What follows belongs to an exercise in optimizing a design on an open flow for small area, a short achievable clock period and few clock cycles; a production flow would make more cautious choices.
At most, simulation tests tie the RTL to the original design; equivalence was not proved.
The series may have gaps, and a smaller design here may also do less where the tests do not look.
No functional check of the RTL was part of run 3.
Power figures rest on the tool's default switching activity, not on a simulated workload.

## design/flow/design.v

```verilog
`timescale 1ns / 1ps
`default_nettype none
module WeightROM (
  input wire [4:0] col,
  output logic [31:0][7:0] w
);
  localparam logic [31:0] T_0_0 = 32'h37351790;
  assign w[0][0] = T_0_0[col];
  localparam logic [31:0] T_0_1 = 32'hf7f872d2;
  assign w[0][1] = T_0_1[col];
  localparam logic [31:0] T_0_2 = 32'h6bbb0ae0;
  assign w[0][2] = T_0_2[col];
  localparam logic [31:0] T_0_3 = 32'h1fda2b53;
  assign w[0][3] = T_0_3[col];
  localparam logic [31:0] T_0_4 = 32'hd92e0ad2;
  assign w[0][4] = T_0_4[col];
  localparam logic [31:0] T_0_5 = 32'he2b79be6;
  assign w[0][5] = T_0_5[col];
  localparam logic [31:0] T_0_6 = 32'h93f6f606;
  assign w[0][6] = T_0_6[col];
  localparam logic [31:0] T_0_7 = 32'hff906b34;
  assign w[0][7] = T_0_7[col];
  localparam logic [31:0] T_1_0 = 32'h2404fac3;
  assign w[1][0] = T_1_0[col];
  localparam logic [31:0] T_1_1 = 32'h3ab98f6d;
  assign w[1][1] = T_1_1[col];
  localparam logic [31:0] T_1_2 = 32'h20fb7d55;
  assign w[1][2] = T_1_2[col];
  localparam logic [31:0] T_1_3 = 32'h99a4626a;
  assign w[1][3] = T_1_3[col];
  localparam logic [31:0] T_1_4 = 32'h4afdef59;
  assign w[1][4] = T_1_4[col];
  localparam logic [31:0] T_1_5 = 32'hc4b5c8b5;
  assign w[1][5] = T_1_5[col];
  localparam logic [31:0] T_1_6 = 32'h9ca89c9e;
  assign w[1][6] = T_1_6[col];
  localparam logic [31:0] T_1_7 = 32'h0e9d5ee6;
  assign w[1][7] = T_1_7[col];
  localparam logic [31:0] T_2_0 = 32'hdc1b59d5;
  assign w[2][0] = T_2_0[col];
  localparam logic [31:0] T_2_1 = 32'h0863df52;
  assign w[2][1] = T_2_1[col];
  localparam logic [31:0] T_2_2 = 32'h067bc797;
  assign w[2][2] = T_2_2[col];
  localparam logic [31:0] T_2_3 = 32'h2f5d58c6;
  assign w[2][3] = T_2_3[col];
  localparam logic [31:0] T_2_4 = 32'h02f13313;
  assign w[2][4] = T_2_4[col];
  localparam logic [31:0] T_2_5 = 32'h8fc3f559;
  assign w[2][5] = T_2_5[col];
  localparam logic [31:0] T_2_6 = 32'h194ac58a;
  assign w[2][6] = T_2_6[col];
  localparam logic [31:0] T_2_7 = 32'h3cb3664a;
  assign w[2][7] = T_2_7[col];
  localparam logic [31:0] T_3_0 = 32'h6e6a62b3;
  assign w[3][0] = T_3_0[col];
  localparam logic [31:0] T_3_1 = 32'h7f03bbe0;
  assign w[3][1] = T_3_1[col];
  localparam logic [31:0] T_3_2 = 32'h0bc7543b;
  assign w[3][2] = T_3_2[col];
  localparam logic [31:0] T_3_3 = 32'h96787e8a;
  assign w[3][3] = T_3_3[col];
  localparam logic [31:0] T_3_4 = 32'h9fe73f51;
  assign w[3][4] = T_3_4[col];
  localparam logic [31:0] T_3_5 = 32'h96b93d53;
  assign w[3][5] = T_3_5[col];
  localparam logic [31:0] T_3_6 = 32'hccfb0e04;
  assign w[3][6] = T_3_6[col];
  localparam logic [31:0] T_3_7 = 32'hfd1b7826;
  assign w[3][7] = T_3_7[col];
  localparam logic [31:0] T_4_0 = 32'hd5038f26;
  assign w[4][0] = T_4_0[col];
  localparam logic [31:0] T_4_1 = 32'hdb71c597;
  assign w[4][1] = T_4_1[col];
  localparam logic [31:0] T_4_2 = 32'hfe2c54ac;
  assign w[4][2] = T_4_2[col];
  localparam logic [31:0] T_4_3 = 32'he55a1c17;
  assign w[4][3] = T_4_3[col];
  localparam logic [31:0] T_4_4 = 32'h620dd958;
  assign w[4][4] = T_4_4[col];
  localparam logic [31:0] T_4_5 = 32'h84f575c5;
  assign w[4][5] = T_4_5[col];
  localparam logic [31:0] T_4_6 = 32'h9764feb8;
  assign w[4][6] = T_4_6[col];
  localparam logic [31:0] T_4_7 = 32'he8418332;
  assign w[4][7] = T_4_7[col];
  localparam logic [31:0] T_5_0 = 32'h046e6ed2;
  assign w[5][0] = T_5_0[col];
  localparam logic [31:0] T_5_1 = 32'h926a5df0;
  assign w[5][1] = T_5_1[col];
  localparam logic [31:0] T_5_2 = 32'h7ed460c3;
  assign w[5][2] = T_5_2[col];
  localparam logic [31:0] T_5_3 = 32'hb360673b;
  assign w[5][3] = T_5_3[col];
  localparam logic [31:0] T_5_4 = 32'h39b27adc;
  assign w[5][4] = T_5_4[col];
  localparam logic [31:0] T_5_5 = 32'hb97f0210;
  assign w[5][5] = T_5_5[col];
  localparam logic [31:0] T_5_6 = 32'h4135ca68;
  assign w[5][6] = T_5_6[col];
  localparam logic [31:0] T_5_7 = 32'h66d243a1;
  assign w[5][7] = T_5_7[col];
  localparam logic [31:0] T_6_0 = 32'h9346e4e3;
  assign w[6][0] = T_6_0[col];
  localparam logic [31:0] T_6_1 = 32'h1fa2394f;
  assign w[6][1] = T_6_1[col];
  localparam logic [31:0] T_6_2 = 32'h9145ba56;
  assign w[6][2] = T_6_2[col];
  localparam logic [31:0] T_6_3 = 32'hc26a86a8;
  assign w[6][3] = T_6_3[col];
  localparam logic [31:0] T_6_4 = 32'h96ab6fed;
  assign w[6][4] = T_6_4[col];
  localparam logic [31:0] T_6_5 = 32'h6c110c0d;
  assign w[6][5] = T_6_5[col];
  localparam logic [31:0] T_6_6 = 32'h20546e67;
  assign w[6][6] = T_6_6[col];
  localparam logic [31:0] T_6_7 = 32'h7575b89d;
  assign w[6][7] = T_6_7[col];
  localparam logic [31:0] T_7_0 = 32'h57eef468;
  assign w[7][0] = T_7_0[col];
  localparam logic [31:0] T_7_1 = 32'h32fcd3c6;
  assign w[7][1] = T_7_1[col];
  localparam logic [31:0] T_7_2 = 32'h2c642280;
  assign w[7][2] = T_7_2[col];
  localparam logic [31:0] T_7_3 = 32'h839670b3;
  assign w[7][3] = T_7_3[col];
  localparam logic [31:0] T_7_4 = 32'h1a4a76e9;
  assign w[7][4] = T_7_4[col];
  localparam logic [31:0] T_7_5 = 32'h6fe16708;
  assign w[7][5] = T_7_5[col];
  localparam logic [31:0] T_7_6 = 32'h5d6d3e44;
  assign w[7][6] = T_7_6[col];
  localparam logic [31:0] T_7_7 = 32'h9f91d08f;
  assign w[7][7] = T_7_7[col];
  localparam logic [31:0] T_8_0 = 32'hb3e40e3f;
  assign w[8][0] = T_8_0[col];
  localparam logic [31:0] T_8_1 = 32'h3f81fa0d;
  assign w[8][1] = T_8_1[col];
  localparam logic [31:0] T_8_2 = 32'h6eb88bed;
  assign w[8][2] = T_8_2[col];
  localparam logic [31:0] T_8_3 = 32'h48f914db;
  assign w[8][3] = T_8_3[col];
  localparam logic [31:0] T_8_4 = 32'h6367dd43;
  assign w[8][4] = T_8_4[col];
  localparam logic [31:0] T_8_5 = 32'hc6d700f0;
  assign w[8][5] = T_8_5[col];
  localparam logic [31:0] T_8_6 = 32'hee2c20d1;
  assign w[8][6] = T_8_6[col];
  localparam logic [31:0] T_8_7 = 32'h1a32ce33;
  assign w[8][7] = T_8_7[col];
  localparam logic [31:0] T_9_0 = 32'h626fbcea;
  assign w[9][0] = T_9_0[col];
  localparam logic [31:0] T_9_1 = 32'h9ce29e60;
  assign w[9][1] = T_9_1[col];
  localparam logic [31:0] T_9_2 = 32'h72547d3a;
  assign w[9][2] = T_9_2[col];
  localparam logic [31:0] T_9_3 = 32'h060e5886;
  assign w[9][3] = T_9_3[col];
  localparam logic [31:0] T_9_4 = 32'hd5aeab35;
  assign w[9][4] = T_9_4[col];
  localparam logic [31:0] T_9_5 = 32'h08161e99;
  assign w[9][5] = T_9_5[col];
  localparam logic [31:0] T_9_6 = 32'h66f4a1f5;
  assign w[9][6] = T_9_6[col];
  localparam logic [31:0] T_9_7 = 32'hb0f8cfe3;
  assign w[9][7] = T_9_7[col];
  localparam logic [31:0] T_10_0 = 32'hd76d71ae;
  assign w[10][0] = T_10_0[col];
  localparam logic [31:0] T_10_1 = 32'h640f6431;
  assign w[10][1] = T_10_1[col];
  localparam logic [31:0] T_10_2 = 32'hda2c2784;
  assign w[10][2] = T_10_2[col];
  localparam logic [31:0] T_10_3 = 32'h7110b1ba;
  assign w[10][3] = T_10_3[col];
  localparam logic [31:0] T_10_4 = 32'hce46fbc1;
  assign w[10][4] = T_10_4[col];
  localparam logic [31:0] T_10_5 = 32'hd3a5ad51;
  assign w[10][5] = T_10_5[col];
  localparam logic [31:0] T_10_6 = 32'h6cb232bf;
  assign w[10][6] = T_10_6[col];
  localparam logic [31:0] T_10_7 = 32'hc978439b;
  assign w[10][7] = T_10_7[col];
  localparam logic [31:0] T_11_0 = 32'hebb137e4;
  assign w[11][0] = T_11_0[col];
  localparam logic [31:0] T_11_1 = 32'h4ac19a27;
  assign w[11][1] = T_11_1[col];
  localparam logic [31:0] T_11_2 = 32'hd6575c73;
  assign w[11][2] = T_11_2[col];
  localparam logic [31:0] T_11_3 = 32'h3d83f6a5;
  assign w[11][3] = T_11_3[col];
  localparam logic [31:0] T_11_4 = 32'h20696d74;
  assign w[11][4] = T_11_4[col];
  localparam logic [31:0] T_11_5 = 32'hc996ebfa;
  assign w[11][5] = T_11_5[col];
  localparam logic [31:0] T_11_6 = 32'h21acdad7;
  assign w[11][6] = T_11_6[col];
  localparam logic [31:0] T_11_7 = 32'h2e856e56;
  assign w[11][7] = T_11_7[col];
  localparam logic [31:0] T_12_0 = 32'h419e1666;
  assign w[12][0] = T_12_0[col];
  localparam logic [31:0] T_12_1 = 32'h082edf17;
  assign w[12][1] = T_12_1[col];
  localparam logic [31:0] T_12_2 = 32'h006f815f;
  assign w[12][2] = T_12_2[col];
  localparam logic [31:0] T_12_3 = 32'h2d618edd;
  assign w[12][3] = T_12_3[col];
  localparam logic [31:0] T_12_4 = 32'h485c938d;
  assign w[12][4] = T_12_4[col];
  localparam logic [31:0] T_12_5 = 32'ha04631c4;
  assign w[12][5] = T_12_5[col];
  localparam logic [31:0] T_12_6 = 32'h648903b0;
  assign w[12][6] = T_12_6[col];
  localparam logic [31:0] T_12_7 = 32'h6a63250b;
  assign w[12][7] = T_12_7[col];
  localparam logic [31:0] T_13_0 = 32'had61ac83;
  assign w[13][0] = T_13_0[col];
  localparam logic [31:0] T_13_1 = 32'he4b2294b;
  assign w[13][1] = T_13_1[col];
  localparam logic [31:0] T_13_2 = 32'h973b6f3f;
  assign w[13][2] = T_13_2[col];
  localparam logic [31:0] T_13_3 = 32'h45cc0e8b;
  assign w[13][3] = T_13_3[col];
  localparam logic [31:0] T_13_4 = 32'h755e72f9;
  assign w[13][4] = T_13_4[col];
  localparam logic [31:0] T_13_5 = 32'had8ba64a;
  assign w[13][5] = T_13_5[col];
  localparam logic [31:0] T_13_6 = 32'hfdc88e79;
  assign w[13][6] = T_13_6[col];
  localparam logic [31:0] T_13_7 = 32'h6b02d552;
  assign w[13][7] = T_13_7[col];
  localparam logic [31:0] T_14_0 = 32'h569b7a71;
  assign w[14][0] = T_14_0[col];
  localparam logic [31:0] T_14_1 = 32'hb1c4e9d1;
  assign w[14][1] = T_14_1[col];
  localparam logic [31:0] T_14_2 = 32'hd0d01e2a;
  assign w[14][2] = T_14_2[col];
  localparam logic [31:0] T_14_3 = 32'ha1f65133;
  assign w[14][3] = T_14_3[col];
  localparam logic [31:0] T_14_4 = 32'heb5245ed;
  assign w[14][4] = T_14_4[col];
  localparam logic [31:0] T_14_5 = 32'ha49cc29a;
  assign w[14][5] = T_14_5[col];
  localparam logic [31:0] T_14_6 = 32'h99ae311f;
  assign w[14][6] = T_14_6[col];
  localparam logic [31:0] T_14_7 = 32'h799cb6c1;
  assign w[14][7] = T_14_7[col];
  localparam logic [31:0] T_15_0 = 32'hcc5d11be;
  assign w[15][0] = T_15_0[col];
  localparam logic [31:0] T_15_1 = 32'h2d9c2179;
  assign w[15][1] = T_15_1[col];
  localparam logic [31:0] T_15_2 = 32'h7de230bf;
  assign w[15][2] = T_15_2[col];
  localparam logic [31:0] T_15_3 = 32'h2d5d395d;
  assign w[15][3] = T_15_3[col];
  localparam logic [31:0] T_15_4 = 32'h63171345;
  assign w[15][4] = T_15_4[col];
  localparam logic [31:0] T_15_5 = 32'h3753f904;
  assign w[15][5] = T_15_5[col];
  localparam logic [31:0] T_15_6 = 32'he5132d85;
  assign w[15][6] = T_15_6[col];
  localparam logic [31:0] T_15_7 = 32'h2ada3834;
  assign w[15][7] = T_15_7[col];
  localparam logic [31:0] T_16_0 = 32'hcc71a217;
  assign w[16][0] = T_16_0[col];
  localparam logic [31:0] T_16_1 = 32'h441a2729;
  assign w[16][1] = T_16_1[col];
  localparam logic [31:0] T_16_2 = 32'h547578fc;
  assign w[16][2] = T_16_2[col];
  localparam logic [31:0] T_16_3 = 32'h3711cf62;
  assign w[16][3] = T_16_3[col];
  localparam logic [31:0] T_16_4 = 32'h31a58e3a;
  assign w[16][4] = T_16_4[col];
  localparam logic [31:0] T_16_5 = 32'h9b4b5c1e;
  assign w[16][5] = T_16_5[col];
  localparam logic [31:0] T_16_6 = 32'h91ee3475;
  assign w[16][6] = T_16_6[col];
  localparam logic [31:0] T_16_7 = 32'h9a1abc78;
  assign w[16][7] = T_16_7[col];
  localparam logic [31:0] T_17_0 = 32'hb783de30;
  assign w[17][0] = T_17_0[col];
  localparam logic [31:0] T_17_1 = 32'h60bf5778;
  assign w[17][1] = T_17_1[col];
  localparam logic [31:0] T_17_2 = 32'h30ee0c91;
  assign w[17][2] = T_17_2[col];
  localparam logic [31:0] T_17_3 = 32'hbb970db2;
  assign w[17][3] = T_17_3[col];
  localparam logic [31:0] T_17_4 = 32'hbeed0df8;
  assign w[17][4] = T_17_4[col];
  localparam logic [31:0] T_17_5 = 32'h763489a4;
  assign w[17][5] = T_17_5[col];
  localparam logic [31:0] T_17_6 = 32'hbd655889;
  assign w[17][6] = T_17_6[col];
  localparam logic [31:0] T_17_7 = 32'hd870b059;
  assign w[17][7] = T_17_7[col];
  localparam logic [31:0] T_18_0 = 32'ha2590f6f;
  assign w[18][0] = T_18_0[col];
  localparam logic [31:0] T_18_1 = 32'h8eddceb1;
  assign w[18][1] = T_18_1[col];
  localparam logic [31:0] T_18_2 = 32'hf0403ec6;
  assign w[18][2] = T_18_2[col];
  localparam logic [31:0] T_18_3 = 32'ha1c91c96;
  assign w[18][3] = T_18_3[col];
  localparam logic [31:0] T_18_4 = 32'h1d6a791f;
  assign w[18][4] = T_18_4[col];
  localparam logic [31:0] T_18_5 = 32'h782e1f6c;
  assign w[18][5] = T_18_5[col];
  localparam logic [31:0] T_18_6 = 32'hf8a1d3c1;
  assign w[18][6] = T_18_6[col];
  localparam logic [31:0] T_18_7 = 32'h34e0b326;
  assign w[18][7] = T_18_7[col];
  localparam logic [31:0] T_19_0 = 32'hd063c491;
  assign w[19][0] = T_19_0[col];
  localparam logic [31:0] T_19_1 = 32'h074cfab3;
  assign w[19][1] = T_19_1[col];
  localparam logic [31:0] T_19_2 = 32'hcf747d70;
  assign w[19][2] = T_19_2[col];
  localparam logic [31:0] T_19_3 = 32'hdff5c5bc;
  assign w[19][3] = T_19_3[col];
  localparam logic [31:0] T_19_4 = 32'h1fa01d00;
  assign w[19][4] = T_19_4[col];
  localparam logic [31:0] T_19_5 = 32'hd8c65b7a;
  assign w[19][5] = T_19_5[col];
  localparam logic [31:0] T_19_6 = 32'h0b1f4f7f;
  assign w[19][6] = T_19_6[col];
  localparam logic [31:0] T_19_7 = 32'h02daca81;
  assign w[19][7] = T_19_7[col];
  localparam logic [31:0] T_20_0 = 32'h3433d76a;
  assign w[20][0] = T_20_0[col];
  localparam logic [31:0] T_20_1 = 32'hd333456b;
  assign w[20][1] = T_20_1[col];
  localparam logic [31:0] T_20_2 = 32'hc0f80f1c;
  assign w[20][2] = T_20_2[col];
  localparam logic [31:0] T_20_3 = 32'hb5329062;
  assign w[20][3] = T_20_3[col];
  localparam logic [31:0] T_20_4 = 32'h41bf3998;
  assign w[20][4] = T_20_4[col];
  localparam logic [31:0] T_20_5 = 32'h42c35e06;
  assign w[20][5] = T_20_5[col];
  localparam logic [31:0] T_20_6 = 32'h015e8a4b;
  assign w[20][6] = T_20_6[col];
  localparam logic [31:0] T_20_7 = 32'heb0eb5f8;
  assign w[20][7] = T_20_7[col];
  localparam logic [31:0] T_21_0 = 32'hb96e7e47;
  assign w[21][0] = T_21_0[col];
  localparam logic [31:0] T_21_1 = 32'h6c38bda4;
  assign w[21][1] = T_21_1[col];
  localparam logic [31:0] T_21_2 = 32'h3c8d98ae;
  assign w[21][2] = T_21_2[col];
  localparam logic [31:0] T_21_3 = 32'hbdaa4fff;
  assign w[21][3] = T_21_3[col];
  localparam logic [31:0] T_21_4 = 32'he8bd48ae;
  assign w[21][4] = T_21_4[col];
  localparam logic [31:0] T_21_5 = 32'hfa213032;
  assign w[21][5] = T_21_5[col];
  localparam logic [31:0] T_21_6 = 32'h984dcf1c;
  assign w[21][6] = T_21_6[col];
  localparam logic [31:0] T_21_7 = 32'hc95c3474;
  assign w[21][7] = T_21_7[col];
  localparam logic [31:0] T_22_0 = 32'h8ed10f59;
  assign w[22][0] = T_22_0[col];
  localparam logic [31:0] T_22_1 = 32'h19d4e834;
  assign w[22][1] = T_22_1[col];
  localparam logic [31:0] T_22_2 = 32'h640f453b;
  assign w[22][2] = T_22_2[col];
  localparam logic [31:0] T_22_3 = 32'hd7ffe8ab;
  assign w[22][3] = T_22_3[col];
  localparam logic [31:0] T_22_4 = 32'h1fa94504;
  assign w[22][4] = T_22_4[col];
  localparam logic [31:0] T_22_5 = 32'hcb858efe;
  assign w[22][5] = T_22_5[col];
  localparam logic [31:0] T_22_6 = 32'h8653b0d3;
  assign w[22][6] = T_22_6[col];
  localparam logic [31:0] T_22_7 = 32'hbb26f6be;
  assign w[22][7] = T_22_7[col];
  localparam logic [31:0] T_23_0 = 32'h411a8836;
  assign w[23][0] = T_23_0[col];
  localparam logic [31:0] T_23_1 = 32'h72485c26;
  assign w[23][1] = T_23_1[col];
  localparam logic [31:0] T_23_2 = 32'h51843160;
  assign w[23][2] = T_23_2[col];
  localparam logic [31:0] T_23_3 = 32'h12ac5a40;
  assign w[23][3] = T_23_3[col];
  localparam logic [31:0] T_23_4 = 32'ha3be0eff;
  assign w[23][4] = T_23_4[col];
  localparam logic [31:0] T_23_5 = 32'h5d3c6b43;
  assign w[23][5] = T_23_5[col];
  localparam logic [31:0] T_23_6 = 32'hb15ef55f;
  assign w[23][6] = T_23_6[col];
  localparam logic [31:0] T_23_7 = 32'ha3da5b5c;
  assign w[23][7] = T_23_7[col];
  localparam logic [31:0] T_24_0 = 32'h61c92067;
  assign w[24][0] = T_24_0[col];
  localparam logic [31:0] T_24_1 = 32'h59338afd;
  assign w[24][1] = T_24_1[col];
  localparam logic [31:0] T_24_2 = 32'h7b446d32;
  assign w[24][2] = T_24_2[col];
  localparam logic [31:0] T_24_3 = 32'h74d5c0df;
  assign w[24][3] = T_24_3[col];
  localparam logic [31:0] T_24_4 = 32'h34316f16;
  assign w[24][4] = T_24_4[col];
  localparam logic [31:0] T_24_5 = 32'h406ecb84;
  assign w[24][5] = T_24_5[col];
  localparam logic [31:0] T_24_6 = 32'h7b255624;
  assign w[24][6] = T_24_6[col];
  localparam logic [31:0] T_24_7 = 32'h7d461bed;
  assign w[24][7] = T_24_7[col];
  localparam logic [31:0] T_25_0 = 32'h52e7f14f;
  assign w[25][0] = T_25_0[col];
  localparam logic [31:0] T_25_1 = 32'ha7387e21;
  assign w[25][1] = T_25_1[col];
  localparam logic [31:0] T_25_2 = 32'h1b40c5d5;
  assign w[25][2] = T_25_2[col];
  localparam logic [31:0] T_25_3 = 32'h7b9684bb;
  assign w[25][3] = T_25_3[col];
  localparam logic [31:0] T_25_4 = 32'h55492c36;
  assign w[25][4] = T_25_4[col];
  localparam logic [31:0] T_25_5 = 32'hb380c841;
  assign w[25][5] = T_25_5[col];
  localparam logic [31:0] T_25_6 = 32'h27a22ed2;
  assign w[25][6] = T_25_6[col];
  localparam logic [31:0] T_25_7 = 32'h1e6fb55c;
  assign w[25][7] = T_25_7[col];
  localparam logic [31:0] T_26_0 = 32'hcfc6ff87;
  assign w[26][0] = T_26_0[col];
  localparam logic [31:0] T_26_1 = 32'hd0c4104e;
  assign w[26][1] = T_26_1[col];
  localparam logic [31:0] T_26_2 = 32'hfde9852f;
  assign w[26][2] = T_26_2[col];
  localparam logic [31:0] T_26_3 = 32'h31907a8d;
  assign w[26][3] = T_26_3[col];
  localparam logic [31:0] T_26_4 = 32'h73a2845c;
  assign w[26][4] = T_26_4[col];
  localparam logic [31:0] T_26_5 = 32'h6502f5d8;
  assign w[26][5] = T_26_5[col];
  localparam logic [31:0] T_26_6 = 32'h49cdee50;
  assign w[26][6] = T_26_6[col];
  localparam logic [31:0] T_26_7 = 32'h5eca031e;
  assign w[26][7] = T_26_7[col];
  localparam logic [31:0] T_27_0 = 32'h6123c6ba;
  assign w[27][0] = T_27_0[col];
  localparam logic [31:0] T_27_1 = 32'h7766e713;
  assign w[27][1] = T_27_1[col];
  localparam logic [31:0] T_27_2 = 32'he9ce79c9;
  assign w[27][2] = T_27_2[col];
  localparam logic [31:0] T_27_3 = 32'h8efa69f6;
  assign w[27][3] = T_27_3[col];
  localparam logic [31:0] T_27_4 = 32'h9c05f9cd;
  assign w[27][4] = T_27_4[col];
  localparam logic [31:0] T_27_5 = 32'h5d14d42d;
  assign w[27][5] = T_27_5[col];
  localparam logic [31:0] T_27_6 = 32'h4ec125ec;
  assign w[27][6] = T_27_6[col];
  localparam logic [31:0] T_27_7 = 32'h1e2f7444;
  assign w[27][7] = T_27_7[col];
  localparam logic [31:0] T_28_0 = 32'h1d1412a8;
  assign w[28][0] = T_28_0[col];
  localparam logic [31:0] T_28_1 = 32'hdccd23b6;
  assign w[28][1] = T_28_1[col];
  localparam logic [31:0] T_28_2 = 32'ha8d4d30d;
  assign w[28][2] = T_28_2[col];
  localparam logic [31:0] T_28_3 = 32'h1c79c747;
  assign w[28][3] = T_28_3[col];
  localparam logic [31:0] T_28_4 = 32'h99c5ed41;
  assign w[28][4] = T_28_4[col];
  localparam logic [31:0] T_28_5 = 32'h5c7c4349;
  assign w[28][5] = T_28_5[col];
  localparam logic [31:0] T_28_6 = 32'haf8e268f;
  assign w[28][6] = T_28_6[col];
  localparam logic [31:0] T_28_7 = 32'h2c2d52db;
  assign w[28][7] = T_28_7[col];
  localparam logic [31:0] T_29_0 = 32'hb740d526;
  assign w[29][0] = T_29_0[col];
  localparam logic [31:0] T_29_1 = 32'h820bb8df;
  assign w[29][1] = T_29_1[col];
  localparam logic [31:0] T_29_2 = 32'hc0f931be;
  assign w[29][2] = T_29_2[col];
  localparam logic [31:0] T_29_3 = 32'h94717e92;
  assign w[29][3] = T_29_3[col];
  localparam logic [31:0] T_29_4 = 32'h1be59d28;
  assign w[29][4] = T_29_4[col];
  localparam logic [31:0] T_29_5 = 32'h9998fb87;
  assign w[29][5] = T_29_5[col];
  localparam logic [31:0] T_29_6 = 32'h342b29a0;
  assign w[29][6] = T_29_6[col];
  localparam logic [31:0] T_29_7 = 32'haafd0e9f;
  assign w[29][7] = T_29_7[col];
  localparam logic [31:0] T_30_0 = 32'h5405c350;
  assign w[30][0] = T_30_0[col];
  localparam logic [31:0] T_30_1 = 32'h2a0b53cf;
  assign w[30][1] = T_30_1[col];
  localparam logic [31:0] T_30_2 = 32'h3787fea4;
  assign w[30][2] = T_30_2[col];
  localparam logic [31:0] T_30_3 = 32'h42f29570;
  assign w[30][3] = T_30_3[col];
  localparam logic [31:0] T_30_4 = 32'h5801ddab;
  assign w[30][4] = T_30_4[col];
  localparam logic [31:0] T_30_5 = 32'hb5a32ac9;
  assign w[30][5] = T_30_5[col];
  localparam logic [31:0] T_30_6 = 32'h18a34e24;
  assign w[30][6] = T_30_6[col];
  localparam logic [31:0] T_30_7 = 32'hb30795c9;
  assign w[30][7] = T_30_7[col];
  localparam logic [31:0] T_31_0 = 32'hdbada539;
  assign w[31][0] = T_31_0[col];
  localparam logic [31:0] T_31_1 = 32'h8e615048;
  assign w[31][1] = T_31_1[col];
  localparam logic [31:0] T_31_2 = 32'h00acf25a;
  assign w[31][2] = T_31_2[col];
  localparam logic [31:0] T_31_3 = 32'h6171f988;
  assign w[31][3] = T_31_3[col];
  localparam logic [31:0] T_31_4 = 32'h2e195fe4;
  assign w[31][4] = T_31_4[col];
  localparam logic [31:0] T_31_5 = 32'he215aa5d;
  assign w[31][5] = T_31_5[col];
  localparam logic [31:0] T_31_6 = 32'h12eaf37f;
  assign w[31][6] = T_31_6[col];
  localparam logic [31:0] T_31_7 = 32'ha33d6c9b;
  assign w[31][7] = T_31_7[col];
endmodule
`default_nettype wire
`timescale 1ns / 1ps
`default_nettype none
module MacRow (
  input  wire clk_in,
  input  wire clr,
  input  wire [7:0] x1,
  input  wire [7:0] x3,
  input  wire [7:0] w,
  output logic [7:0] nacc
);
  wire [7:0] x2 = {x1[6:0], 1'b0};
  wire [7:0] a = nacc | {8{clr}};
  wire s01 = w[0] & ~w[1];
  wire s02 = ~w[0] & w[1];
  wire s03 = w[0] & w[1];
  wire [7:0] p0 = ~(({8{s01}} & x1[7:0]) | ({8{s02}} & x2[7:0]) | ({8{s03}} & x3[7:0]));
  wire s11 = w[2] & ~w[3];
  wire s12 = ~w[2] & w[3];
  wire s13 = w[2] & w[3];
  wire [5:0] p1 = ~(({6{s11}} & x1[5:0]) | ({6{s12}} & x2[5:0]) | ({6{s13}} & x3[5:0]));
  wire s21 = w[4] & ~w[5];
  wire s22 = ~w[4] & w[5];
  wire s23 = w[4] & w[5];
  wire [3:0] p2 = ~(({4{s21}} & x1[3:0]) | ({4{s22}} & x2[3:0]) | ({4{s23}} & x3[3:0]));
  wire s31 = w[6] & ~w[7];
  wire s32 = ~w[6] & w[7];
  wire s33 = w[6] & w[7];
  wire [1:0] p3 = ~(({2{s31}} & x1[1:0]) | ({2{s32}} & x2[1:0]) | ({2{s33}} & x3[1:0]));
  wire t1 = ~(a[0] ^ p0[0]);
  wire t2 = a[0] | p0[0];
  wire t3 = a[1] ^ p0[1] ^ t2;
  wire t4 = (a[1] & p0[1]) | (a[1] & t2) | (p0[1] & t2);
  wire t5 = a[2] ^ p0[2] ^ p1[0];
  wire t6 = (a[2] & p0[2]) | (a[2] & p1[0]) | (p0[2] & p1[0]);
  wire t7 = ~(t5 ^ t4);
  wire t8 = t5 | t4;
  wire t9 = a[3] ^ p0[3] ^ p1[1];
  wire t10 = (a[3] & p0[3]) | (a[3] & p1[1]) | (p0[3] & p1[1]);
  wire t11 = t6 ^ t9 ^ t8;
  wire t12 = (t6 & t9) | (t6 & t8) | (t9 & t8);
  wire t13 = a[4] ^ p0[4] ^ p1[2];
  wire t14 = (a[4] & p0[4]) | (a[4] & p1[2]) | (p0[4] & p1[2]);
  wire t15 = p2[0] ^ t10 ^ t13;
  wire t16 = (p2[0] & t10) | (p2[0] & t13) | (t10 & t13);
  wire t17 = ~(t15 ^ t12);
  wire t18 = t15 | t12;
  wire t19 = a[5] ^ p0[5] ^ p1[3];
  wire t20 = (a[5] & p0[5]) | (a[5] & p1[3]) | (p0[5] & p1[3]);
  wire t21 = p2[1] ^ t14 ^ t19;
  wire t22 = (p2[1] & t14) | (p2[1] & t19) | (t14 & t19);
  wire t23 = t16 ^ t21 ^ t18;
  wire t24 = (t16 & t21) | (t16 & t18) | (t21 & t18);
  wire t25 = a[6] ^ p0[6] ^ p1[4];
  wire t26 = (a[6] & p0[6]) | (a[6] & p1[4]) | (p0[6] & p1[4]);
  wire t27 = p2[2] ^ p3[0] ^ t20;
  wire t28 = (p2[2] & p3[0]) | (p2[2] & t20) | (p3[0] & t20);
  wire t29 = t25 ^ t27 ^ t22;
  wire t30 = (t25 & t27) | (t25 & t22) | (t27 & t22);
  wire t31 = ~(t29 ^ t24);
  wire t32 = t29 | t24;
  wire t33 = a[7] ^ p0[7] ^ p1[5];
  wire t34 = p2[3] ^ p3[1] ^ t26;
  wire t35 = t33 ^ t28 ^ t34;
  wire t36 = t35 ^ t30 ^ t32;
  wire [7:0] nxt = {t36, t31, t23, t17, t11, t7, t3, t1};
  always_ff @(posedge clk_in) nacc <= nxt;
endmodule
`default_nettype wire
`timescale 1ns / 1ps
`default_nettype none
module MVProd (
  input  wire clk_in,
  input  wire clr,
  input  wire [7:0] x1,
  input  wire [7:0] x3,
  input  wire [31:0][7:0] w,
  output logic [31:0][7:0] nacc
);
  for (genvar r = 0; r < 32; r++) begin : g_row
    MacRow row (.clk_in(clk_in), .clr(clr), .x1(x1), .x3(x3), .w(w[r]), .nacc(nacc[r]));
  end
endmodule
`default_nettype wire
`timescale 1ns / 1ps
`default_nettype none
module mvprod_top (
  input  wire       clk,
  input  wire       rst,
  input  wire       in_wr,
  input  wire [7:0] in_data,
  input  wire       start,
  output logic      out_valid,
  output logic [7:0] out_data,
  output logic      out_last
);
  logic [4:0] wcnt;             
  logic       clr;              
  logic [7:0] x1, x3;           
  logic [31:0][7:0] wcol, w;    
  logic       st;
  logic [31:0][7:0] nacc;        
  logic [31:0][7:0] osh;
  logic [4:0] ocnt;
  WeightROM rom (.col(wcnt), .w(wcol));
  always_ff @(posedge clk) begin
    x1 <= (in_wr && !rst) ? in_data : 8'd0;
    x3 <= (in_wr && !rst) ? in_data + {in_data[6:0], 1'b0} : 8'd0;
    clr <= in_wr && !rst && wcnt == 5'd0;
    w <= wcol;
    if (rst) begin
      wcnt <= '0;
      st <= 1'b0;
      out_valid <= 1'b0;
      out_last <= 1'b0;
      ocnt <= '0;
    end else begin
      if (in_wr) wcnt <= wcnt + 5'd1;
      st <= start;
      if (st) begin
        out_valid <= 1'b1;
        out_last <= 1'b0;
        ocnt <= '0;
      end else begin
        if (ocnt == 5'd31) out_valid <= 1'b0;
        out_last <= out_valid && ocnt == 5'd30;
        ocnt <= ocnt + {4'd0, out_valid};
      end
    end
  end
  MVProd rows (.clk_in(clk), .clr(clr), .x1(x1), .x3(x3), .w(w), .nacc(nacc));
  always_ff @(posedge clk) begin
    for (int r = 0; r < 32; r++)
      osh[r] <= st ? nacc[r] : (r == 31 ? nacc[r] : osh[r+1]);
  end
  assign out_data = ~osh[0];    
endmodule
`default_nettype wire
```

## design/flow/run.sh

```bash
#!/bin/bash
# synth_recipe.tcl (not shown) runs the flow's synth.tcl, then flattens the netlist and writes it again
# the make line also repeats each setting of config.mk as NAME=value (left out here)
make -C /OpenROAD-flow-scripts/flow DESIGN_CONFIG=/design/flow/config.mk WORK_HOME=/design/flow/orfs CLKGATE_MAP_FILE= SYNTH_SCRIPT=/design/flow/synth_recipe.tcl finish
```

## design/flow/config.mk

```make
export PLATFORM = sky130hd
export DESIGN_NAME = mvprod_top
export DESIGN_NICKNAME = mvprod_top
export VERILOG_FILES = /design/flow/design.v
export SDC_FILE = /design/flow/constraint.sdc
export NUM_CORES = 4
export LEC_CHECK = 0
export CAP_MARGIN = 20
export CORE_MARGIN = 2
export CORE_UTILIZATION = 55
export PLACE_DENSITY = 0.65
export SLEW_MARGIN = 20
export SYNTH_MEMORY_MAX_BITS = 16384
```

## design/flow/constraint.sdc

```tcl
create_clock -name core_clock -period 6.0 [get_ports {clk}]
set_input_delay 1.2000 -clock core_clock [delete_from_list [all_inputs] [get_ports {clk}]]
set_output_delay 1.2000 -clock core_clock [all_outputs]
set_load 0.01 [all_outputs]
```

**Run 1: cell classes on the final placement**

(1 px per µm)
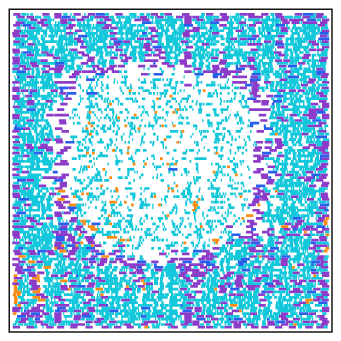
[sequential cells] purple | cells: 797
[remaining buffers and delay cells] orange | cells: 142
[combinational and other logic] cyan | cells: 4,496
[clock drivers and dummy loads] blue | cells: 161
core footprint: 100,000 µm²
Core Rows: 116

**Run 1: pin map**

(1.5 px per µm) Pins as bars across the die edge, other pins in grey.
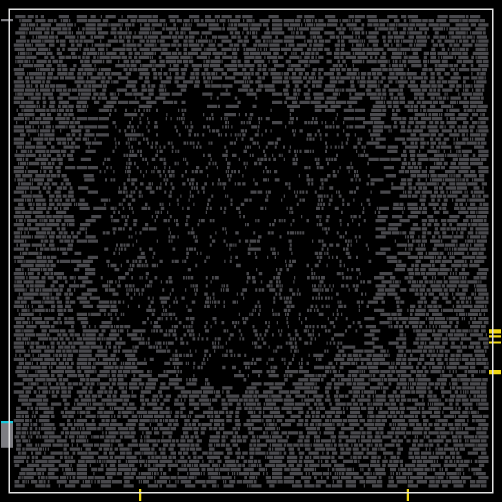
[out_data] yellow | pins: 8 | direction: output | edge: 6 right, 2 bottom
[out_last] cyan | pins: 1 | direction: output | edge: left
all pins by edge: 14 left, 6 right, 2 bottom
Buffers on Ports: 21
Chip Height: 321.3 µm
DIE WIDTH: 321.3 µm

**Run 1: clock wiring as the flow saved it**

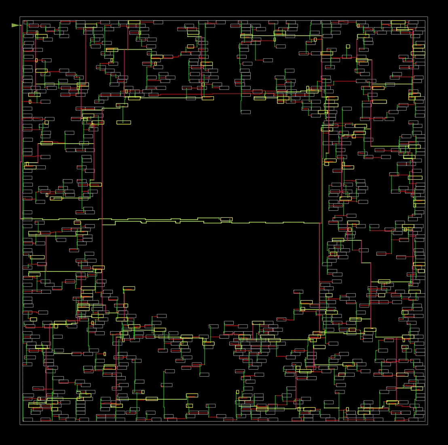
num sequential: 797
clk pwr: 5700 µW
CTS Sinks: 797
clock latency (worst-skew pair): 0.69 ns

**Run 1: routed metal, one colour a layer**

(2 px per µm)
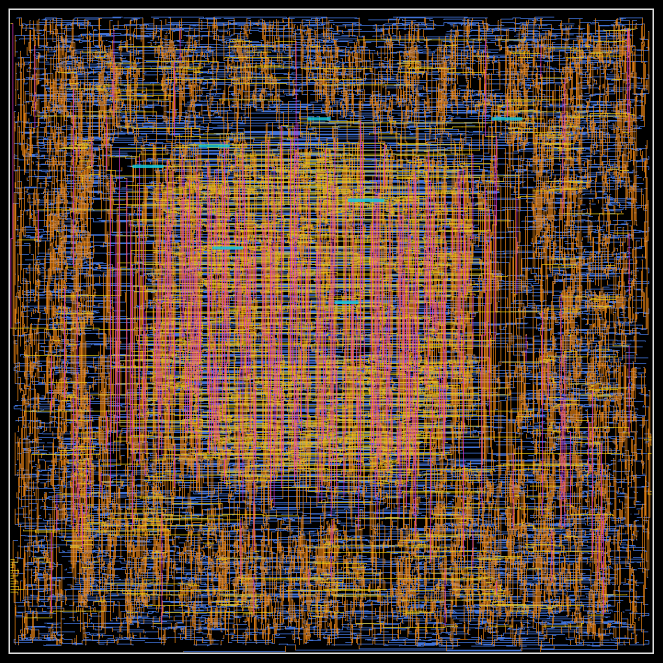
[metal 4] magenta | wire length: 14,000 µm
[metal 3] yellow | wire length: 22.4 mm
[metal 2] orange | wire length: 92.6 mm
[metal 1] blue | wire length: 88.0 mm
[metal 5] cyan | wire length: 92.0 µm
wire per inst: 31.43 µm
routed wire length: 217.1 mm
Vias: 44,514

==> metrics.md, run 1 <==
| Metric | Value |
|---|---|
| Status | complete, no violations |
| Cell area after layout | 59,110 µm² |
| Root Buffer | clkbuf_16 |
| Antenna viol nets, final | 0 |
| Seq/Total Area, Yosys | 28.81% |
| I/O pin cnt | 22 |
| Post-DP HPWL | 153.0 mm |
| Worst min path class | reg2reg |
| Lkg Pwr | 0.02514 µW |
| Count leader, synth | dfxtp_1 |
| Initial antenna violation count | 24 |
| CP Launch Type | register |
| Max-slew violations | 0 |
| Final Non-Filler Cells | 6,907 |
| Total GRT Usage | 41.77% |
| Cell variety after synth | 78 |
| First-pass GRT wire length | 313.8 mm |
| R2R Path Start | x1[1] |
| Die area | 103,200 µm² |
| Synthesized area per cell | 9.545 µm² |
| Top_reg_cell synth | dfxtp_1 |
| Worst path cell trace | buf_4, mux2_2, a22oi_1, fa_1, inv_1, ha_1, inv_1, fa_1, inv_1, ha_1, inv_1, fa_1, inv_1, ha_1, xor2_1, xnor2_1, xnor2_1, xnor2_1 |
| Clk_skew | 0.02750 ns |
| RSZ-0062 raised after global routing | false |
| Vias per cell | 6.445 |
| Initial DRC Count | 5,116 |
| Hold buffers post-CTS | 0 |
| Area share of the largest cell type after synthesis | 28.81% |
| Final Core Density | 59.11% |
| CTS tree | built |
| Share of layout cells above drive strength 1 | 23.25% |
| IR Drop Worst-Case VDD | 0.3709 mV |
| Area Growth Syn to Fin | 6.747% |
| Post-synth top cells | 797 x dfxtp_1, 750 x mux2_2, 537 x inv_1 |
| # fillers | 8,477 |
| DP Area | 56,000 µm² |
| Critical Path AT | 5.06 ns |
| Vias in the first global route | 44,187 |
| Synth warnings | 2 |
| Largest net degree at the start of global routing | 130 |
| Crit. Startpoint | x1[1] |
| Cts bufs inserted | 89 |
| Bufs on Longest Clock Path | 3 |
| Setup bufs post-CTS | 0 |
| Met1 usage | 54.95% |
| Min Tclk post-route | 4.478 ns |
| Inst Count DP | 6,732 |
| Setup CP Type | reg2reg |
| Post-Syn Area | 55,370 µm² |
| Clk slew on worst S/H paths | 0.06 ns |
| Fin. Hold Viols | 0 |
| Yosys top cell by area | dfxtp_1 |
| Post-CTS Resized | 0 |
| Starting Density | 55.37% |
| Crit Path Max Fanout | 64 |
| Most frequent cells in the layout | 778 x dfxtp_1, 750 x mux2_2, 536 x inv_1 |
| Met2 Resource Use GR | 61.79% |
| Htree depth | 3 |
| Busiest grt layer | met2 |
| Worst hold margin | 0.3460 ns |
| CP Capture Type | register |
| Number of synthesized flops with an enable pin | 0 |
| Asr flop ratio synth | 0% |
| Worst hold path startpoint | rows.g_row[31].row.nacc[5] |
| Pre-CTS setup slack | 1.612 ns |
| Most used cell, CP | inv_1 |
| Setup TNS | 0 ns |
| Relative slew slack | 9.656% |
| Total chip power | 21,780 µW |
| Peak Freq | 223.3 MHz |
| Worst path slowest cell | dfxtp_4 |
| DRT Pass-1 Iters | 8 |
| CP required | 6.58 ns |
| #FFs+latches synth | 797 |
| RePlAce Congestion | 1.133 |
| Total of max-cap violations | 0 |
| Met3 GRT Util | 12.05% |
| Synthesized instance count | 5,801 |
| Max stage delay on crit path | 0.90 ns |
| Power density cells | 368.5 nW/µm² |
| Setup ws final | 1.522 ns |
| Top cells by area, synth | dfxtp_1 29%, mux2_2 15%, fa_1 14% |
| Worst Tran Pin Value | 1.346 ns |
| Remaining global-route overflow | 0 |
| NumNets Final | 6,087 |
| Commonest non-fill, non-tap cell in the layout | dfxtp_1 |
| Endpoints failing setup | 0 |
| Syn nets | 6,362 |
| Final Cycle Share | 74.64% |
| DRC | 0 |
Testbench counts for the RTL of run 1, summed over its fixed seeds: cycles 6,592.
==> run 1: final cells by class <==
type / instances / area [µm²] / share of cell area, %
clock inverters: 34 / 455.4 / 0.7705
flip-flops and latches: 797 / 16010 / 27.09
diodes: 13 / 32.53 / 0.05504
well taps: 1298 / 1624 / 2.748
inverters: 540 / 2032 / 3.438
multi-input cells: 3956 / 34930 / 59.10
clock buffers: 127 / 2613 / 4.420
repair buffers: 142 / 1404 / 2.375
==> run 1: worst max-delay path: cells and delay by family, from the launching register on <==
family                   cells  cell delay [ns]
adder cells (fa/ha/maj)      6             1.56
flip-flops                   1             0.90
multiplexers                 1             0.25
AO/OA/AOI/OAI                1             0.08
buffers and inverters        6             0.86
XOR/XNOR                     4             0.58
==> run 1: logic make-up after synthesis <==
| logic type | Yosys count | share of synthesized area, % |
|---|---|---|
| AOI/OAI and AO/OA | 1187 | 15.30 |
| and+or+nand+nor | 1186 | 10.20 |
| buffers and inverters | 1048 | 8.148 |
| DFF | 797 | 28.81 |
| muxes | 769 | 15.73 |
| adders and majority gates | 549 | 17.62 |
| xor gates and xnor gates | 265 | 4.192 |
==> run 1: state kept, by name, indices dropped and copies added (netlist names) <==
name,flops
clr,1
ocnt,5
osh,256
out_last,1
out_valid,1
rows.g_row.row.nacc,256
st,1
w,256
wcnt,5
x1,8
x3,7
==> run 1: layer usage <==
metal | wire, µm | vias up
met5 | 92 | -
met2 | 92560 | 2551
met4 | 13980 | 14
met3 | 22430 | 649
met1 | 88040 | 22214
li1 | - | 19086
==> run 1: power breakdown <==
group / internal, µW / leakage [µW] / switching, µW / total, µW
clock network: 3390 / 0.00150 / 2310 / 5700
registers: 7310 / 0.00667 / 1280 / 8580
logic: 3470 / 0.0170 / 4030 / 7500
==> run 1: path summary, 6_finish.rpt <==
check / endpoint / slack (ns) / cells past startpoint
worst max-delay path: rows.g_row[15].row.nacc[7] / 1.52 / 18
worst max register to register: rows.g_row[15].row.nacc[7] / 1.52 / 18
worst min register to register: osh[253] / 0.35 / 0
worst min-delay path: osh[253] / 0.35 / 0
==> inputs of run 2 (changes only) <==
--- a/design/flow/config.mk
+++ b/design/flow/config.mk
@@ -6,8 +6,9 @@
 export NUM_CORES = 4
 export LEC_CHECK = 0
+export ABC_AREA = 1
 export CAP_MARGIN = 20
 export CORE_MARGIN = 2
-export CORE_UTILIZATION = 55
-export PLACE_DENSITY = 0.65
+export CORE_UTILIZATION = 40
+export PLACE_DENSITY = 0.6
 export SLEW_MARGIN = 20
 export SYNTH_MEMORY_MAX_BITS = 16384
==> run 2 against run 1 <==
Compared with the run above:
- wire length increased by 24%
- utilization is 14 points lower
- combinational power up 13%
- critical path depth grew 5
- via count is 16% higher
- first-iteration DRC count is 17% higher
- sequential power decreased by 5.4%
- synthesized cell count is 26% higher
- flip-flop and latch count unchanged
- sequential share of layout area barely moved
==> metrics.md, run 2 <==
| Metric | Value |
|---|---|
| CP Launch Type | register |
| Status | complete, no violations |
| Reg-to-reg endpoint | rows.g_row[20].row.nacc[7] |
| Syn nets | 7,847 (+23%) |
| DRC | 0 (unchanged) |
| Initial antenna violation count | 42 (+75%) |
| I/O pin cnt | 22 (unchanged) |
| Worst path slowest cell | dfxtp_4 |
| Critical Path AT | 5.31 ns (+0.25 ns) |
| Power density cells | 389.1 nW/µm² (+5.6%) |
| Htree depth | 3 (unchanged) |
| DP Area | 55,620 µm² (-0.68%) |
| Largest net degree at the start of global routing | 140 (+7.7%) |
| Seq pwr share | 35.3% (-4.1 points) |
| Bufs on Longest Clock Path | 3 (unchanged) |
| Fin. Hold Viols | 0 (unchanged) |
| Vias per cell | 5.702 (-12%) |
| Chip Height | 369.0 µm (+15%) |
| Post-synth top cells | 1,783 x nand2_1, 1,351 x inv_1, 797 x dfxtp_1 |
| Endpoints failing setup | 0 (unchanged) |
| Starting Density | 40.44% (-15 points) |
| Max stage delay on crit path | 0.72 ns (-0.18 ns) |
| Clk slew on worst S/H paths | 0.06 ns (about the same) |
| Most frequent cells in the layout | 1,783 x nand2_1, 1,350 x inv_1, 777 x dfxtp_1 |
| Number of synthesized flops with an enable pin | 0 (unchanged) |
| Seq/Total Area, Yosys | 29.93% (+1.1 points) |
| Top_reg_cell synth | dfxtp_1 |
| Part of the power in the clock network | 27.9% (+1.7 points) |
| Internal power | 13,950 µW (-1.5%) |
| Worst Reg-to-Reg Cells | 23 (+5) |
| Asr flop ratio synth | 0% (unchanged) |
| Relative slew slack | 18.64% (+9.0 points) |
| RePlAce Congestion | 1.175 (+3.7%) |
| NumNets Final | 7,773 (+28%) |
| Initial DRC Count | 5,988 (+17%) |
| Buffers on Ports | 21 (unchanged) |
| Final Cycle Share | 78.01% (+3.4 points) |
| First-pass GRT wire length | 373.3 mm (+19%) |
| Die area | 136,200 µm² (+32%) |
| Hold buffers post-CTS | 0 (unchanged) |
| Worst hold path startpoint | rows.g_row[31].row.nacc[2] |
| Sw Ratio | 39.39% (+4.4 points) |
| Top delay family on crit path | adder cells |
| Top cells by area, synth | dfxtp_1 30%, fa_1 14%, nand2_1 13% |
| Worst hold endpoint | osh[250] |
| Cell variety after synth | 54 (-31%) |
-- run 2: worst max-delay path by stage --
| stage | endpoint | slack (ns) | depth (start not counted) |
|---|---|---|---|
| finish | rows.g_row[20].row.nacc[7] | 1.32 | 23 |
| detailed placement | rows.g_row[20].row.nacc[7] | 1.41 | 23 |
| CTS | rows.g_row[20].row.nacc[7] | 1.41 | 23 |
| global route | rows.g_row[9].row.nacc[7] | 1.10 | 21 |
| global placement | rows.g_row[0].row.nacc[7] | 1.51 | 22 |
| floorplan | rows.g_row[20].row.nacc[7] | 2.22 | 27 |
-- run 2: logic make-up (layout without fill, tap and decap cells) --
family | after synthesis | after routing | synth area share [%]
buffers and inverters | 1764 | 1768 | 13.15
flip-flops | 797 | 797 | 29.93
XOR/XNOR | 157 | 157 | 2.594
AND/OR/NAND/NOR | 2983 | 2983 | 22.95
other | 0 | 13 | 0
AO/OA/AOI/OAI | 1036 | 1036 | 13.07
adder cells (fa/ha/maj) | 549 | 549 | 18.31
-- run 2: through the flow --
| step | worst slack, ns | hold slack [ns] | std cells | total power [µW] |
|---|---|---|---|---|
| 6_report | 1.319 | 0.3450 | 9058 | 23010 |
| 5_1_grt | 1.101 | 0.3513 | 9045 | 24630 |
| 4_1_cts | 1.413 | 0.3493 | 9044 | 23040 |
| 3_5_place_dp | 1.408 | 0.3356 | 8870 | 16560 |
| 3_3_place_gp | 1.506 | 0.3358 | 8870 | 16370 |
| 2_1_floorplan | 2.223 | 0.3231 | 7286 | 13600 |
-- run 2: layer usage --
layer  up-vias  global-route usage, %  wire [µm]
met5         -                      0        222
met4        34                  24.33      19230
met3       767                  9.632      27120
met2      2998                  57.78     113000
met1     24959                  50.56     109500
li1      22891                      -          -
-- run 2: cell type report --
cell class,count,area (µm²)
Fill cell,13465,72660
Multi-Input combinational cell,4725,30340
Sequential cell,797,16000
Inverter,1398,5266
Clock buffer,127,2680
Tap cell,1755,2196
Timing Repair Buffer,196,1824
Clock inverter,47,798.3
Antenna cell,13,32.53
-- run 2: power by group through the flow --
stage | combinational, µW | clock, µW | sequential [µW]
2_1_floorplan | 5840 | 0 | 7760
5_1_grt | 9630 | 6720 | 8270
4_1_cts | 8420 | 6520 | 8100
3_5_place_dp | 8360 | 0 | 8200
3_3_place_gp | 8200 | 0 | 8170
6_report | 8470 | 6420 | 8120
**Run 2: cell classes on the final placement**

(1 px per µm)
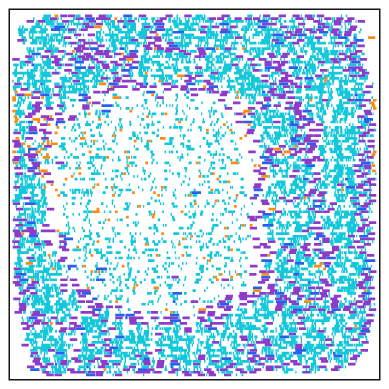
[clock drivers and dummy loads] blue | cells: 174
[remaining buffers and delay cells] orange | cells: 196
[sequential cells] purple | cells: 797
[combinational and other logic] cyan | cells: 6,123
core footprint: 131,800 µm²
Core Rows: 133

**Run 2: metal 2**

(1 px per µm)
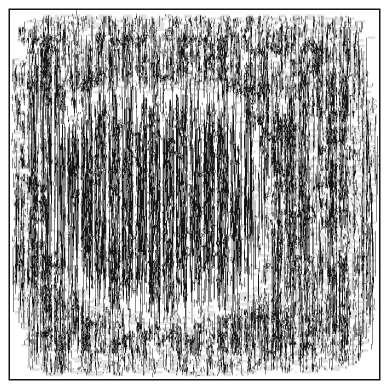
longest straight run: 157 µm
main direction: vertical
Vias: 51,649
routed wire length: 269.0 mm
met2 Resource Use GR: 57.78%

**Run 2: clock wiring as the flow saved it**

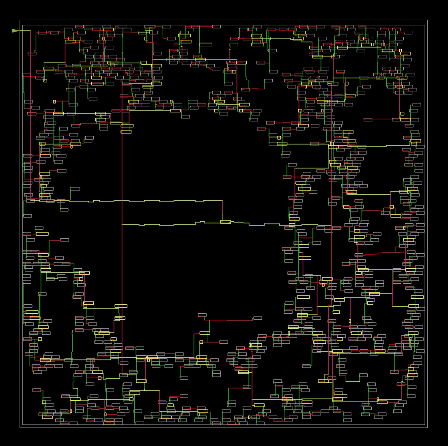
clock latency (worst-skew pair): 0.74 ns
clk_skew: 0.04754 ns
# clk buffers: 127
clk pwr: 6420 µW
cts bufs inserted: 94

**Run 2: routed metal, one colour a layer**

(1.5 px per µm)
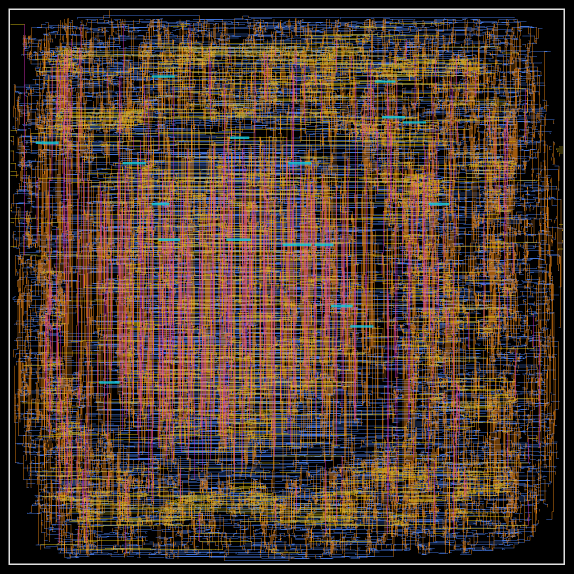
[metal 2] orange | wire length: 113 mm
[metal 4] magenta | wire length: 19,200 µm
[metal 3] yellow | wire length: 27.1 mm
[metal 1] blue | wire length: 109 mm
[metal 5] cyan | wire length: 223 µm
Total GRT Usage: 38.91%
wire per inst: 29.70 µm

## Run 3: files that changed since run 2, shown whole
==> design/flow/design.v <==
`timescale 1ns / 1ps
`default_nettype none
module WeightROM (
  input wire [4:0] col,
  output logic [31:0][7:0] w
);
  always_comb begin
    case (col)
      5'd0: w = {8'he1, 8'hb2, 8'ha2, 8'hfc, 8'h36, 8'h0d, 8'h2f, 8'h8b, 8'h70, 8'h4d, 8'h09, 8'h42, 8'hc3, 8'h53, 8'hc4, 8'h43, 8'h5e, 8'hdb, 8'h5f, 8'h9e, 8'h4e, 8'hf2, 8'hf0, 8'hdf, 8'h98, 8'hf3, 8'h8c, 8'h2a, 8'h35, 8'h35, 8'h37, 8'h08};
      5'd1: w = {8'hc4, 8'h12, 8'haf, 8'hca, 8'h0b, 8'h87, 8'h59, 8'h1d, 8'h73, 8'hec, 8'h3d, 8'h6b, 8'h62, 8'h9d, 8'h08, 8'h39, 8'h05, 8'h6c, 8'haf, 8'h87, 8'he6, 8'hc9, 8'h8d, 8'h99, 8'h8a, 8'h47, 8'h0d, 8'h8b, 8'had, 8'hde, 8'hc9, 8'h7a};
      5'd2: w = {8'h70, 8'h46, 8'ha7, 8'h4e, 8'hf8, 8'h9f, 8'h95, 8'hfb, 8'hd3, 8'hb2, 8'hdf, 8'h24, 8'h48, 8'hbd, 8'h20, 8'h65, 8'hfd, 8'h50, 8'h04, 8'h3f, 8'hdb, 8'h45, 8'h58, 8'h07, 8'hc2, 8'hf6, 8'h10, 8'h2f, 8'hc0, 8'h0d, 8'he6, 8'he0};
      5'd3: w = {8'hef, 8'hb2, 8'h96, 8'he5, 8'h75, 8'hbe, 8'h89, 8'h8a, 8'hd0, 8'had, 8'h5c, 8'hd7, 8'h68, 8'h31, 8'hd2, 8'hb6, 8'h0f, 8'h74, 8'h7e, 8'h9c, 8'h20, 8'hc9, 8'h25, 8'h0f, 8'hb1, 8'hba, 8'h58, 8'h54, 8'h0c, 8'he0, 8'h5a, 8'h00};
      5'd4: w = {8'he5, 8'h09, 8'h8e, 8'h82, 8'h0b, 8'hf0, 8'hdc, 8'h1e, 8'hd1, 8'he7, 8'he8, 8'h94, 8'h6f, 8'h1a, 8'h9f, 8'hf5, 8'h8f, 8'h6b, 8'hd4, 8'h4e, 8'hf4, 8'hea, 8'h74, 8'he9, 8'h08, 8'h84, 8'h3b, 8'hda, 8'h35, 8'h37, 8'h74, 8'h9b};
      5'd5: w = {8'h51, 8'h5c, 8'h55, 8'h03, 8'h69, 8'h04, 8'h1a, 8'hc7, 8'h17, 8'hae, 8'hbe, 8'h8b, 8'h6e, 8'ha3, 8'h3b, 8'hde, 8'h87, 8'h1d, 8'h54, 8'h41, 8'h3f, 8'h4b, 8'hd7, 8'ha5, 8'h19, 8'h59, 8'hca, 8'hc5, 8'h87, 8'h00, 8'haa, 8'ha4};
      5'd6: w = {8'h76, 8'hab, 8'h02, 8'hb8, 8'hdc, 8'h72, 8'he5, 8'h8b, 8'hfc, 8'h61, 8'h89, 8'hcb, 8'h64, 8'h65, 8'h92, 8'hcc, 8'h1a, 8'h93, 8'hf2, 8'h2d, 8'hf5, 8'h30, 8'hc3, 8'h7c, 8'h53, 8'h57, 8'h57, 8'h30, 8'h32, 8'hab, 8'h9f, 8'h3e};
      5'd7: w = {8'h98, 8'hb6, 8'hee, 8'hc3, 8'h5d, 8'h29, 8'h4c, 8'haa, 8'h10, 8'he8, 8'h1e, 8'h90, 8'h8b, 8'h4e, 8'h7c, 8'h04, 8'h45, 8'hb2, 8'h19, 8'h78, 8'h69, 8'hdd, 8'he9, 8'h6c, 8'h9e, 8'h99, 8'h97, 8'h66, 8'h0b, 8'h4d, 8'he1, 8'h37};
      5'd8: w = {8'h59, 8'h9b, 8'h75, 8'h3e, 8'h5e, 8'ha5, 8'h85, 8'hb4, 8'he4, 8'h15, 8'h4a, 8'h97, 8'h7c, 8'hf1, 8'h3a, 8'h0a, 8'h7b, 8'h5a, 8'h86, 8'hf6, 8'h31, 8'hbd, 8'hd4, 8'h14, 8'h22, 8'h12, 8'h8a, 8'hb3, 8'h32, 8'h77, 8'h16, 8'ha9};
      5'd9: w = {8'h74, 8'h67, 8'ha8, 8'hef, 8'h03, 8'hc9, 8'h42, 8'hf2, 8'hb8, 8'ha1, 8'h49, 8'h65, 8'he2, 8'he7, 8'h03, 8'h1b, 8'h10, 8'ha5, 8'h7c, 8'h5b, 8'heb, 8'hd4, 8'hb2, 8'h87, 8'h76, 8'h5c, 8'hf9, 8'hc1, 8'h5b, 8'h96, 8'h9b, 8'hff};
      5'd10: w = {8'h91, 8'hdc, 8'h99, 8'h58, 8'he3, 8'h75, 8'hde, 8'h54, 8'h52, 8'hb5, 8'hcb, 8'ha7, 8'h5d, 8'h2f, 8'h1f, 8'hfa, 8'h40, 8'h94, 8'hed, 8'h8b, 8'h9d, 8'h26, 8'ha7, 8'h99, 8'h71, 8'h79, 8'h0b, 8'h6f, 8'h7c, 8'he6, 8'hd6, 8'h41};
      5'd11: w = {8'hb8, 8'h74, 8'hfa, 8'h10, 8'h1c, 8'h49, 8'h72, 8'hb6, 8'hbb, 8'h2b, 8'h5f, 8'h74, 8'hf6, 8'h3f, 8'h7d, 8'hbc, 8'he8, 8'h07, 8'h4f, 8'h0a, 8'hf6, 8'h30, 8'hbf, 8'h97, 8'h40, 8'hf6, 8'h53, 8'h59, 8'hfa, 8'h0b, 8'hf7, 8'hbc};
      5'd12: w = {8'h5e, 8'h9e, 8'h3f, 8'h85, 8'hb4, 8'h2b, 8'h83, 8'hc0, 8'hce, 8'hc0, 8'ha7, 8'hb9, 8'h36, 8'hfc, 8'hc3, 8'he4, 8'hbd, 8'hcd, 8'h90, 8'h33, 8'h4f, 8'h59, 8'h2f, 8'h1a, 8'hdb, 8'h86, 8'h12, 8'h7c, 8'hbe, 8'h3b, 8'hc5, 8'h63};
      5'd13: w = {8'hed, 8'h24, 8'h6e, 8'h52, 8'hde, 8'h69, 8'hd3, 8'h15, 8'h64, 8'hca, 8'ha3, 8'h90, 8'h06, 8'h94, 8'h80, 8'hc7, 8'hee, 8'hc3, 8'h37, 8'ha0, 8'hb9, 8'h7f, 8'h55, 8'h42, 8'h7d, 8'hd7, 8'h1d, 8'h60, 8'hbb, 8'hb0, 8'h1d, 8'hca};
      5'd14: w = {8'hde, 8'h57, 8'h29, 8'hbc, 8'hbf, 8'h69, 8'h27, 8'h7c, 8'hea, 8'h9e, 8'h59, 8'h23, 8'hef, 8'h52, 8'h43, 8'h2c, 8'h20, 8'h3b, 8'h94, 8'h02, 8'hfc, 8'h93, 8'h8c, 8'h92, 8'hbb, 8'h51, 8'hdf, 8'h76, 8'h8d, 8'hef, 8'hbd, 8'hc2};
      5'd15: w = {8'h6d, 8'h9d, 8'h33, 8'h1c, 8'h33, 8'h75, 8'had, 8'h2a, 8'h41, 8'hea, 8'h46, 8'hc9, 8'h8b, 8'hc2, 8'ha1, 8'h99, 8'h20, 8'ha2, 8'he1, 8'h1e, 8'h6a, 8'h38, 8'hd3, 8'h96, 8'h83, 8'h8d, 8'h40, 8'hd3, 8'h02, 8'h66, 8'h73, 8'h60};
      5'd16: w = {8'hbb, 8'hf7, 8'hde, 8'h9a, 8'hd1, 8'h44, 8'h91, 8'h5b, 8'h00, 8'h7d, 8'h74, 8'h33, 8'h49, 8'h4b, 8'h5b, 8'h3d, 8'h79, 8'h01, 8'h25, 8'hcc, 8'h9f, 8'h23, 8'h01, 8'h3a, 8'he0, 8'hb4, 8'h60, 8'hb3, 8'hf6, 8'hbf, 8'hb6, 8'h25};
      5'd17: w = {8'h40, 8'hee, 8'h42, 8'h40, 8'h8f, 8'hb1, 8'hc9, 8'ha2, 8'hd1, 8'hcc, 8'h09, 8'hfb, 8'he1, 8'h30, 8'h0f, 8'he2, 8'hf4, 8'h59, 8'hb6, 8'ha7, 8'h2c, 8'h52, 8'h3b, 8'hb0, 8'h19, 8'h1b, 8'hb3, 8'h09, 8'hd7, 8'he7, 8'h04, 8'h7c};
      5'd18: w = {8'ha5, 8'h85, 8'h90, 8'hf7, 8'hb6, 8'h43, 8'h89, 8'hec, 8'h7c, 8'hae, 8'hd5, 8'hd0, 8'h6e, 8'h22, 8'h7e, 8'h54, 8'h1b, 8'hea, 8'h18, 8'h37, 8'he4, 8'h37, 8'h7d, 8'h71, 8'h4f, 8'hc5, 8'h65, 8'h74, 8'h14, 8'h08, 8'hb9, 8'h71};
      5'd19: w = {8'hd5, 8'h02, 8'he6, 8'hea, 8'h8c, 8'hc4, 8'h92, 8'h21, 8'hfb, 8'h1c, 8'hdf, 8'hd4, 8'hc2, 8'h3b, 8'h16, 8'he2, 8'h8b, 8'he1, 8'h7c, 8'h57, 8'h50, 8'h87, 8'h99, 8'h4c, 8'h53, 8'h18, 8'h23, 8'h1c, 8'he9, 8'h4d, 8'hd6, 8'h1e};
      5'd20: w = {8'hb8, 8'h08, 8'hac, 8'h2d, 8'h28, 8'h08, 8'h0a, 8'h1a, 8'hf1, 8'h4b, 8'h92, 8'h5f, 8'hcc, 8'h03, 8'haa, 8'h8f, 8'hfb, 8'hbd, 8'h16, 8'h11, 8'h25, 8'hc8, 8'he4, 8'hac, 8'h8a, 8'he0, 8'hf4, 8'h2a, 8'he8, 8'h9d, 8'hb6, 8'hef};
      5'd21: w = {8'hcf, 8'h68, 8'hdc, 8'ha8, 8'h8b, 8'h14, 8'hc3, 8'h72, 8'h38, 8'h98, 8'h3b, 8'h1f, 8'h1d, 8'hf0, 8'hf6, 8'h55, 8'h04, 8'h48, 8'h07, 8'h8e, 8'h51, 8'he5, 8'hd3, 8'hdd, 8'h67, 8'h9a, 8'h7b, 8'h66, 8'h79, 8'h96, 8'h7e, 8'h77};
      5'd22: w = {8'h4a, 8'h08, 8'h9d, 8'h3e, 8'h4e, 8'hc7, 8'h95, 8'had, 8'hc2, 8'h4b, 8'hc1, 8'h64, 8'haf, 8'h9f, 8'hd4, 8'h65, 8'had, 8'h1e, 8'h59, 8'hbc, 8'h16, 8'h91, 8'hc7, 8'h39, 8'h77, 8'hcd, 8'haf, 8'hea, 8'h5d, 8'h7e, 8'h14, 8'h4a};
      5'd23: w = {8'h45, 8'h6c, 8'hb4, 8'h56, 8'h4c, 8'hdf, 8'h69, 8'h09, 8'h9c, 8'h3b, 8'h1c, 8'h34, 8'hb8, 8'hca, 8'h1f, 8'h50, 8'h86, 8'hef, 8'h6a, 8'h41, 8'heb, 8'h60, 8'hd2, 8'h2f, 8'hab, 8'h12, 8'h94, 8'h20, 8'h74, 8'hb0, 8'hfe, 8'hee};
      5'd24: w = {8'h89, 8'ha4, 8'h31, 8'h51, 8'h27, 8'h7d, 8'h7e, 8'hc7, 8'hf5, 8'hba, 8'h89, 8'hda, 8'h5e, 8'h18, 8'h49, 8'h78, 8'h7e, 8'hda, 8'hfd, 8'h09, 8'h69, 8'ha9, 8'h10, 8'h13, 8'he9, 8'h87, 8'h78, 8'h4b, 8'h96, 8'h68, 8'h08, 8'hdf};
      5'd25: w = {8'hf3, 8'h8e, 8'h93, 8'h40, 8'hca, 8'h91, 8'hef, 8'h44, 8'h9a, 8'hf9, 8'h20, 8'ha2, 8'hde, 8'h03, 8'h39, 8'ha8, 8'hb0, 8'h11, 8'h84, 8'h80, 8'h87, 8'h35, 8'h4d, 8'hf7, 8'hbb, 8'h1b, 8'h8e, 8'h56, 8'h3f, 8'h3c, 8'h92, 8'hef};
      5'd26: w = {8'h12, 8'h25, 8'h49, 8'heb, 8'hfa, 8'ha5, 8'hd2, 8'h98, 8'h20, 8'h5d, 8'h0e, 8'h09, 8'h1e, 8'h92, 8'h71, 8'h0f, 8'h6f, 8'h21, 8'h7f, 8'h48, 8'h8c, 8'h53, 8'h5a, 8'h66, 8'he5, 8'hb2, 8'h85, 8'h6d, 8'hfb, 8'had, 8'he1, 8'h8b};
      5'd27: w = {8'h13, 8'h52, 8'hb0, 8'hff, 8'hfc, 8'hc5, 8'h8c, 8'hc6, 8'h20, 8'hb3, 8'hff, 8'h80, 8'h7c, 8'h72, 8'hd8, 8'ha1, 8'h8f, 8'hd0, 8'he1, 8'h9a, 8'hab, 8'hd4, 8'h22, 8'hce, 8'hf4, 8'h22, 8'h34, 8'h86, 8'hd7, 8'heb, 8'hda, 8'h9c};
      5'd28: w = {8'h41, 8'hf5, 8'h79, 8'h3b, 8'hb2, 8'h9e, 8'hbd, 8'hde, 8'h6e, 8'h9a, 8'h6d, 8'h0b, 8'h39, 8'hf4, 8'hfd, 8'hfc, 8'h24, 8'hc7, 8'h54, 8'h00, 8'h0c, 8'h2d, 8'h96, 8'h83, 8'hd3, 8'h97, 8'h3e, 8'h47, 8'hba, 8'hc1, 8'h4a, 8'hdb};
      5'd29: w = {8'hb8, 8'ha6, 8'hc1, 8'hc4, 8'h07, 8'h3c, 8'h6a, 8'hdd, 8'hd2, 8'h84, 8'h3f, 8'h89, 8'h00, 8'hed, 8'h7f, 8'h18, 8'hfe, 8'hba, 8'hf3, 8'he8, 8'hd9, 8'h4a, 8'hc5, 8'h57, 8'h26, 8'he0, 8'hbc, 8'h9c, 8'h83, 8'h88, 8'h07, 8'ha7};
      5'd30: w = {8'h29, 8'h19, 8'h04, 8'h22, 8'h67, 8'hf7, 8'h19, 8'hef, 8'h27, 8'h2c, 8'hb2, 8'hb6, 8'h2d, 8'h64, 8'ha2, 8'h07, 8'h55, 8'h95, 8'hda, 8'hd1, 8'h27, 8'hff, 8'h55, 8'h7c, 8'h61, 8'ha8, 8'hc4, 8'h9f, 8'hc3, 8'h01, 8'h30, 8'hb6};
      5'd31: w = {8'ha3, 8'ha0, 8'haf, 8'h56, 8'h1c, 8'h07, 8'h22, 8'h00, 8'hd0, 8'he9, 8'hf9, 8'h8e, 8'h2d, 8'h4f, 8'hd9, 8'he1, 8'h41, 8'h7e, 8'h67, 8'h20, 8'h25, 8'hb5, 8'h92, 8'h61, 8'h88, 8'h1d, 8'h2a, 8'hef, 8'hf8, 8'h21, 8'h68, 8'hf2};
      default: w = '0;
    endcase
  end
endmodule
`default_nettype wire
`timescale 1ns / 1ps
`default_nettype none
module mvprod_top (
  input  wire       clk,
  input  wire       rst,
  input  wire       in_wr,
  input  wire [7:0] in_data,
  input  wire       start,
  output logic      out_valid,
  output logic [7:0] out_data,
  output logic      out_last
);
  logic       xv;
  logic [7:0] x;
  logic       st;
  logic [4:0] col;
  logic [31:0][7:0] w;
  logic [31:0][7:0] acc;
  logic [31:0][7:0] osh;
  logic [4:0] ocnt;
  WeightROM rom (.col(col), .w(w));
  always_ff @(posedge clk) begin
    x <= in_data;
    if (rst) begin
      xv <= 1'b0;
      st <= 1'b0;
      col <= '0;
      out_valid <= 1'b0;
      out_last <= 1'b0;
      ocnt <= '0;
    end else begin
      xv <= in_wr;
      st <= start;
      if (xv) col <= col + 5'd1;
      if (st) begin
        out_valid <= 1'b1;
        out_last <= 1'b0;
        ocnt <= '0;
      end else begin
        if (ocnt == 5'd31) out_valid <= 1'b0;
        out_last <= out_valid && ocnt == 5'd30;
        ocnt <= ocnt + {4'd0, out_valid};
      end
    end
  end
  always_ff @(posedge clk) begin
    for (int r = 0; r < 32; r++) begin
      if (xv) acc[r] <= (col == 5'd0 ? 8'd0 : acc[r]) + w[r] * x;
      osh[r] <= st ? acc[r] : (r == 31 ? acc[r] : osh[r+1]);
    end
  end
  assign out_data = osh[0];
endmodule
`default_nettype wire
==> design/flow/config.mk <==
export PLATFORM = sky130hd
export DESIGN_NAME = mvprod_top
export DESIGN_NICKNAME = mvprod_top
export VERILOG_FILES = /design/flow/design.v
export SDC_FILE = /design/flow/constraint.sdc
export NUM_CORES = 4
export LEC_CHECK = 0
export CAP_MARGIN = 20
export CORE_MARGIN = 2
export CORE_UTILIZATION = 40
export PLACE_DENSITY = 0.6
export SLEW_MARGIN = 20
export SYNTH_MEMORY_MAX_BITS = 16384
==> run 3 against run 2 <==
Compared with the run above:
- still clean on timing, DRC and antenna
- clock-buffer cell count is 12 higher
- register-to-register slack worse by 0.71 ns
- global-route usage shrank 7.6 points
- wire length down 2.4%
- sequential share of layout area fell by 2.3 points
- non-clock buffer count rose by 254
- power increased by 1.7%
- critical endpoint is now w[5]
==> metrics.md, run 3 <==
| Metric | Value |
|---|---|
| Initial DRC Count | 5,377 (-10%) |
| # fillers | 15,834 (+18%) |
| Critical Path AT | 6.11 ns (+0.80 ns) |
| Clk_skew | 0.03793 ns (-0.009610 ns) |
| Clock latency (worst-skew pair) | 0.77 ns (+0.03 ns) |
| Htree depth | 3 (unchanged) |
| Final Cycle Share | 89.88% (+12 points) |
| Syn nets | 8,217 (+4.7%) |
| Endpoints failing setup | 0 (unchanged) |
| Area of the multi-input gates | 42,080 µm² (+39%) |
| DP Area | 71,010 µm² (+28%) |
| Status | complete, no violations |
| Final Non-Filler Cells | 9,488 (+4.7%) |
| First-pass GRT wire length | 384.7 mm (+3.1%) |
| Top cells by area, synth | fa_1 17%, dfxtp_1 16%, edfxtp_1 12% |
| Largest net degree at the start of global routing | 142 (+1.4%) |
| Buffers on Ports | 21 (unchanged) |
| Top_reg_cell synth | dfxtp_1 |
| Die area | 168,800 µm² (+24%) |
| Total chip power | 23,400 µW (+1.7%) |
| Post-synth top cells | 1,154 x nand2_1, 1,024 x inv_1, 576 x fa_1 |
| Fin. Hold Viols | 0 (unchanged) |
| Seq/Total Area, Yosys | 27.76% (-2.2 points) |
| CP Launch Type | register |
| Number of synthesized flops with an enable pin | 256 (+256) |
| Max stage delay on crit path | 0.71 ns (about the same) |
| Most frequent cells in the layout | 1,154 x nand2_1, 1,024 x inv_1, 576 x fa_1 |
| Initial antenna violation count | 23 (-45%) |
| Worst hold path startpoint | acc[248] |
| Cts bufs inserted | 97 (+3.2%) |
| Bufs on Longest Clock Path | 3 (unchanged) |
| Hold buffers post-CTS | 0 (unchanged) |
| Clk slew on worst S/H paths | 0.06 ns (about the same) |
| Worst path slowest cell | o41ai_1 |
| Starting Density | 40.22% (-0.22 points) |
| NumNets Final | 8,361 (+7.6%) |
| Cell variety after synth | 113 (+110%) |
| Wire per inst | 27.68 µm (-6.8%) |
| Inst Count DP | 9,291 (+4.7%) |
| Vias per cell | 5.571 (-2.3%) |
-- run 3: cell types whose count changed after synthesis, sizes merged, moves of 72 or more --
cell / change
o221ai: -72
inv: -365
a32oi: -75
xnor2: +369
nand3: -396
dfxtp: -263
mux2: +249
nand2: -641
nor2: -478
and2: +419
edfxtp: +256
o22ai: -101
fa: +191
ha: +408
-- run 3: area by class of cell --
class,count,area share (%)
antenna,13,0.04377
clock buffer,139,3.844
clock inverter,45,0.5539
inverter,1030,5.219
multi-input combinational,4832,56.62
sequential,790,24.77
tap,2189,3.685
timing repair buffer,450,5.266
-- run 3: cell families (layout without fill, tap and decap cells) --
kind of cell | count (synthesis) | after routing | share of synthesized area (%)
compound gates | 933 | 933 | 9.464
mux | 269 | 269 | 4.581
flops | 790 | 790 | 27.76
simple gates | 1922 | 1922 | 13.23
fa+ha+maj | 1148 | 1148 | 28.22
other cells | 0 | 13 | 0
xor+xnor | 560 | 560 | 7.950
buf+inv | 1435 | 1664 | 8.793
-- run 3: metrics by stage --
step           setup WS (ns)  util (%)  hold slack, ns
2_1_floorplan         0.4427         -          0.3393
3_3_place_gp          0.9151     43.13          0.3522
3_5_place_dp          0.8969     43.13          0.3583
4_1_cts               0.8581     45.12          0.3679
5_1_grt               0.5615     45.13          0.3750
6_report              0.6074     45.15          0.3661
-- run 3: power by group --
part,internal (µW),switching [µW]
logic,4530,4960
clock network,3470,2540
registers,7130,779
total,15100,8280
-- run 3: worst paths after layout --
path | end | slack [ns] | cells after the start
worst min register to register | osh[248] | 0.37 | 0
worst max-delay path | w[5] | 0.61 | 13
worst max register to register | w[5] | 0.61 | 13
worst min-delay path | osh[248] | 0.37 | 0
-- run 3: routing by layer --
metal / track usage (%) / vias to the layer above / routed length [µm]
li1: - / 23066 / -
met3: 7.772 / 711 / 23350
met2: 46.09 / 2433 / 111100
met1: 41.91 / 26623 / 110900
met5: 0 / - / 152
met4: 17.22 / 22 / 17110
**Run 3: cell classes on the final placement**

(1 px per µm)
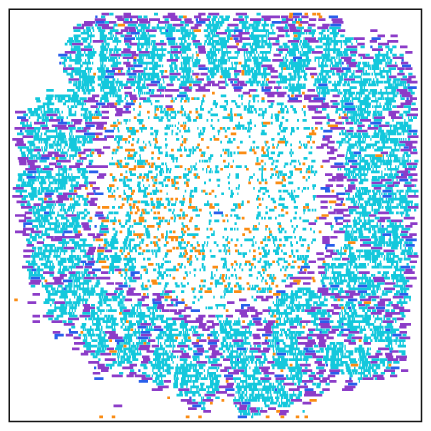
[remaining buffers and delay cells] orange | cells: 450
[combinational and other logic] cyan | cells: 5,862
[clock drivers and dummy loads] blue | cells: 184
[sequential cells] purple | cells: 790
Core Rows: 149
core footprint: 164,600 µm²

**Run 3: pin map**

(1 px per µm) Pins as bars across the die edge, other pins in grey.
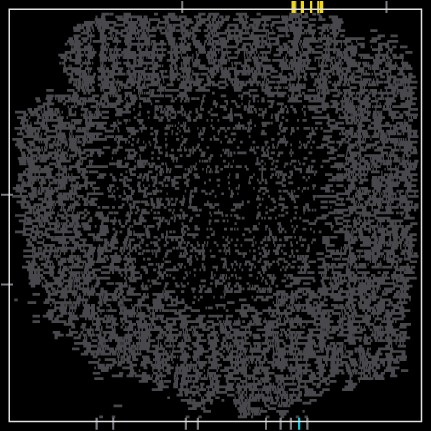
[out_last] cyan | pins: 1 | direction: output | edge: bottom
[out_data] yellow | pins: 8 | direction: output | edge: top
all pins by edge: 11 top, 9 bottom, 2 left
Chip Height: 410.9 µm
DIE WIDTH: 410.9 µm

**Run 3: metal 2**

(1 px per µm)
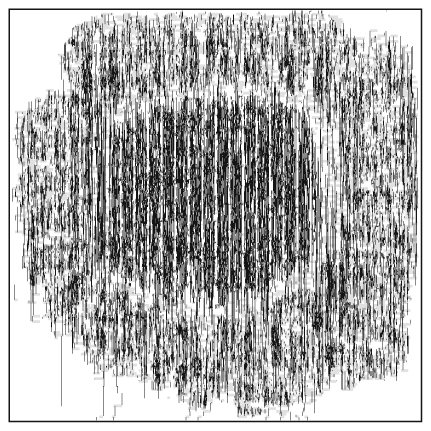
longest straight run: 150 µm
wire length on this layer: 111 mm
main direction: vertical
share of all routed wire: 42%
nets with wire on the layer: 7,013
routed wire length: 262.7 mm
met2 Resource Use GR: 46.09%
Vias: 52,855

**Run 3: clock wiring as the flow saved it**

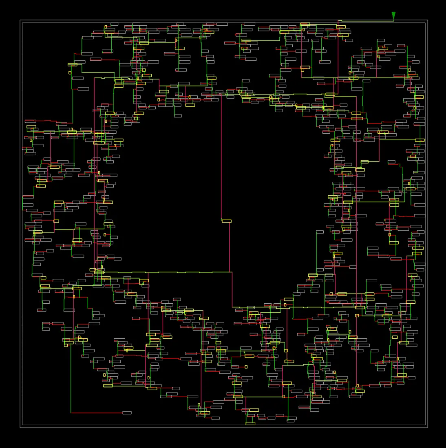
# clk buffers: 139
CTS Sinks: 790
clk pwr: 6010 µW

==> run 4: too many edits to list; what changed since run 3 <==
design/flow/design.v: 99 -> 2692 lines; modules unchanged: 0
  WeightROM: edited, 42 -> 4 lines
  RomGroup0: new, 1214 lines
  RomGroup1: new, 1212 lines
  G_a22oi: new, 3 lines
  G_a31oi: new, 3 lines
  G_inv: new, 3 lines
  G_mux2i: new, 3 lines
  G_nand2: new, 3 lines
  G_nand3: new, 3 lines
  G_nand4: new, 3 lines
  G_nor2: new, 3 lines
  G_o21ai: new, 3 lines
  G_o22ai: new, 3 lines
  G_o31ai: new, 3 lines
  FullAdd: new, 4 lines
  Xor2: new, 3 lines
  Xnor2: new, 3 lines
  Nand2: new, 3 lines
  Or2: new, 3 lines
  DigitDecode: new, 5 lines
  SelectN: new, 3 lines
  MacTree: new, 127 lines
  MVProd: new, 13 lines
  mvprod_top: edited, 51 -> 53 lines
==> module mvprod_top as of run 4 <==
module mvprod_top (
  input  wire       clk,
  input  wire       rst,
  input  wire       in_wr,
  input  wire [7:0] in_data,
  input  wire       start,
  output logic      out_valid,
  output logic [7:0] out_data,
  output logic      out_last
);
  logic [4:0] wcnt;             
  logic       clr;              
  logic [7:0] x1, x3;           
  logic [31:0][7:0] wcol, w;    
  logic       st;
  logic [31:0][7:0] nacc;       
  logic [31:0][7:0] nnxt;
  logic [31:0][7:0] osh;        
  logic [4:0] ocnt;
  WeightROM rom (.col(wcnt), .w(wcol));
  always_ff @(posedge clk) begin
    x1 <= (in_wr && !rst) ? in_data : 8'd0;
    x3 <= (in_wr && !rst) ? in_data + {in_data[6:0], 1'b0} : 8'd0;
    clr <= in_wr && !rst && wcnt == 5'd0;
    w <= wcol;
    if (rst) begin
      wcnt <= '0;
      st <= 1'b0;
      out_valid <= 1'b0;
      out_last <= 1'b0;
      ocnt <= '0;
    end else begin
      if (in_wr) wcnt <= wcnt + 5'd1;
      st <= start;
      if (st) begin
        out_valid <= 1'b1;
        out_last <= 1'b0;
        ocnt <= '0;
      end else begin
        if (ocnt == 5'd31) out_valid <= 1'b0;
        out_last <= out_valid && ocnt == 5'd30;
        ocnt <= ocnt + {4'd0, out_valid};
      end
    end
  end
  MVProd rows (.clr(clr), .x1(x1), .x3(x3), .w(w), .nacc(nacc), .nnxt(nnxt));
  always_ff @(posedge clk) begin
    nacc <= nnxt;
    for (int r = 0; r < 32; r++)
      osh[r] <= st ? nacc[r] : (r == 31 ? nacc[r] : osh[r+1]);
  end
  assign out_data = ~osh[0];
endmodule
==> module G_mux2i as of run 4 <==
module G_mux2i (input wire A0, input wire A1, input wire S, output wire Y);
  assign Y = (~A0&~S) | (~A1&S);
endmodule
==> module G_o22ai as of run 4 <==
module G_o22ai (input wire A1, input wire A2, input wire B1, input wire B2, output wire Y);
  assign Y = (~B1&~B2) | (~A1&~A2);
endmodule
==> module G_nand4 as of run 4 <==
module G_nand4 (input wire A, input wire B, input wire C, input wire D, output wire Y);
  assign Y = (~A) | (~B) | (~C) | (~D);
endmodule
==> module G_nand3 as of run 4 <==
module G_nand3 (input wire A, input wire B, input wire C, output wire Y);
  assign Y = (~A) | (~B) | (~C);
endmodule
==> module DigitDecode as of run 4 <==
module DigitDecode (input wire w0, input wire w1, output wire s1, output wire s2, output wire s3);
  assign s1 = w0 & ~w1;
  assign s2 = ~w0 & w1;
  assign s3 = w0 & w1;
endmodule
==> module G_o21ai as of run 4 <==
module G_o21ai (input wire A1, input wire A2, input wire B1, output wire Y);
  assign Y = (~A1&~A2) | (~B1);
endmodule
==> module SelectN as of run 4 <==
module SelectN (input wire s1, input wire s2, input wire s3, input wire a1, input wire a2, input wire a3, output wire y);
  assign y = ~((s1 & a1) | (s2 & a2) | (s3 & a3));
endmodule
==> module Or2 as of run 4 <==
module Or2 (input wire a, input wire b, output wire y);
  assign y = a | b;
endmodule
==> module MVProd as of run 4 <==
module MVProd (
  input  wire clr,
  input  wire [7:0] x1,
  input  wire [7:0] x3,
  input  wire [31:0][7:0] w,
  input  wire [31:0][7:0] nacc,
  output wire [31:0][7:0] nnxt
);
  wire [7:0] x2 = {x1[6:0], 1'b0};
  for (genvar r = 0; r < 32; r++) begin : g_row
    MacTree row (.nacc(nacc[r]), .clr(clr), .w(w[r]), .x1(x1), .x2(x2), .x3(x3), .nnxt(nnxt[r]));
  end
endmodule
==> module MacTree as of run 4 <==
module MacTree (
  input  wire [7:0] nacc,
  input  wire clr,
  input  wire [7:0] w,
  input  wire [7:0] x1,
  input  wire [7:0] x2,
  input  wire [7:0] x3,
  output wire [7:0] nnxt
);
  wire na0;
  Or2 u1 (.a(nacc[0]), .b(clr), .y(na0));
  wire na1;
  Or2 u2 (.a(nacc[1]), .b(clr), .y(na1));
  wire na2;
  Or2 u3 (.a(nacc[2]), .b(clr), .y(na2));
  wire na3;
  Or2 u4 (.a(nacc[3]), .b(clr), .y(na3));
  wire na4;
  Or2 u5 (.a(nacc[4]), .b(clr), .y(na4));
  wire na5;
  Or2 u6 (.a(nacc[5]), .b(clr), .y(na5));
  wire na6;
  Or2 u7 (.a(nacc[6]), .b(clr), .y(na6));
  wire na7;
  Or2 u8 (.a(nacc[7]), .b(clr), .y(na7));
  wire s01, s02, s03;
  DigitDecode u9 (.w0(w[0]), .w1(w[1]), .s1(s01), .s2(s02), .s3(s03));
  wire np0_0;
  Nand2 u10 (.a(w[0]), .b(x1[0]), .y(np0_0));
  wire np0_1;
  SelectN u11 (.s1(s01), .s2(s02), .s3(s03), .a1(x1[1]), .a2(x2[1]), .a3(x3[1]), .y(np0_1));
  wire np0_2;
  SelectN u12 (.s1(s01), .s2(s02), .s3(s03), .a1(x1[2]), .a2(x2[2]), .a3(x3[2]), .y(np0_2));
  wire np0_3;
  SelectN u13 (.s1(s01), .s2(s02), .s3(s03), .a1(x1[3]), .a2(x2[3]), .a3(x3[3]), .y(np0_3));
  wire np0_4;
  SelectN u14 (.s1(s01), .s2(s02), .s3(s03), .a1(x1[4]), .a2(x2[4]), .a3(x3[4]), .y(np0_4));
  wire np0_5;
  SelectN u15 (.s1(s01), .s2(s02), .s3(s03), .a1(x1[5]), .a2(x2[5]), .a3(x3[5]), .y(np0_5));
  wire np0_6;
  SelectN u16 (.s1(s01), .s2(s02), .s3(s03), .a1(x1[6]), .a2(x2[6]), .a3(x3[6]), .y(np0_6));
  wire np0_7;
  SelectN u17 (.s1(s01), .s2(s02), .s3(s03), .a1(x1[7]), .a2(x2[7]), .a3(x3[7]), .y(np0_7));
  wire s11, s12, s13;
  DigitDecode u18 (.w0(w[2]), .w1(w[3]), .s1(s11), .s2(s12), .s3(s13));
  wire np1_0;
  Nand2 u19 (.a(w[2]), .b(x1[0]), .y(np1_0));
  wire np1_1;
  SelectN u20 (.s1(s11), .s2(s12), .s3(s13), .a1(x1[1]), .a2(x2[1]), .a3(x3[1]), .y(np1_1));
  wire np1_2;
  SelectN u21 (.s1(s11), .s2(s12), .s3(s13), .a1(x1[2]), .a2(x2[2]), .a3(x3[2]), .y(np1_2));
  wire np1_3;
  SelectN u22 (.s1(s11), .s2(s12), .s3(s13), .a1(x1[3]), .a2(x2[3]), .a3(x3[3]), .y(np1_3));
  wire np1_4;
  SelectN u23 (.s1(s11), .s2(s12), .s3(s13), .a1(x1[4]), .a2(x2[4]), .a3(x3[4]), .y(np1_4));
  wire np1_5;
  SelectN u24 (.s1(s11), .s2(s12), .s3(s13), .a1(x1[5]), .a2(x2[5]), .a3(x3[5]), .y(np1_5));
  wire s21, s22, s23;
  DigitDecode u25 (.w0(w[4]), .w1(w[5]), .s1(s21), .s2(s22), .s3(s23));
  wire np2_0;
  Nand2 u26 (.a(w[4]), .b(x1[0]), .y(np2_0));
  wire np2_1;
  SelectN u27 (.s1(s21), .s2(s22), .s3(s23), .a1(x1[1]), .a2(x2[1]), .a3(x3[1]), .y(np2_1));
  wire np2_2;
  SelectN u28 (.s1(s21), .s2(s22), .s3(s23), .a1(x1[2]), .a2(x2[2]), .a3(x3[2]), .y(np2_2));
  wire np2_3;
  SelectN u29 (.s1(s21), .s2(s22), .s3(s23), .a1(x1[3]), .a2(x2[3]), .a3(x3[3]), .y(np2_3));
  wire np3_0;
  Nand2 u30 (.a(w[6]), .b(x1[0]), .y(np3_0));
  wire np3_1;
  Nand2 u31 (.a(w[6]), .b(x1[1]), .y(np3_1));
  wire np3_2;
  Nand2 u32 (.a(w[7]), .b(x1[0]), .y(np3_2));
  wire t2;
  Xnor2 u33 (.a(na0), .b(np0_0), .y(nnxt[0]));
  Or2 u34 (.a(na0), .b(np0_0), .y(t2));
  wire t4;
  FullAdd u35 (.a(na1), .b(np0_1), .c(t2), .s(nnxt[1]), .co(t4));
  wire t5, t6;
  FullAdd u36 (.a(na2), .b(np0_2), .c(np1_0), .s(t5), .co(t6));
  wire t8;
  Xnor2 u37 (.a(t5), .b(t4), .y(nnxt[2]));
  Or2 u38 (.a(t5), .b(t4), .y(t8));
  wire t9, t10;
  FullAdd u39 (.a(na3), .b(np0_3), .c(np1_1), .s(t9), .co(t10));
  wire t12;
  FullAdd u40 (.a(t6), .b(t9), .c(t8), .s(nnxt[3]), .co(t12));
  wire t13, t14;
  FullAdd u41 (.a(na4), .b(np0_4), .c(np1_2), .s(t13), .co(t14));
  wire t15, t16;
  FullAdd u42 (.a(np2_0), .b(t10), .c(t13), .s(t15), .co(t16));
  wire t18;
  Xnor2 u43 (.a(t15), .b(t12), .y(nnxt[4]));
  Or2 u44 (.a(t15), .b(t12), .y(t18));
  wire t19, t20;
  FullAdd u45 (.a(na5), .b(np0_5), .c(np1_3), .s(t19), .co(t20));
  wire t21, t22;
  FullAdd u46 (.a(np2_1), .b(t14), .c(t19), .s(t21), .co(t22));
  wire t24;
  FullAdd u47 (.a(t16), .b(t21), .c(t18), .s(nnxt[5]), .co(t24));
  wire t25, t26;
  FullAdd u48 (.a(na6), .b(np3_0), .c(np0_6), .s(t25), .co(t26));
  wire t27, t28;
  FullAdd u49 (.a(np1_4), .b(np2_2), .c(t20), .s(t27), .co(t28));
  wire t29, t30;
  FullAdd u50 (.a(t25), .b(t27), .c(t22), .s(t29), .co(t30));
  wire t32;
  Xnor2 u51 (.a(t29), .b(t24), .y(nnxt[6]));
  Or2 u52 (.a(t29), .b(t24), .y(t32));
  wire t33;
  Xor2 u53 (.a(na7), .b(np3_1), .y(t33));
  wire t34;
  Xor2 u54 (.a(np3_2), .b(np0_7), .y(t34));
  wire t35;
  Xor2 u55 (.a(np1_5), .b(np2_3), .y(t35));
  wire t36;
  Xor2 u56 (.a(t33), .b(t34), .y(t36));
  wire t37;
  Xor2 u57 (.a(t35), .b(t26), .y(t37));
  wire t38;
  Xor2 u58 (.a(t36), .b(t37), .y(t38));
  wire t39;
  Xor2 u59 (.a(t38), .b(t28), .y(t39));
  wire t40;
  Xor2 u60 (.a(t39), .b(t30), .y(t40));
  Xnor2 u61 (.a(t40), .b(t32), .y(nnxt[7]));
endmodule
==> module Nand2 as of run 4 <==
module Nand2 (input wire a, input wire b, output wire y);
  assign y = ~(a & b);
endmodule
==> module Xnor2 as of run 4 <==
module Xnor2 (input wire a, input wire b, output wire y);
  assign y = ~(a ^ b);
endmodule
==> module G_o31ai as of run 4 <==
module G_o31ai (input wire A1, input wire A2, input wire A3, input wire B1, output wire Y);
  assign Y = (~A1&~A2&~A3) | (~B1);
endmodule
==> module Xor2 as of run 4 <==
module Xor2 (input wire a, input wire b, output wire y);
  assign y = a ^ b;
endmodule
==> module FullAdd as of run 4 <==
module FullAdd (input wire a, input wire b, input wire c, output wire s, output wire co);
  assign s = a ^ b ^ c;
  assign co = (a & b) | (a & c) | (b & c);
endmodule
==> module G_inv as of run 4 <==
module G_inv (input wire A, output wire Y);
  assign Y = (~A);
endmodule
==> module G_a22oi as of run 4 <==
module G_a22oi (input wire A1, input wire A2, input wire B1, input wire B2, output wire Y);
  assign Y = (~A1&~B1) | (~A1&~B2) | (~A2&~B1) | (~A2&~B2);
endmodule
==> module G_a31oi as of run 4 <==
module G_a31oi (input wire A1, input wire A2, input wire A3, input wire B1, output wire Y);
  assign Y = (~A1&~B1) | (~A2&~B1) | (~A3&~B1);
endmodule
==> module WeightROM as of run 4 <==
module WeightROM (input wire [4:0] col, output wire [31:0][7:0] w);
  RomGroup0 u_group0 (.col(col), .w(w[15:0]));
  RomGroup1 u_group1 (.col(col), .w(w[31:16]));
endmodule
==> module G_nor2 as of run 4 <==
module G_nor2 (input wire A, input wire B, output wire Y);
  assign Y = (~A&~B);
endmodule
==> module G_nand2 as of run 4 <==
module G_nand2 (input wire A, input wire B, output wire Y);
  assign Y = (~A) | (~B);
endmodule
--- a/design/flow/config.mk
+++ b/design/flow/config.mk
@@ -8,6 +8,10 @@
 export CAP_MARGIN = 20
 export CORE_MARGIN = 2
-export CORE_UTILIZATION = 40
-export PLACE_DENSITY = 0.6
+export CORE_UTILIZATION = 55
+export CTS_CLUSTER_DIAMETER = 60
+export CTS_CLUSTER_SIZE = 30
+export PLACE_DENSITY = 0.65
+export SETUP_SLACK_MARGIN = 2.6
 export SLEW_MARGIN = 20
+export SYNTH_HIERARCHICAL = 1
 export SYNTH_MEMORY_MAX_BITS = 16384
==> run 4 against run 3 <==
Compared with the run above:
- critical path depth decreased by 4
- first-iteration DRC count increased by 83%
- sequential power increased by 6.6%
- utilization increased by 18 points
- combinational power decreased by 9.6%
- via count decreased by 19%
- critical endpoint is now nacc[215]
==> metrics.md, run 4 <==
| Metric | Value |
|---|---|
| Max stage delay on crit path | 0.56 ns (-0.15 ns) |
| Hold buffers post-CTS | 0 (unchanged) |
| CP required | 6.60 ns |
| Initial DRC Count | 9,835 (+83%) |
| Remaining global-route overflow | 0 |
| DRC | 0 |
| Worst min path class | reg2reg |
| Endpoints failing setup | 0 (unchanged) |
| Final Cycle Share | 59.89% (-30 points) |
| Hold Path Cell Cnt | 0 (unchanged) |
| Buffers on Ports | 21 (unchanged) |
| RePlAce Congestion | 1.095 |
| Htree depth | 3 (unchanged) |
| CP Launch Type | register |
| Number of stages on the worst setup path | 9 (-4) |
| Initial antenna violation count | 15 (-35%) |
| Syn nets | 5,059 (-38%) |
| Final Non-Filler Cells | 6,120 (-35%) |
| Fin. Hold Viols | 0 (unchanged) |
| Largest net degree at the start of global routing | 110 (-23%) |
| NumNets Final | 5,308 (-37%) |
| Critical Path AT | 4.19 ns (-1.92 ns) |
| Most frequent cells in the layout | 776 x dfxtp_1, 480 x a222oi_1, 444 x nor2_1 |
| Chip Height | 301.1 µm (-27%) |
| Cts bufs inserted | 74 (-24%) |
| Share of layout cells above drive strength 1 | 21.21% |
| Bufs on Longest Clock Path | 3 (unchanged) |
| Lkg Pwr | 0.01958 µW |
| Min Tclk post-route | 3.594 ns |
| Worst Reg-to-Reg Cells | 9 (-4) |
| Pre-CTS setup slack | 2.061 ns (+1.164 ns) |
| Worst path slowest cell | a222oi_1 |
| Inst Count DP | 5,884 (-37%) |
| Starting Density | 55.68% (+15 points) |
| Setup TNS | 0 ns |
| Status | complete, no violations |
| Crit path buf inv count | 2 |
| Vias in the first global route | 41,378 |
| Die area | 90,630 µm² (-46%) |
| Setup ws final | 2.406 ns (+1.799 ns) |
| Clk slew on worst S/H paths | 0.10 ns (+0.04 ns) |
| First-pass GRT wire length | 284.0 mm (-26%) |
| DIE WIDTH | 301.1 µm (-27%) |
| Vias per cell | 6.975 (+25%) |
| DRT Pass-1 Iters | 17 |
Testbench counts for the RTL of run 4, summed over its fixed seeds: cycles 6,592.
[run 4: per-layer routing]
| metal | vias up | part of all wire, % | global-route usage, % |
|---|---|---|---|
| li1 | 17411 | - | - |
| met1 | 20840 | 39 | 59.52 |
| met2 | 3662 | 41 | 60.68 |
| met3 | 760 | 14 | 13.07 |
| met4 | 12 | 6.0 | 19.84 |
| met5 | - | 0.038 | 0 |
[run 4: stage by stage]
step                util, %  hold WS (ns)  cell area [µm²]  power [µW]
floorplan                 -        0.3235            48900       13960
global placement      58.69        0.3304            51150       16060
detailed placement    58.69        0.3340            51150       16380
CTS                   62.55        0.3501            54510       21750
global route          63.40        0.3555            55260       23100
finish                63.41        0.3500            55270       22150
[run 4: worst paths after layout]
path / slack (ns) / to / startpoint
min reg2reg: 0.35 / osh[255] / nacc[255]
max: 2.41 / nacc[215] / x1[2]
max reg2reg: 2.41 / nacc[215] / x1[2]
min: 0.35 / osh[255] / nacc[255]
[run 4: power by group]
group	internal [µW]	switching (µW)	leakage, µW
clock network	2630	2520	0.00129
logic	4100	4480	0.0116
registers	7280	1140	0.00667
total	14000	8140	0.0196
[run 4: layout make-up]
type / instances / area, µm²
Fill cell: 6852 / 31890
Timing Repair Buffer: 204 / 2452
Clock inverter: 53 / 676.9
Antenna cell: 4 / 10.01
Clock buffer: 83 / 1991
Inverter: 225 / 848.3
Multi-Input combinational cell: 3599 / 31830
Tap cell: 1155 / 1445
Sequential cell: 797 / 16020
[run 4: repair_timing]
item                       4_1_cts  5_1_grt
pin swaps                       20       99
setup buffers                   32       54
cloned                           6        4
setup endpoints to repair      103       38
gates resized for setup         12       36
**Run 4: routed metal, one colour a layer**

(2 px per µm)
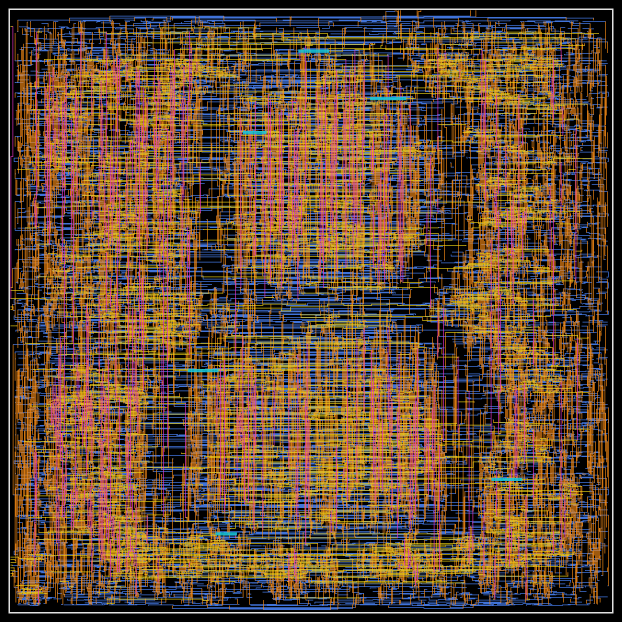
[metal 5] cyan | wire length: 77.3 µm
[metal 1] blue | wire length: 80.1 mm
[metal 3] yellow | wire length: 28.7 mm
[metal 4] magenta | wire length: 12,300 µm
[metal 2] orange | wire length: 82.7 mm
routed wire length: 204.0 mm
wire per inst: 33.33 µm
Vias: 42,685
Total GRT Usage: 42.77%

**Run 4: cell classes on the final placement**

(1 px per µm)
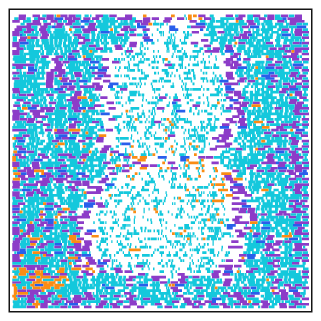
[combinational and other logic] cyan | cells: 3,824
[remaining buffers and delay cells] orange | cells: 204
[sequential cells] purple | cells: 797
[clock drivers and dummy loads] blue | cells: 136
cell area after layout: 55,270 µm²
core footprint: 87,160 µm²
Core Rows: 108
Final Core Density: 63.41%
Seq area share: 28.98%

**Run 4: clock wiring as the flow saved it**

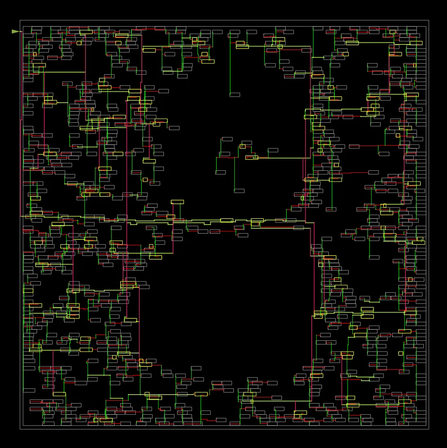
clk pwr: 5150 µW
clock latency (worst-skew pair): 0.68 ns
CTS Sinks: 797
# clk buffers: 83
clk_skew: 0.04657 ns

**Run 4: metal 2**

(1.5 px per µm)
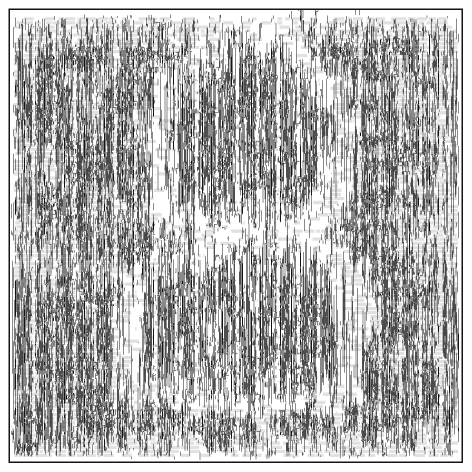
wire length on this layer: 82.7 mm
share of all routed wire: 41%
longest straight run: 136 µm
main direction: vertical
nets with wire on the layer: 4,745
met2 Resource Use GR: 60.68%

==> inputs of run 5 (changes only) <==
--- a/design/flow/design.v
+++ b/design/flow/design.v
@@ -2498,5 +2498,7 @@
   input  wire [7:0] x2,
   input  wire [7:0] x3,
-  output wire [7:0] nnxt
+  output wire [7:0] nnxt,
+  input  wire [1:0] ncar,
+  output wire [1:0] nco
 );
   wire na0;
@@ -2574,52 +2576,55 @@
   Xnor2 u37 (.a(t5), .b(t4), .y(nnxt[2]));
   Or2 u38 (.a(t5), .b(t4), .y(t8));
-  wire t9, t10;
-  FullAdd u39 (.a(na3), .b(np0_3), .c(np1_1), .s(t9), .co(t10));
-  wire t12;
-  FullAdd u40 (.a(t6), .b(t9), .c(t8), .s(nnxt[3]), .co(t12));
+  wire t9;
+  FullAdd u39 (.a(na3), .b(np0_3), .c(np1_1), .s(t9), .co(nco[0]));
+  FullAdd u40 (.a(t6), .b(t9), .c(t8), .s(nnxt[3]), .co(nco[1]));
+  wire nc0;
+  Or2 u41 (.a(ncar[0]), .b(clr), .y(nc0));
+  wire nc1;
+  Or2 u42 (.a(ncar[1]), .b(clr), .y(nc1));
   wire t13, t14;
-  FullAdd u41 (.a(na4), .b(np0_4), .c(np1_2), .s(t13), .co(t14));
+  FullAdd u43 (.a(na4), .b(nc0), .c(nc1), .s(t13), .co(t14));
   wire t15, t16;
-  FullAdd u42 (.a(np2_0), .b(t10), .c(t13), .s(t15), .co(t16));
+  FullAdd u44 (.a(np0_4), .b(np1_2), .c(np2_0), .s(t15), .co(t16));
   wire t18;
-  Xnor2 u43 (.a(t15), .b(t12), .y(nnxt[4]));
-  Or2 u44 (.a(t15), .b(t12), .y(t18));
+  Xnor2 u45 (.a(t13), .b(t15), .y(nnxt[4]));
+  Or2 u46 (.a(t13), .b(t15), .y(t18));
   wire t19, t20;
-  FullAdd u45 (.a(na5), .b(np0_5), .c(np1_3), .s(t19), .co(t20));
+  FullAdd u47 (.a(na5), .b(np0_5), .c(np1_3), .s(t19), .co(t20));
   wire t21, t22;
-  FullAdd u46 (.a(np2_1), .b(t14), .c(t19), .s(t21), .co(t22));
+  FullAdd u48 (.a(np2_1), .b(t14), .c(t16), .s(t21), .co(t22));
   wire t24;
-  FullAdd u47 (.a(t16), .b(t21), .c(t18), .s(nnxt[5]), .co(t24));
+  FullAdd u49 (.a(t19), .b(t18), .c(t21), .s(nnxt[5]), .co(t24));
   wire t25, t26;
-  FullAdd u48 (.a(na6), .b(np3_0), .c(np0_6), .s(t25), .co(t26));
+  FullAdd u50 (.a(na6), .b(np3_0), .c(np0_6), .s(t25), .co(t26));
   wire t27, t28;
-  FullAdd u49 (.a(np1_4), .b(np2_2), .c(t20), .s(t27), .co(t28));
+  FullAdd u51 (.a(np1_4), .b(np2_2), .c(t20), .s(t27), .co(t28));
   wire t29, t30;
-  FullAdd u50 (.a(t25), .b(t27), .c(t22), .s(t29), .co(t30));
+  FullAdd u52 (.a(t25), .b(t22), .c(t27), .s(t29), .co(t30));
   wire t32;
-  Xnor2 u51 (.a(t29), .b(t24), .y(nnxt[6]));
-  Or2 u52 (.a(t29), .b(t24), .y(t32));
+  Xnor2 u53 (.a(t24), .b(t29), .y(nnxt[6]));
+  Or2 u54 (.a(t24), .b(t29), .y(t32));
   wire t33;
-  Xor2 u53 (.a(na7), .b(np3_1), .y(t33));
+  Xor2 u55 (.a(na7), .b(np3_1), .y(t33));
   wire t34;
-  Xor2 u54 (.a(np3_2), .b(np0_7), .y(t34));
+  Xor2 u56 (.a(np3_2), .b(np0_7), .y(t34));
   wire t35;
-  Xor2 u55 (.a(np1_5), .b(np2_3), .y(t35));
+  Xor2 u57 (.a(np1_5), .b(np2_3), .y(t35));
   wire t36;
-  Xor2 u56 (.a(t33), .b(t34), .y(t36));
+  Xor2 u58 (.a(t33), .b(t34), .y(t36));
   wire t37;
-  Xor2 u57 (.a(t35), .b(t26), .y(t37));
+  Xor2 u59 (.a(t35), .b(t26), .y(t37));
   wire t38;
-  Xor2 u58 (.a(t36), .b(t37), .y(t38));
+  Xor2 u60 (.a(t36), .b(t37), .y(t38));
   wire t39;
-  Xor2 u59 (.a(t38), .b(t28), .y(t39));
+  Xor2 u61 (.a(t38), .b(t28), .y(t39));
   wire t40;
-  Xor2 u60 (.a(t39), .b(t30), .y(t40));
-  Xnor2 u61 (.a(t40), .b(t32), .y(nnxt[7]));
+  Xor2 u62 (.a(t39), .b(t30), .y(t40));
+  Xnor2 u63 (.a(t40), .b(t32), .y(nnxt[7]));
 endmodule
 `default_nettype wire
 `timescale 1ns / 1ps
 `default_nettype none
-module MVProd (
+module MVProd #(parameter NC = 2) (
   input  wire clr,
   input  wire [7:0] x1,
@@ -2627,9 +2632,12 @@
   input  wire [31:0][7:0] w,
   input  wire [31:0][7:0] nacc,
-  output wire [31:0][7:0] nnxt
+  input  wire [31:0][NC-1:0] ncar,
+  output wire [31:0][7:0] nnxt,
+  output wire [31:0][NC-1:0] nco
 );
   wire [7:0] x2 = {x1[6:0], 1'b0};
   for (genvar r = 0; r < 32; r++) begin : g_row
-    MacTree row (.nacc(nacc[r]), .clr(clr), .w(w[r]), .x1(x1), .x2(x2), .x3(x3), .nnxt(nnxt[r]));
+    MacTree row (.nacc(nacc[r]), .ncar(ncar[r]), .clr(clr), .w(w[r]), .x1(x1), .x2(x2), .x3(x3),
+                 .nnxt(nnxt[r]), .nco(nco[r]));
   end
 endmodule
@@ -2647,4 +2655,6 @@
   output logic      out_last
 );
+  localparam NC = 2;
+  localparam CUT = 4;
   logic [4:0] wcnt;             
   logic       clr;              
@@ -2652,8 +2662,16 @@
   logic [31:0][7:0] wcol, w;    
   logic       st;
-  logic [31:0][7:0] nacc;       
-  logic [31:0][7:0] nnxt;
-  logic [31:0][7:0] osh;        
+  logic [31:0][7:0] nacc, nnxt;
+  logic [31:0][NC-1:0] ncar, nco;
+  logic [31:1][NC+7:0] osh;     
+  logic [7:0] osh0;             
   logic [4:0] ocnt;
+  function automatic logic [7:0] row_sum(input logic [NC+7:0] v);
+    logic [7:0] s;
+    s = ~v[7:0];
+    for (integer i = 0; i < NC; i = i + 1)
+      if (!v[8+i]) s = s + (8'd1 << CUT);
+    row_sum = s;
+  endfunction
   WeightROM rom (.col(wcnt), .w(wcol));
   always_ff @(posedge clk) begin
@@ -2682,11 +2700,13 @@
     end
   end
-  MVProd rows (.clr(clr), .x1(x1), .x3(x3), .w(w), .nacc(nacc), .nnxt(nnxt));
+  MVProd #(.NC(NC)) rows (.clr(clr), .x1(x1), .x3(x3), .w(w), .nacc(nacc), .ncar(ncar), .nnxt(nnxt), .nco(nco));
   always_ff @(posedge clk) begin
     nacc <= nnxt;
-    for (int r = 0; r < 32; r++)
-      osh[r] <= st ? nacc[r] : (r == 31 ? nacc[r] : osh[r+1]);
+    ncar <= nco;
+    osh0 <= row_sum(st ? {ncar[0], nacc[0]} : osh[1]);
+    for (int r = 1; r < 32; r++)
+      osh[r] <= st ? {ncar[r], nacc[r]} : (r == 31 ? {ncar[r], nacc[r]} : osh[r+1]);
   end
-  assign out_data = ~osh[0];
+  assign out_data = osh0;
 endmodule
 `default_nettype wire
--- a/design/flow/config.mk
+++ b/design/flow/config.mk
@@ -12,5 +12,5 @@
 export CTS_CLUSTER_SIZE = 30
 export PLACE_DENSITY = 0.65
-export SETUP_SLACK_MARGIN = 2.6
+export SETUP_SLACK_MARGIN = 3.0
 export SLEW_MARGIN = 20
 export SYNTH_HIERARCHICAL = 1
==> run 5 against run 4 <==
Compared with the run above:
- final cell count increased by 6.1%
- first-iteration DRC count increased by 5.6%
- worst hold slack about the same
- critical path type unchanged
==> metrics.md, run 5 <==
| Metric | Value |
|---|---|
| Status | complete, no violations |
| Vias per cell | 6.877 (-1.4%) |
| Commonest non-fill, non-tap cell in the layout | dfxtp_1 |
| Clk_skew | 0.05063 ns (+0.004058 ns) |
| CP required | 6.52 ns (-0.08 ns) |
| Total GRT Usage | 40.24% (-2.5 points) |
| Final Cycle Share | 52.52% (-7.4 points) |
| Total of max-cap violations | 0 |
| Syn nets | 5,339 (+5.5%) |
| Largest net degree at the start of global routing | 161 (+46%) |
| Min Tclk post-route | 3.151 ns (-0.4421 ns) |
| NumNets Final | 5,578 (+5.1%) |
| Seq pwr share | 40.5% (+2.5 points) |
| Setup TNS | 0 ns (unchanged) |
| Htree depth | 3 (unchanged) |
| First-pass GRT wire length | 289.0 mm (+1.7%) |
| Sw Ratio | 36.20% (-0.55 points) |
| Endpoints failing setup | 0 (unchanged) |
| Cts bufs inserted | 77 (+4.1%) |
| Vias in the first global route | 42,309 (+2.2%) |
| Internal power | 14,720 µW (+5.1%) |
| Max stage delay on crit path | 0.64 ns (+0.08 ns) |
| Combinational fraction of design power | 34.4% (-4.3 points) |
| Hold buffers post-CTS | 0 (unchanged) |
| Core footprint | 93,330 µm² (+7.1%) |
| Root Buffer | clkbuf_16 |
| Pre-CTS setup slack | 2.572 ns (+0.5105 ns) |
| Worst min path class | reg2reg |
| Remaining global-route overflow | 0 (unchanged) |
| Share of layout cells above drive strength 1 | 23.29% (+2.1 points) |
| DRC | 0 (unchanged) |
| Most frequent cells in the layout | 898 x dfxtp_1, 480 x a222oi_1, 443 x or2_1 |
| Routed wire length | 216.4 mm (+6.1%) |
| Initial DRC Count | 10,388 (+5.6%) |
| Wire per inst | 33.34 µm (about the same) |
| Lkg Pwr | 0.02018 µW (+3.1%) |
| Die area | 96,580 µm² (+6.6%) |
| CP Launch Type | register |
| Switch Pwr | 8354 µW (+2.6%) |
| Setup ws final | 2.849 ns (+0.4421 ns) |
| Bufs on Longest Clock Path | 3 (unchanged) |
| Synth warnings | 7 |
| Worst path slowest cell | a31oi_1 |
| Clk slew on worst S/H paths | 0.09 ns (about the same) |
Testbench counts for the RTL of run 5, summed over its fixed seeds: cycles 6,592.
[run 5: worst paths after layout]
check                           slack (ns)  depth (start not counted)  startpoint       end
worst max-delay path                  2.85                          6     wcnt[3]    w[242]
worst min-delay path                  0.35                          0   nacc[255]  osh[307]
worst max register to register        2.85                          6     wcnt[3]    w[242]
worst min register to register        0.35                          0   nacc[255]  osh[307]
[run 5: what timing repair did]
item                       in CTS  in global routing
setup endpoints to repair      93                 78
gates cloned                    0                 17
setup buffers                  23                 46
pin swaps                       0                 36
resized for setup              27                 85
[run 5: worst max-delay path, delay by kind of cell, from the launching register on]
family	cells	cell delay [ns]
flops	1	0.38
buf+inv	2	0.63
simple gates	3	1.31
compound gates	1	0.64
[run 5: power by group through the flow]
stage / Clock, µW / Sequential [µW] / Combinational (µW)
global placement: 0 / 9350 / 7140
floorplan: 0 / 8930 / 5570
CTS: 5810 / 9290 / 7560
detailed placement: 0 / 9420 / 7350
finish: 5780 / 9350 / 7950
global route: 6040 / 9500 / 8580
[run 5: area by class of cell]
type | instances | area [µm²]
fill | 7559 | 34240
multi-input combinational | 3747 | 32690
sequential | 923 | 18540
timing repair buffer | 199 | 2482
clock buffer | 82 | 1998
tap | 1254 | 1569
clock inverter | 61 | 933.4
inverter | 221 | 855.8
antenna | 5 | 12.51
[run 5: layer usage]
| metal | wire length (µm) | track usage (%) | share of wire (%) | vias to the layer above |
|---|---|---|---|---|
| li1 | - | - | - | 18280 |
| met1 | 85030 | 57.26 | 39 | 21753 |
| met2 | 85960 | 56.16 | 40 | 3738 |
| met3 | 31530 | 11.67 | 15 | 855 |
| met4 | 13790 | 18.64 | 6.4 | 18 |
| met5 | 117 | 0 | 0.054 | - |
[run 5: stage by stage]
step / hold slack [ns] / std cells / util (%) / area, µm²
3_5_place_dp: 0.3306 / 6258 / 58.43 / 54530
4_1_cts: 0.3495 / 6424 / 62.03 / 57890
5_1_grt: 0.3551 / 6488 / 63.30 / 59080
2_1_floorplan: 0.3235 / 4930 / - / 52210
3_3_place_gp: 0.3288 / 6258 / 58.43 / 54530
6_report: 0.3501 / 6492 / 63.31 / 59090
**Run 5: metal 2**

(1.5 px per µm)
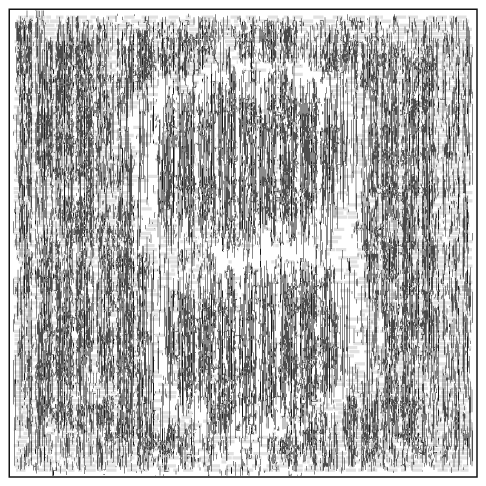
longest straight run: 129 µm
share of all routed wire: 40%
main direction: vertical
Vias: 44,644
met2 Resource Use GR: 56.16%

**Run 5: pin map**

(1.5 px per µm) Pins as bars across the die edge, other pins in grey.
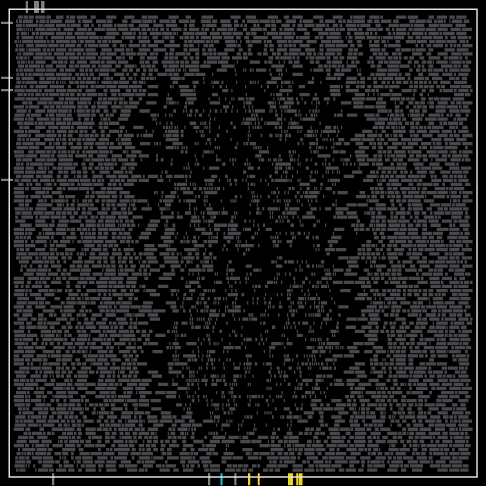
[out_data] yellow | pins: 8 | direction: output | edge: bottom
[out_last] cyan | pins: 1 | direction: output | edge: bottom
all pins by edge: 12 bottom, 6 top, 4 left
DIE WIDTH: 310.8 µm
Chip Height: 310.8 µm

**Run 5: clock wiring as the flow saved it**

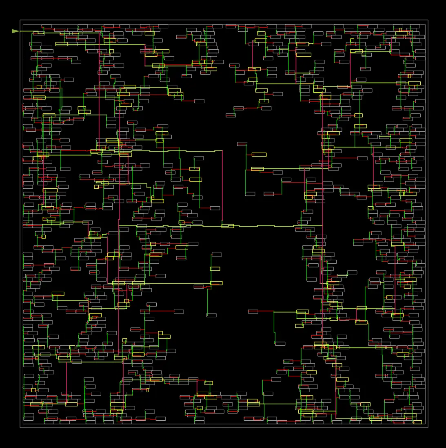
CTS Sinks: 923
clock latency (worst-skew pair): 0.69 ns

**Run 5: cell classes on the final placement**

(1 px per µm)
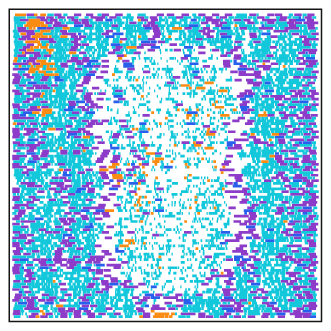
[combinational and other logic] cyan | cells: 3,968
[clock drivers and dummy loads] blue | cells: 143
[sequential cells] purple | cells: 923
[remaining buffers and delay cells] orange | cells: 199
Core Rows: 112
Seq area share: 31.38%
Final Core Density: 63.31%

==> inputs of run 6 (changes only) <==
--- a/design/flow/config.mk
+++ b/design/flow/config.mk
@@ -12,5 +12,5 @@
 export CTS_CLUSTER_SIZE = 30
 export PLACE_DENSITY = 0.65
-export SETUP_SLACK_MARGIN = 3.0
+export SETUP_SLACK_MARGIN = 3.2
 export SLEW_MARGIN = 20
 export SYNTH_HIERARCHICAL = 1
==> run 6 against run 5 <==
Compared with the run above:
- clock-buffer cell count increased by 6
- clock skew decreased by 0.0029 ns
- clock power decreased by 1%
- flip-flop and latch count unchanged
- first-iteration DRC count increased by 10%
- final cell count increased by 2.2%
- highest routed layer unchanged
- critical path depth increased by 3
- sequential power about the same
- combinational power increased by 11%
- wire length increased by 14%
- worst setup slack got worse by 0.11 ns
- design area increased by 4.1%
==> metrics.md, run 6 <==
| Metric | Value |
|---|---|
| Status | complete, no violations |
| DP Area | 54,530 µm² (about the same) |
| Seq pwr share | 39.1% (-1.4 points) |
| Cts bufs inserted | 80 (+3.9%) |
| Crit path buf inv count | 3 (+1) |
| Worst path slowest cell | a222oi_1 |
| Post-Syn Area | 51,760 µm² |
| DIE WIDTH | 310.8 µm (unchanged) |
| Die area | 96,580 µm² (unchanged) |
| Max reg flops | 310 |
| Max stage delay on crit path | 0.66 ns (+0.02 ns) |
| Worst setup path endpoint | nacc[223] |
| Number of stages on the worst setup path | 9 (+3) |
| RSZ-0062 raised after global routing | true |
| # fillers | 7,066 (-6.5%) |
| Post-DP HPWL | 138.4 mm |
| Top delay family on crit path | adder cells |
| DRT Pass-1 Iters | 17 |
| Worst Tran Pin Value | 1.043 ns |
| Worst R2R Setup Slack | 2.73 ns (-0.11 ns) |
| Vias in the first global route | 45,358 (+7.2%) |
| Area Growth Syn to Fin | 18.88% |
| Relative slew slack | 30.44% |
| CP Launch Type | register |
| CTS Sinks | 923 (unchanged) |
| Switch Pwr | 8750 µW (+4.8%) |
| Antenna viol nets, final | 0 |
| R2R Path Start | x1[4] |
| Lkg Pwr | 0.02136 µW (+5.8%) |
| FF+latch area | 18,550 µm² (about the same) |
| Syn nets | 5,339 (unchanged) |
| Crit Path Max Fanout | 8 |
| Critical Path AT | 3.87 ns |
| CTS tree | built |
| Power density cells | 388.7 nW/µm² |
| RePlAce Congestion | 1.086 |
| Chip Height | 310.8 µm (unchanged) |
| Clk_skew | 0.04774 ns (-0.002886 ns) |
| Share of layout cells above drive strength 1 | 26.71% (+3.4 points) |
| Internal power | 15,170 µW (+3.0%) |
| Worst path cell trace | buf_6, buf_12, buf_16, a222oi_1, fa_2, fa_1, fa_1, or2_1, xnor2_1 |
| Worst min path class | reg2reg |
| Initial DRC Count | 11,471 (+10%) |
| I/O pin cnt | 22 |
| Max-slew violations | 0 |
| Min Tclk post-route | 3.266 ns (+0.1142 ns) |
| DRC | 0 (unchanged) |
| NumNets Final | 5,713 (+2.4%) |
| Peak Freq | 306.2 MHz |
| Remaining global-route overflow | 0 (unchanged) |
| Synth warnings | 7 (unchanged) |
| CP Capture Type | register |
| Bufs on Longest Clock Path | 3 (unchanged) |
| Crit. Startpoint | x1[4] |
| Most used cell, CP | fa_1 |
| CP required | 6.60 ns (+0.08 ns) |
| Initial antenna violation count | 25 |
| Worst hold margin | 0.3493 ns (-0.0007470 ns) |
| Most frequent cells in the layout | 900 x dfxtp_1, 480 x a222oi_1, 436 x nand2_1 |
| Root Buffer | clkbuf_16 |
| Starting Density | 55.46% |
| Core Rows | 112 (unchanged) |
| Synthesized area per cell | 10.50 µm² |
| Largest net degree at the start of global routing | 141 (-12%) |
| Fin. Hold Viols | 0 |
| Combinational fraction of design power | 36.9% (+2.5 points) |
| Hold buffers post-CTS | 0 (unchanged) |
| Setup TNS | 0 ns (unchanged) |
| Part of the power in the clock network | 23.9% |
| Synthesized instance count | 4,930 |
| IR Drop Worst-Case VDD | 0.2913 mV |
| Endpoints failing setup | 0 (unchanged) |
| First-pass GRT wire length | 331.1 mm (+15%) |
| Top reg by flops | osh |
| Setup CP Type | reg2reg |
| Total of max-cap violations | 0 (unchanged) |
| Htree depth | 3 (unchanged) |
| Sw Ratio | 36.59% (+0.38 points) |
| Wire per inst | 37.03 µm (+11%) |
| Vias per cell | 7.103 (+3.3%) |
| Reg-to-reg endpoint | nacc[223] |
| Area of the multi-input gates | 32,980 µm² (+0.87%) |
| Buffers on Ports | 21 |
| Commonest non-fill, non-tap cell in the layout | dfxtp_1 |
| Final Cycle Share | 54.43% (+1.9 points) |
| Worst Reg-to-Reg Cells | 9 (+3) |
| Clk slew on worst S/H paths | 0.10 ns (about the same) |
==> run 6: area by class of cell <==
class | instances | area share, %
multi-input combinational | 3747 | 53.59
sequential | 923 | 30.14
timing repair buffer | 331 | 7.576
clock buffer | 88 | 3.385
tap | 1254 | 2.550
inverter | 221 | 1.393
clock inverter | 59 | 1.320
antenna | 11 | 0.04473
==> run 6: metrics by stage <==
stage               worst slack (ns)  std cells  power (µW)
floorplan                      2.508       4930       14500
global placement               2.463       6256       16480
finish                         2.734       6634       23920
CTS                            2.978       6562       23080
detailed placement             2.352       6256       16780
global route                   2.817       6627       24760
==> run 6: worst min-delay path by stage <==
stage	startpoint	depth (start not counted)	slack, ns	endpoint
after global routing	nacc[250]	0	0.35	osh[302]
after floorplan	nacc[248]	0	0.32	osh[300]
after global placement	nacc[250]	0	0.33	osh[302]
final	nacc[249]	0	0.35	osh[301]
after detailed placement	nacc[250]	0	0.33	osh[302]
after CTS	ncar[62]	0	0.35	osh[308]
==> run 6: per-layer routing <==
metal	GRT usage [%]	up-vias	routed length [µm]	part of all wire (%)
li1	-	18611	-	-
met1	62.07	22747	90290	37
met2	66.30	4462	96810	39
met3	19.05	1283	38260	16
met4	27.78	16	20090	8.2
met5	0	-	196	0.080
==> run 6: power groups by stage <==
stage          sequential (µW)  combinational (µW)  clock, µW
3_3_place_gp              9320                7160          0
4_1_cts                   9260                8120       5700
2_1_floorplan             8930                5570          0
6_report                  9360                8840       5720
5_1_grt                   9480                9340       5940
3_5_place_dp              9390                7390          0
==> run 6: repair_timing <==
action / 4_1_cts / 5_1_grt
buffers inserted: 120 / 45
pin swaps: 193 / 140
setup endpoints to repair: 274 / 177
gates cloned: 39 / 16
gates resized for setup: 189 / 103
**Run 6: routed metal, one colour a layer**

(2 px per µm)
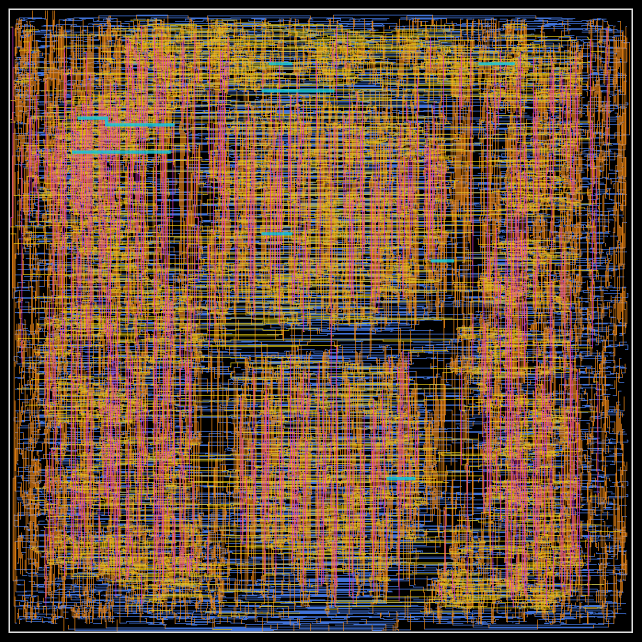
[metal 3] yellow | wire length: 38.3 mm
[metal 5] cyan | wire length: 197 µm
[metal 2] orange | wire length: 96.8 mm
[metal 4] magenta | wire length: 20.1 mm
[metal 1] blue | wire length: 90.3 mm
Total GRT Usage: 47.56%
Vias: 47,119

**Run 6: clock wiring as the flow saved it**

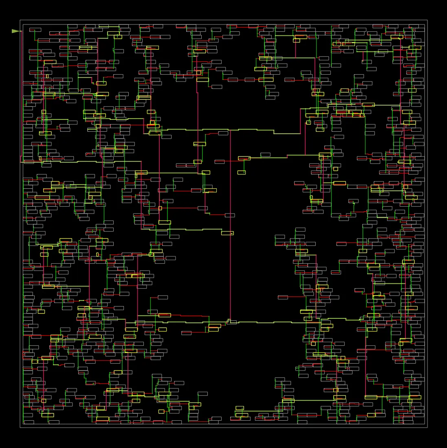
num sequential: 923
clock latency (worst-skew pair): 0.72 ns
clk pwr: 5720 µW

**Run 6: cell classes on the final placement**

(1 px per µm)
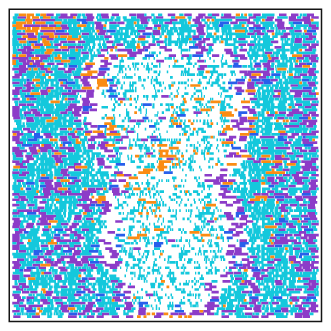
[clock drivers and dummy loads] blue | cells: 147
[combinational and other logic] cyan | cells: 3,968
[sequential cells] purple | cells: 923
[remaining buffers and delay cells] orange | cells: 331
Seq area share: 30.14%
cell area after layout: 61,540 µm²
Final Core Density: 65.93%
core footprint: 93,330 µm²

**Run 6: metal 2**

(1.5 px per µm)
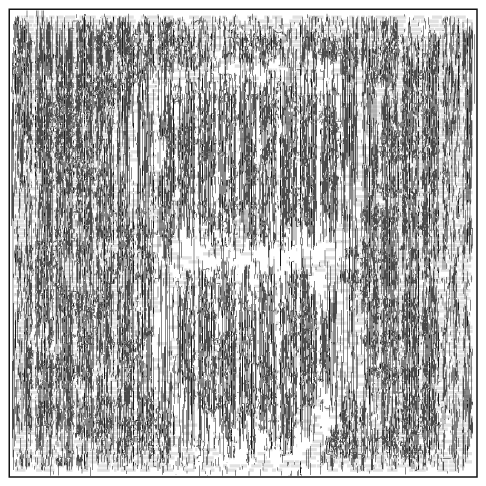
wire length on this layer: 96.8 mm
longest straight run: 181 µm
share of all routed wire: 39%
met2 Resource Use GR: 66.30%
routed wire length: 245.6 mm


## Gallery

Pin map.
picture 1
(1 px per µm) Pins as bars across the die edge, other pins in grey.
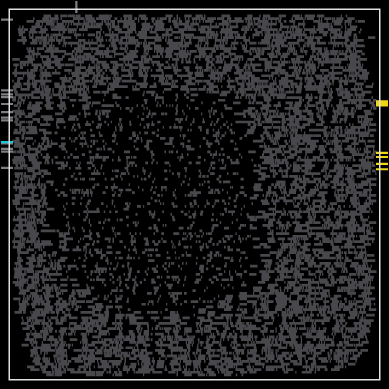
picture 2
(1.5 px per µm) Pins as bars across the die edge, other pins in grey.
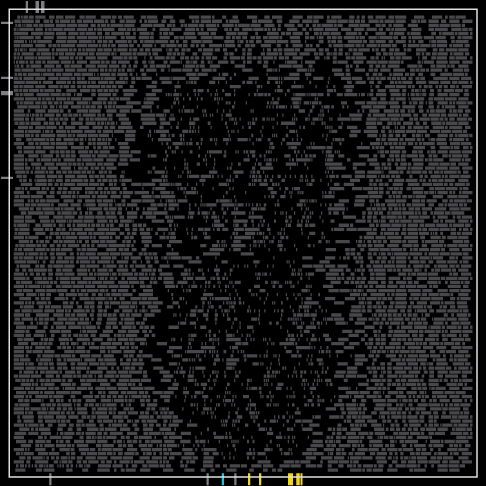
picture 3
(1.5 px per µm) Pins as bars across the die edge, other pins in grey.
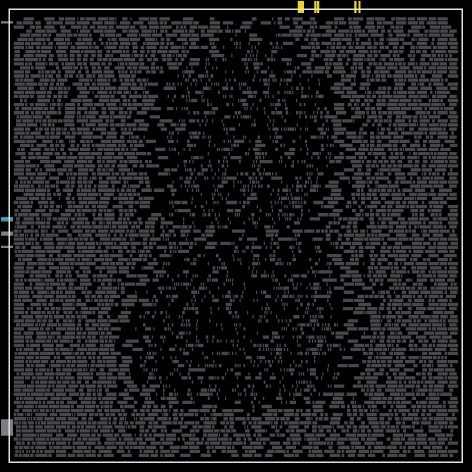
picture 2: run 6
picture 1: run 2
picture 3: run 4
Of these, largest die: picture 1

Key to picture 1:
[out_data] yellow | pins: 8 | direction: output | edge: right
[out_last] cyan | pins: 1 | direction: output | edge: left
all pins by edge: 13 left, 8 right, 1 top

## re-timing with driven ports
The results above use ideal ports. As a check the final layouts listed here were re-extracted and re-timed, cells and wires unchanged.
Step 1 assumes that a clkbuf_16 drives the clock port and a buf_2 every other input.
Step 2 adds t to the input delays and takes it off the output delays; t is the mean of the earliest and latest rising clock arrival at the registers after step 1. Input paths then give back, and output paths get back, about the clock's delay inside the block.
Slacks: ideal / step 1 / step 2; pairs: ideal / step 1.
run	t (ns)	slack for setup (ns)	worst hold slack (ns)	worst data-port slew with drivers (ns)
run 1	0.754	1.522 / 1.522 / 1.522	0.346 / 0.346 / 0.346	0.03
run 2	0.805	1.319 / 1.319 / 1.319	0.345 / 0.345 / 0.345	0.04
run 3	0.835	0.607 / 0.607 / 0.544	0.366 / 0.366 / 0.366	0.07
run 4	0.723	2.406 / 2.406 / 2.406	0.350 / 0.350 / 0.350	0.04
run 5	0.746	2.849 / 2.849 / 2.489	0.350 / 0.350 / 0.350	0.04
run 6	0.773	2.734 / 2.734 / 2.567	0.349 / 0.349 / 0.349	0.05
After both steps every run listed still meets setup and hold. For run 5, which loses most, drivers alone change the setup slack by 0.000 ns; drivers and shift together by -0.360 ns.
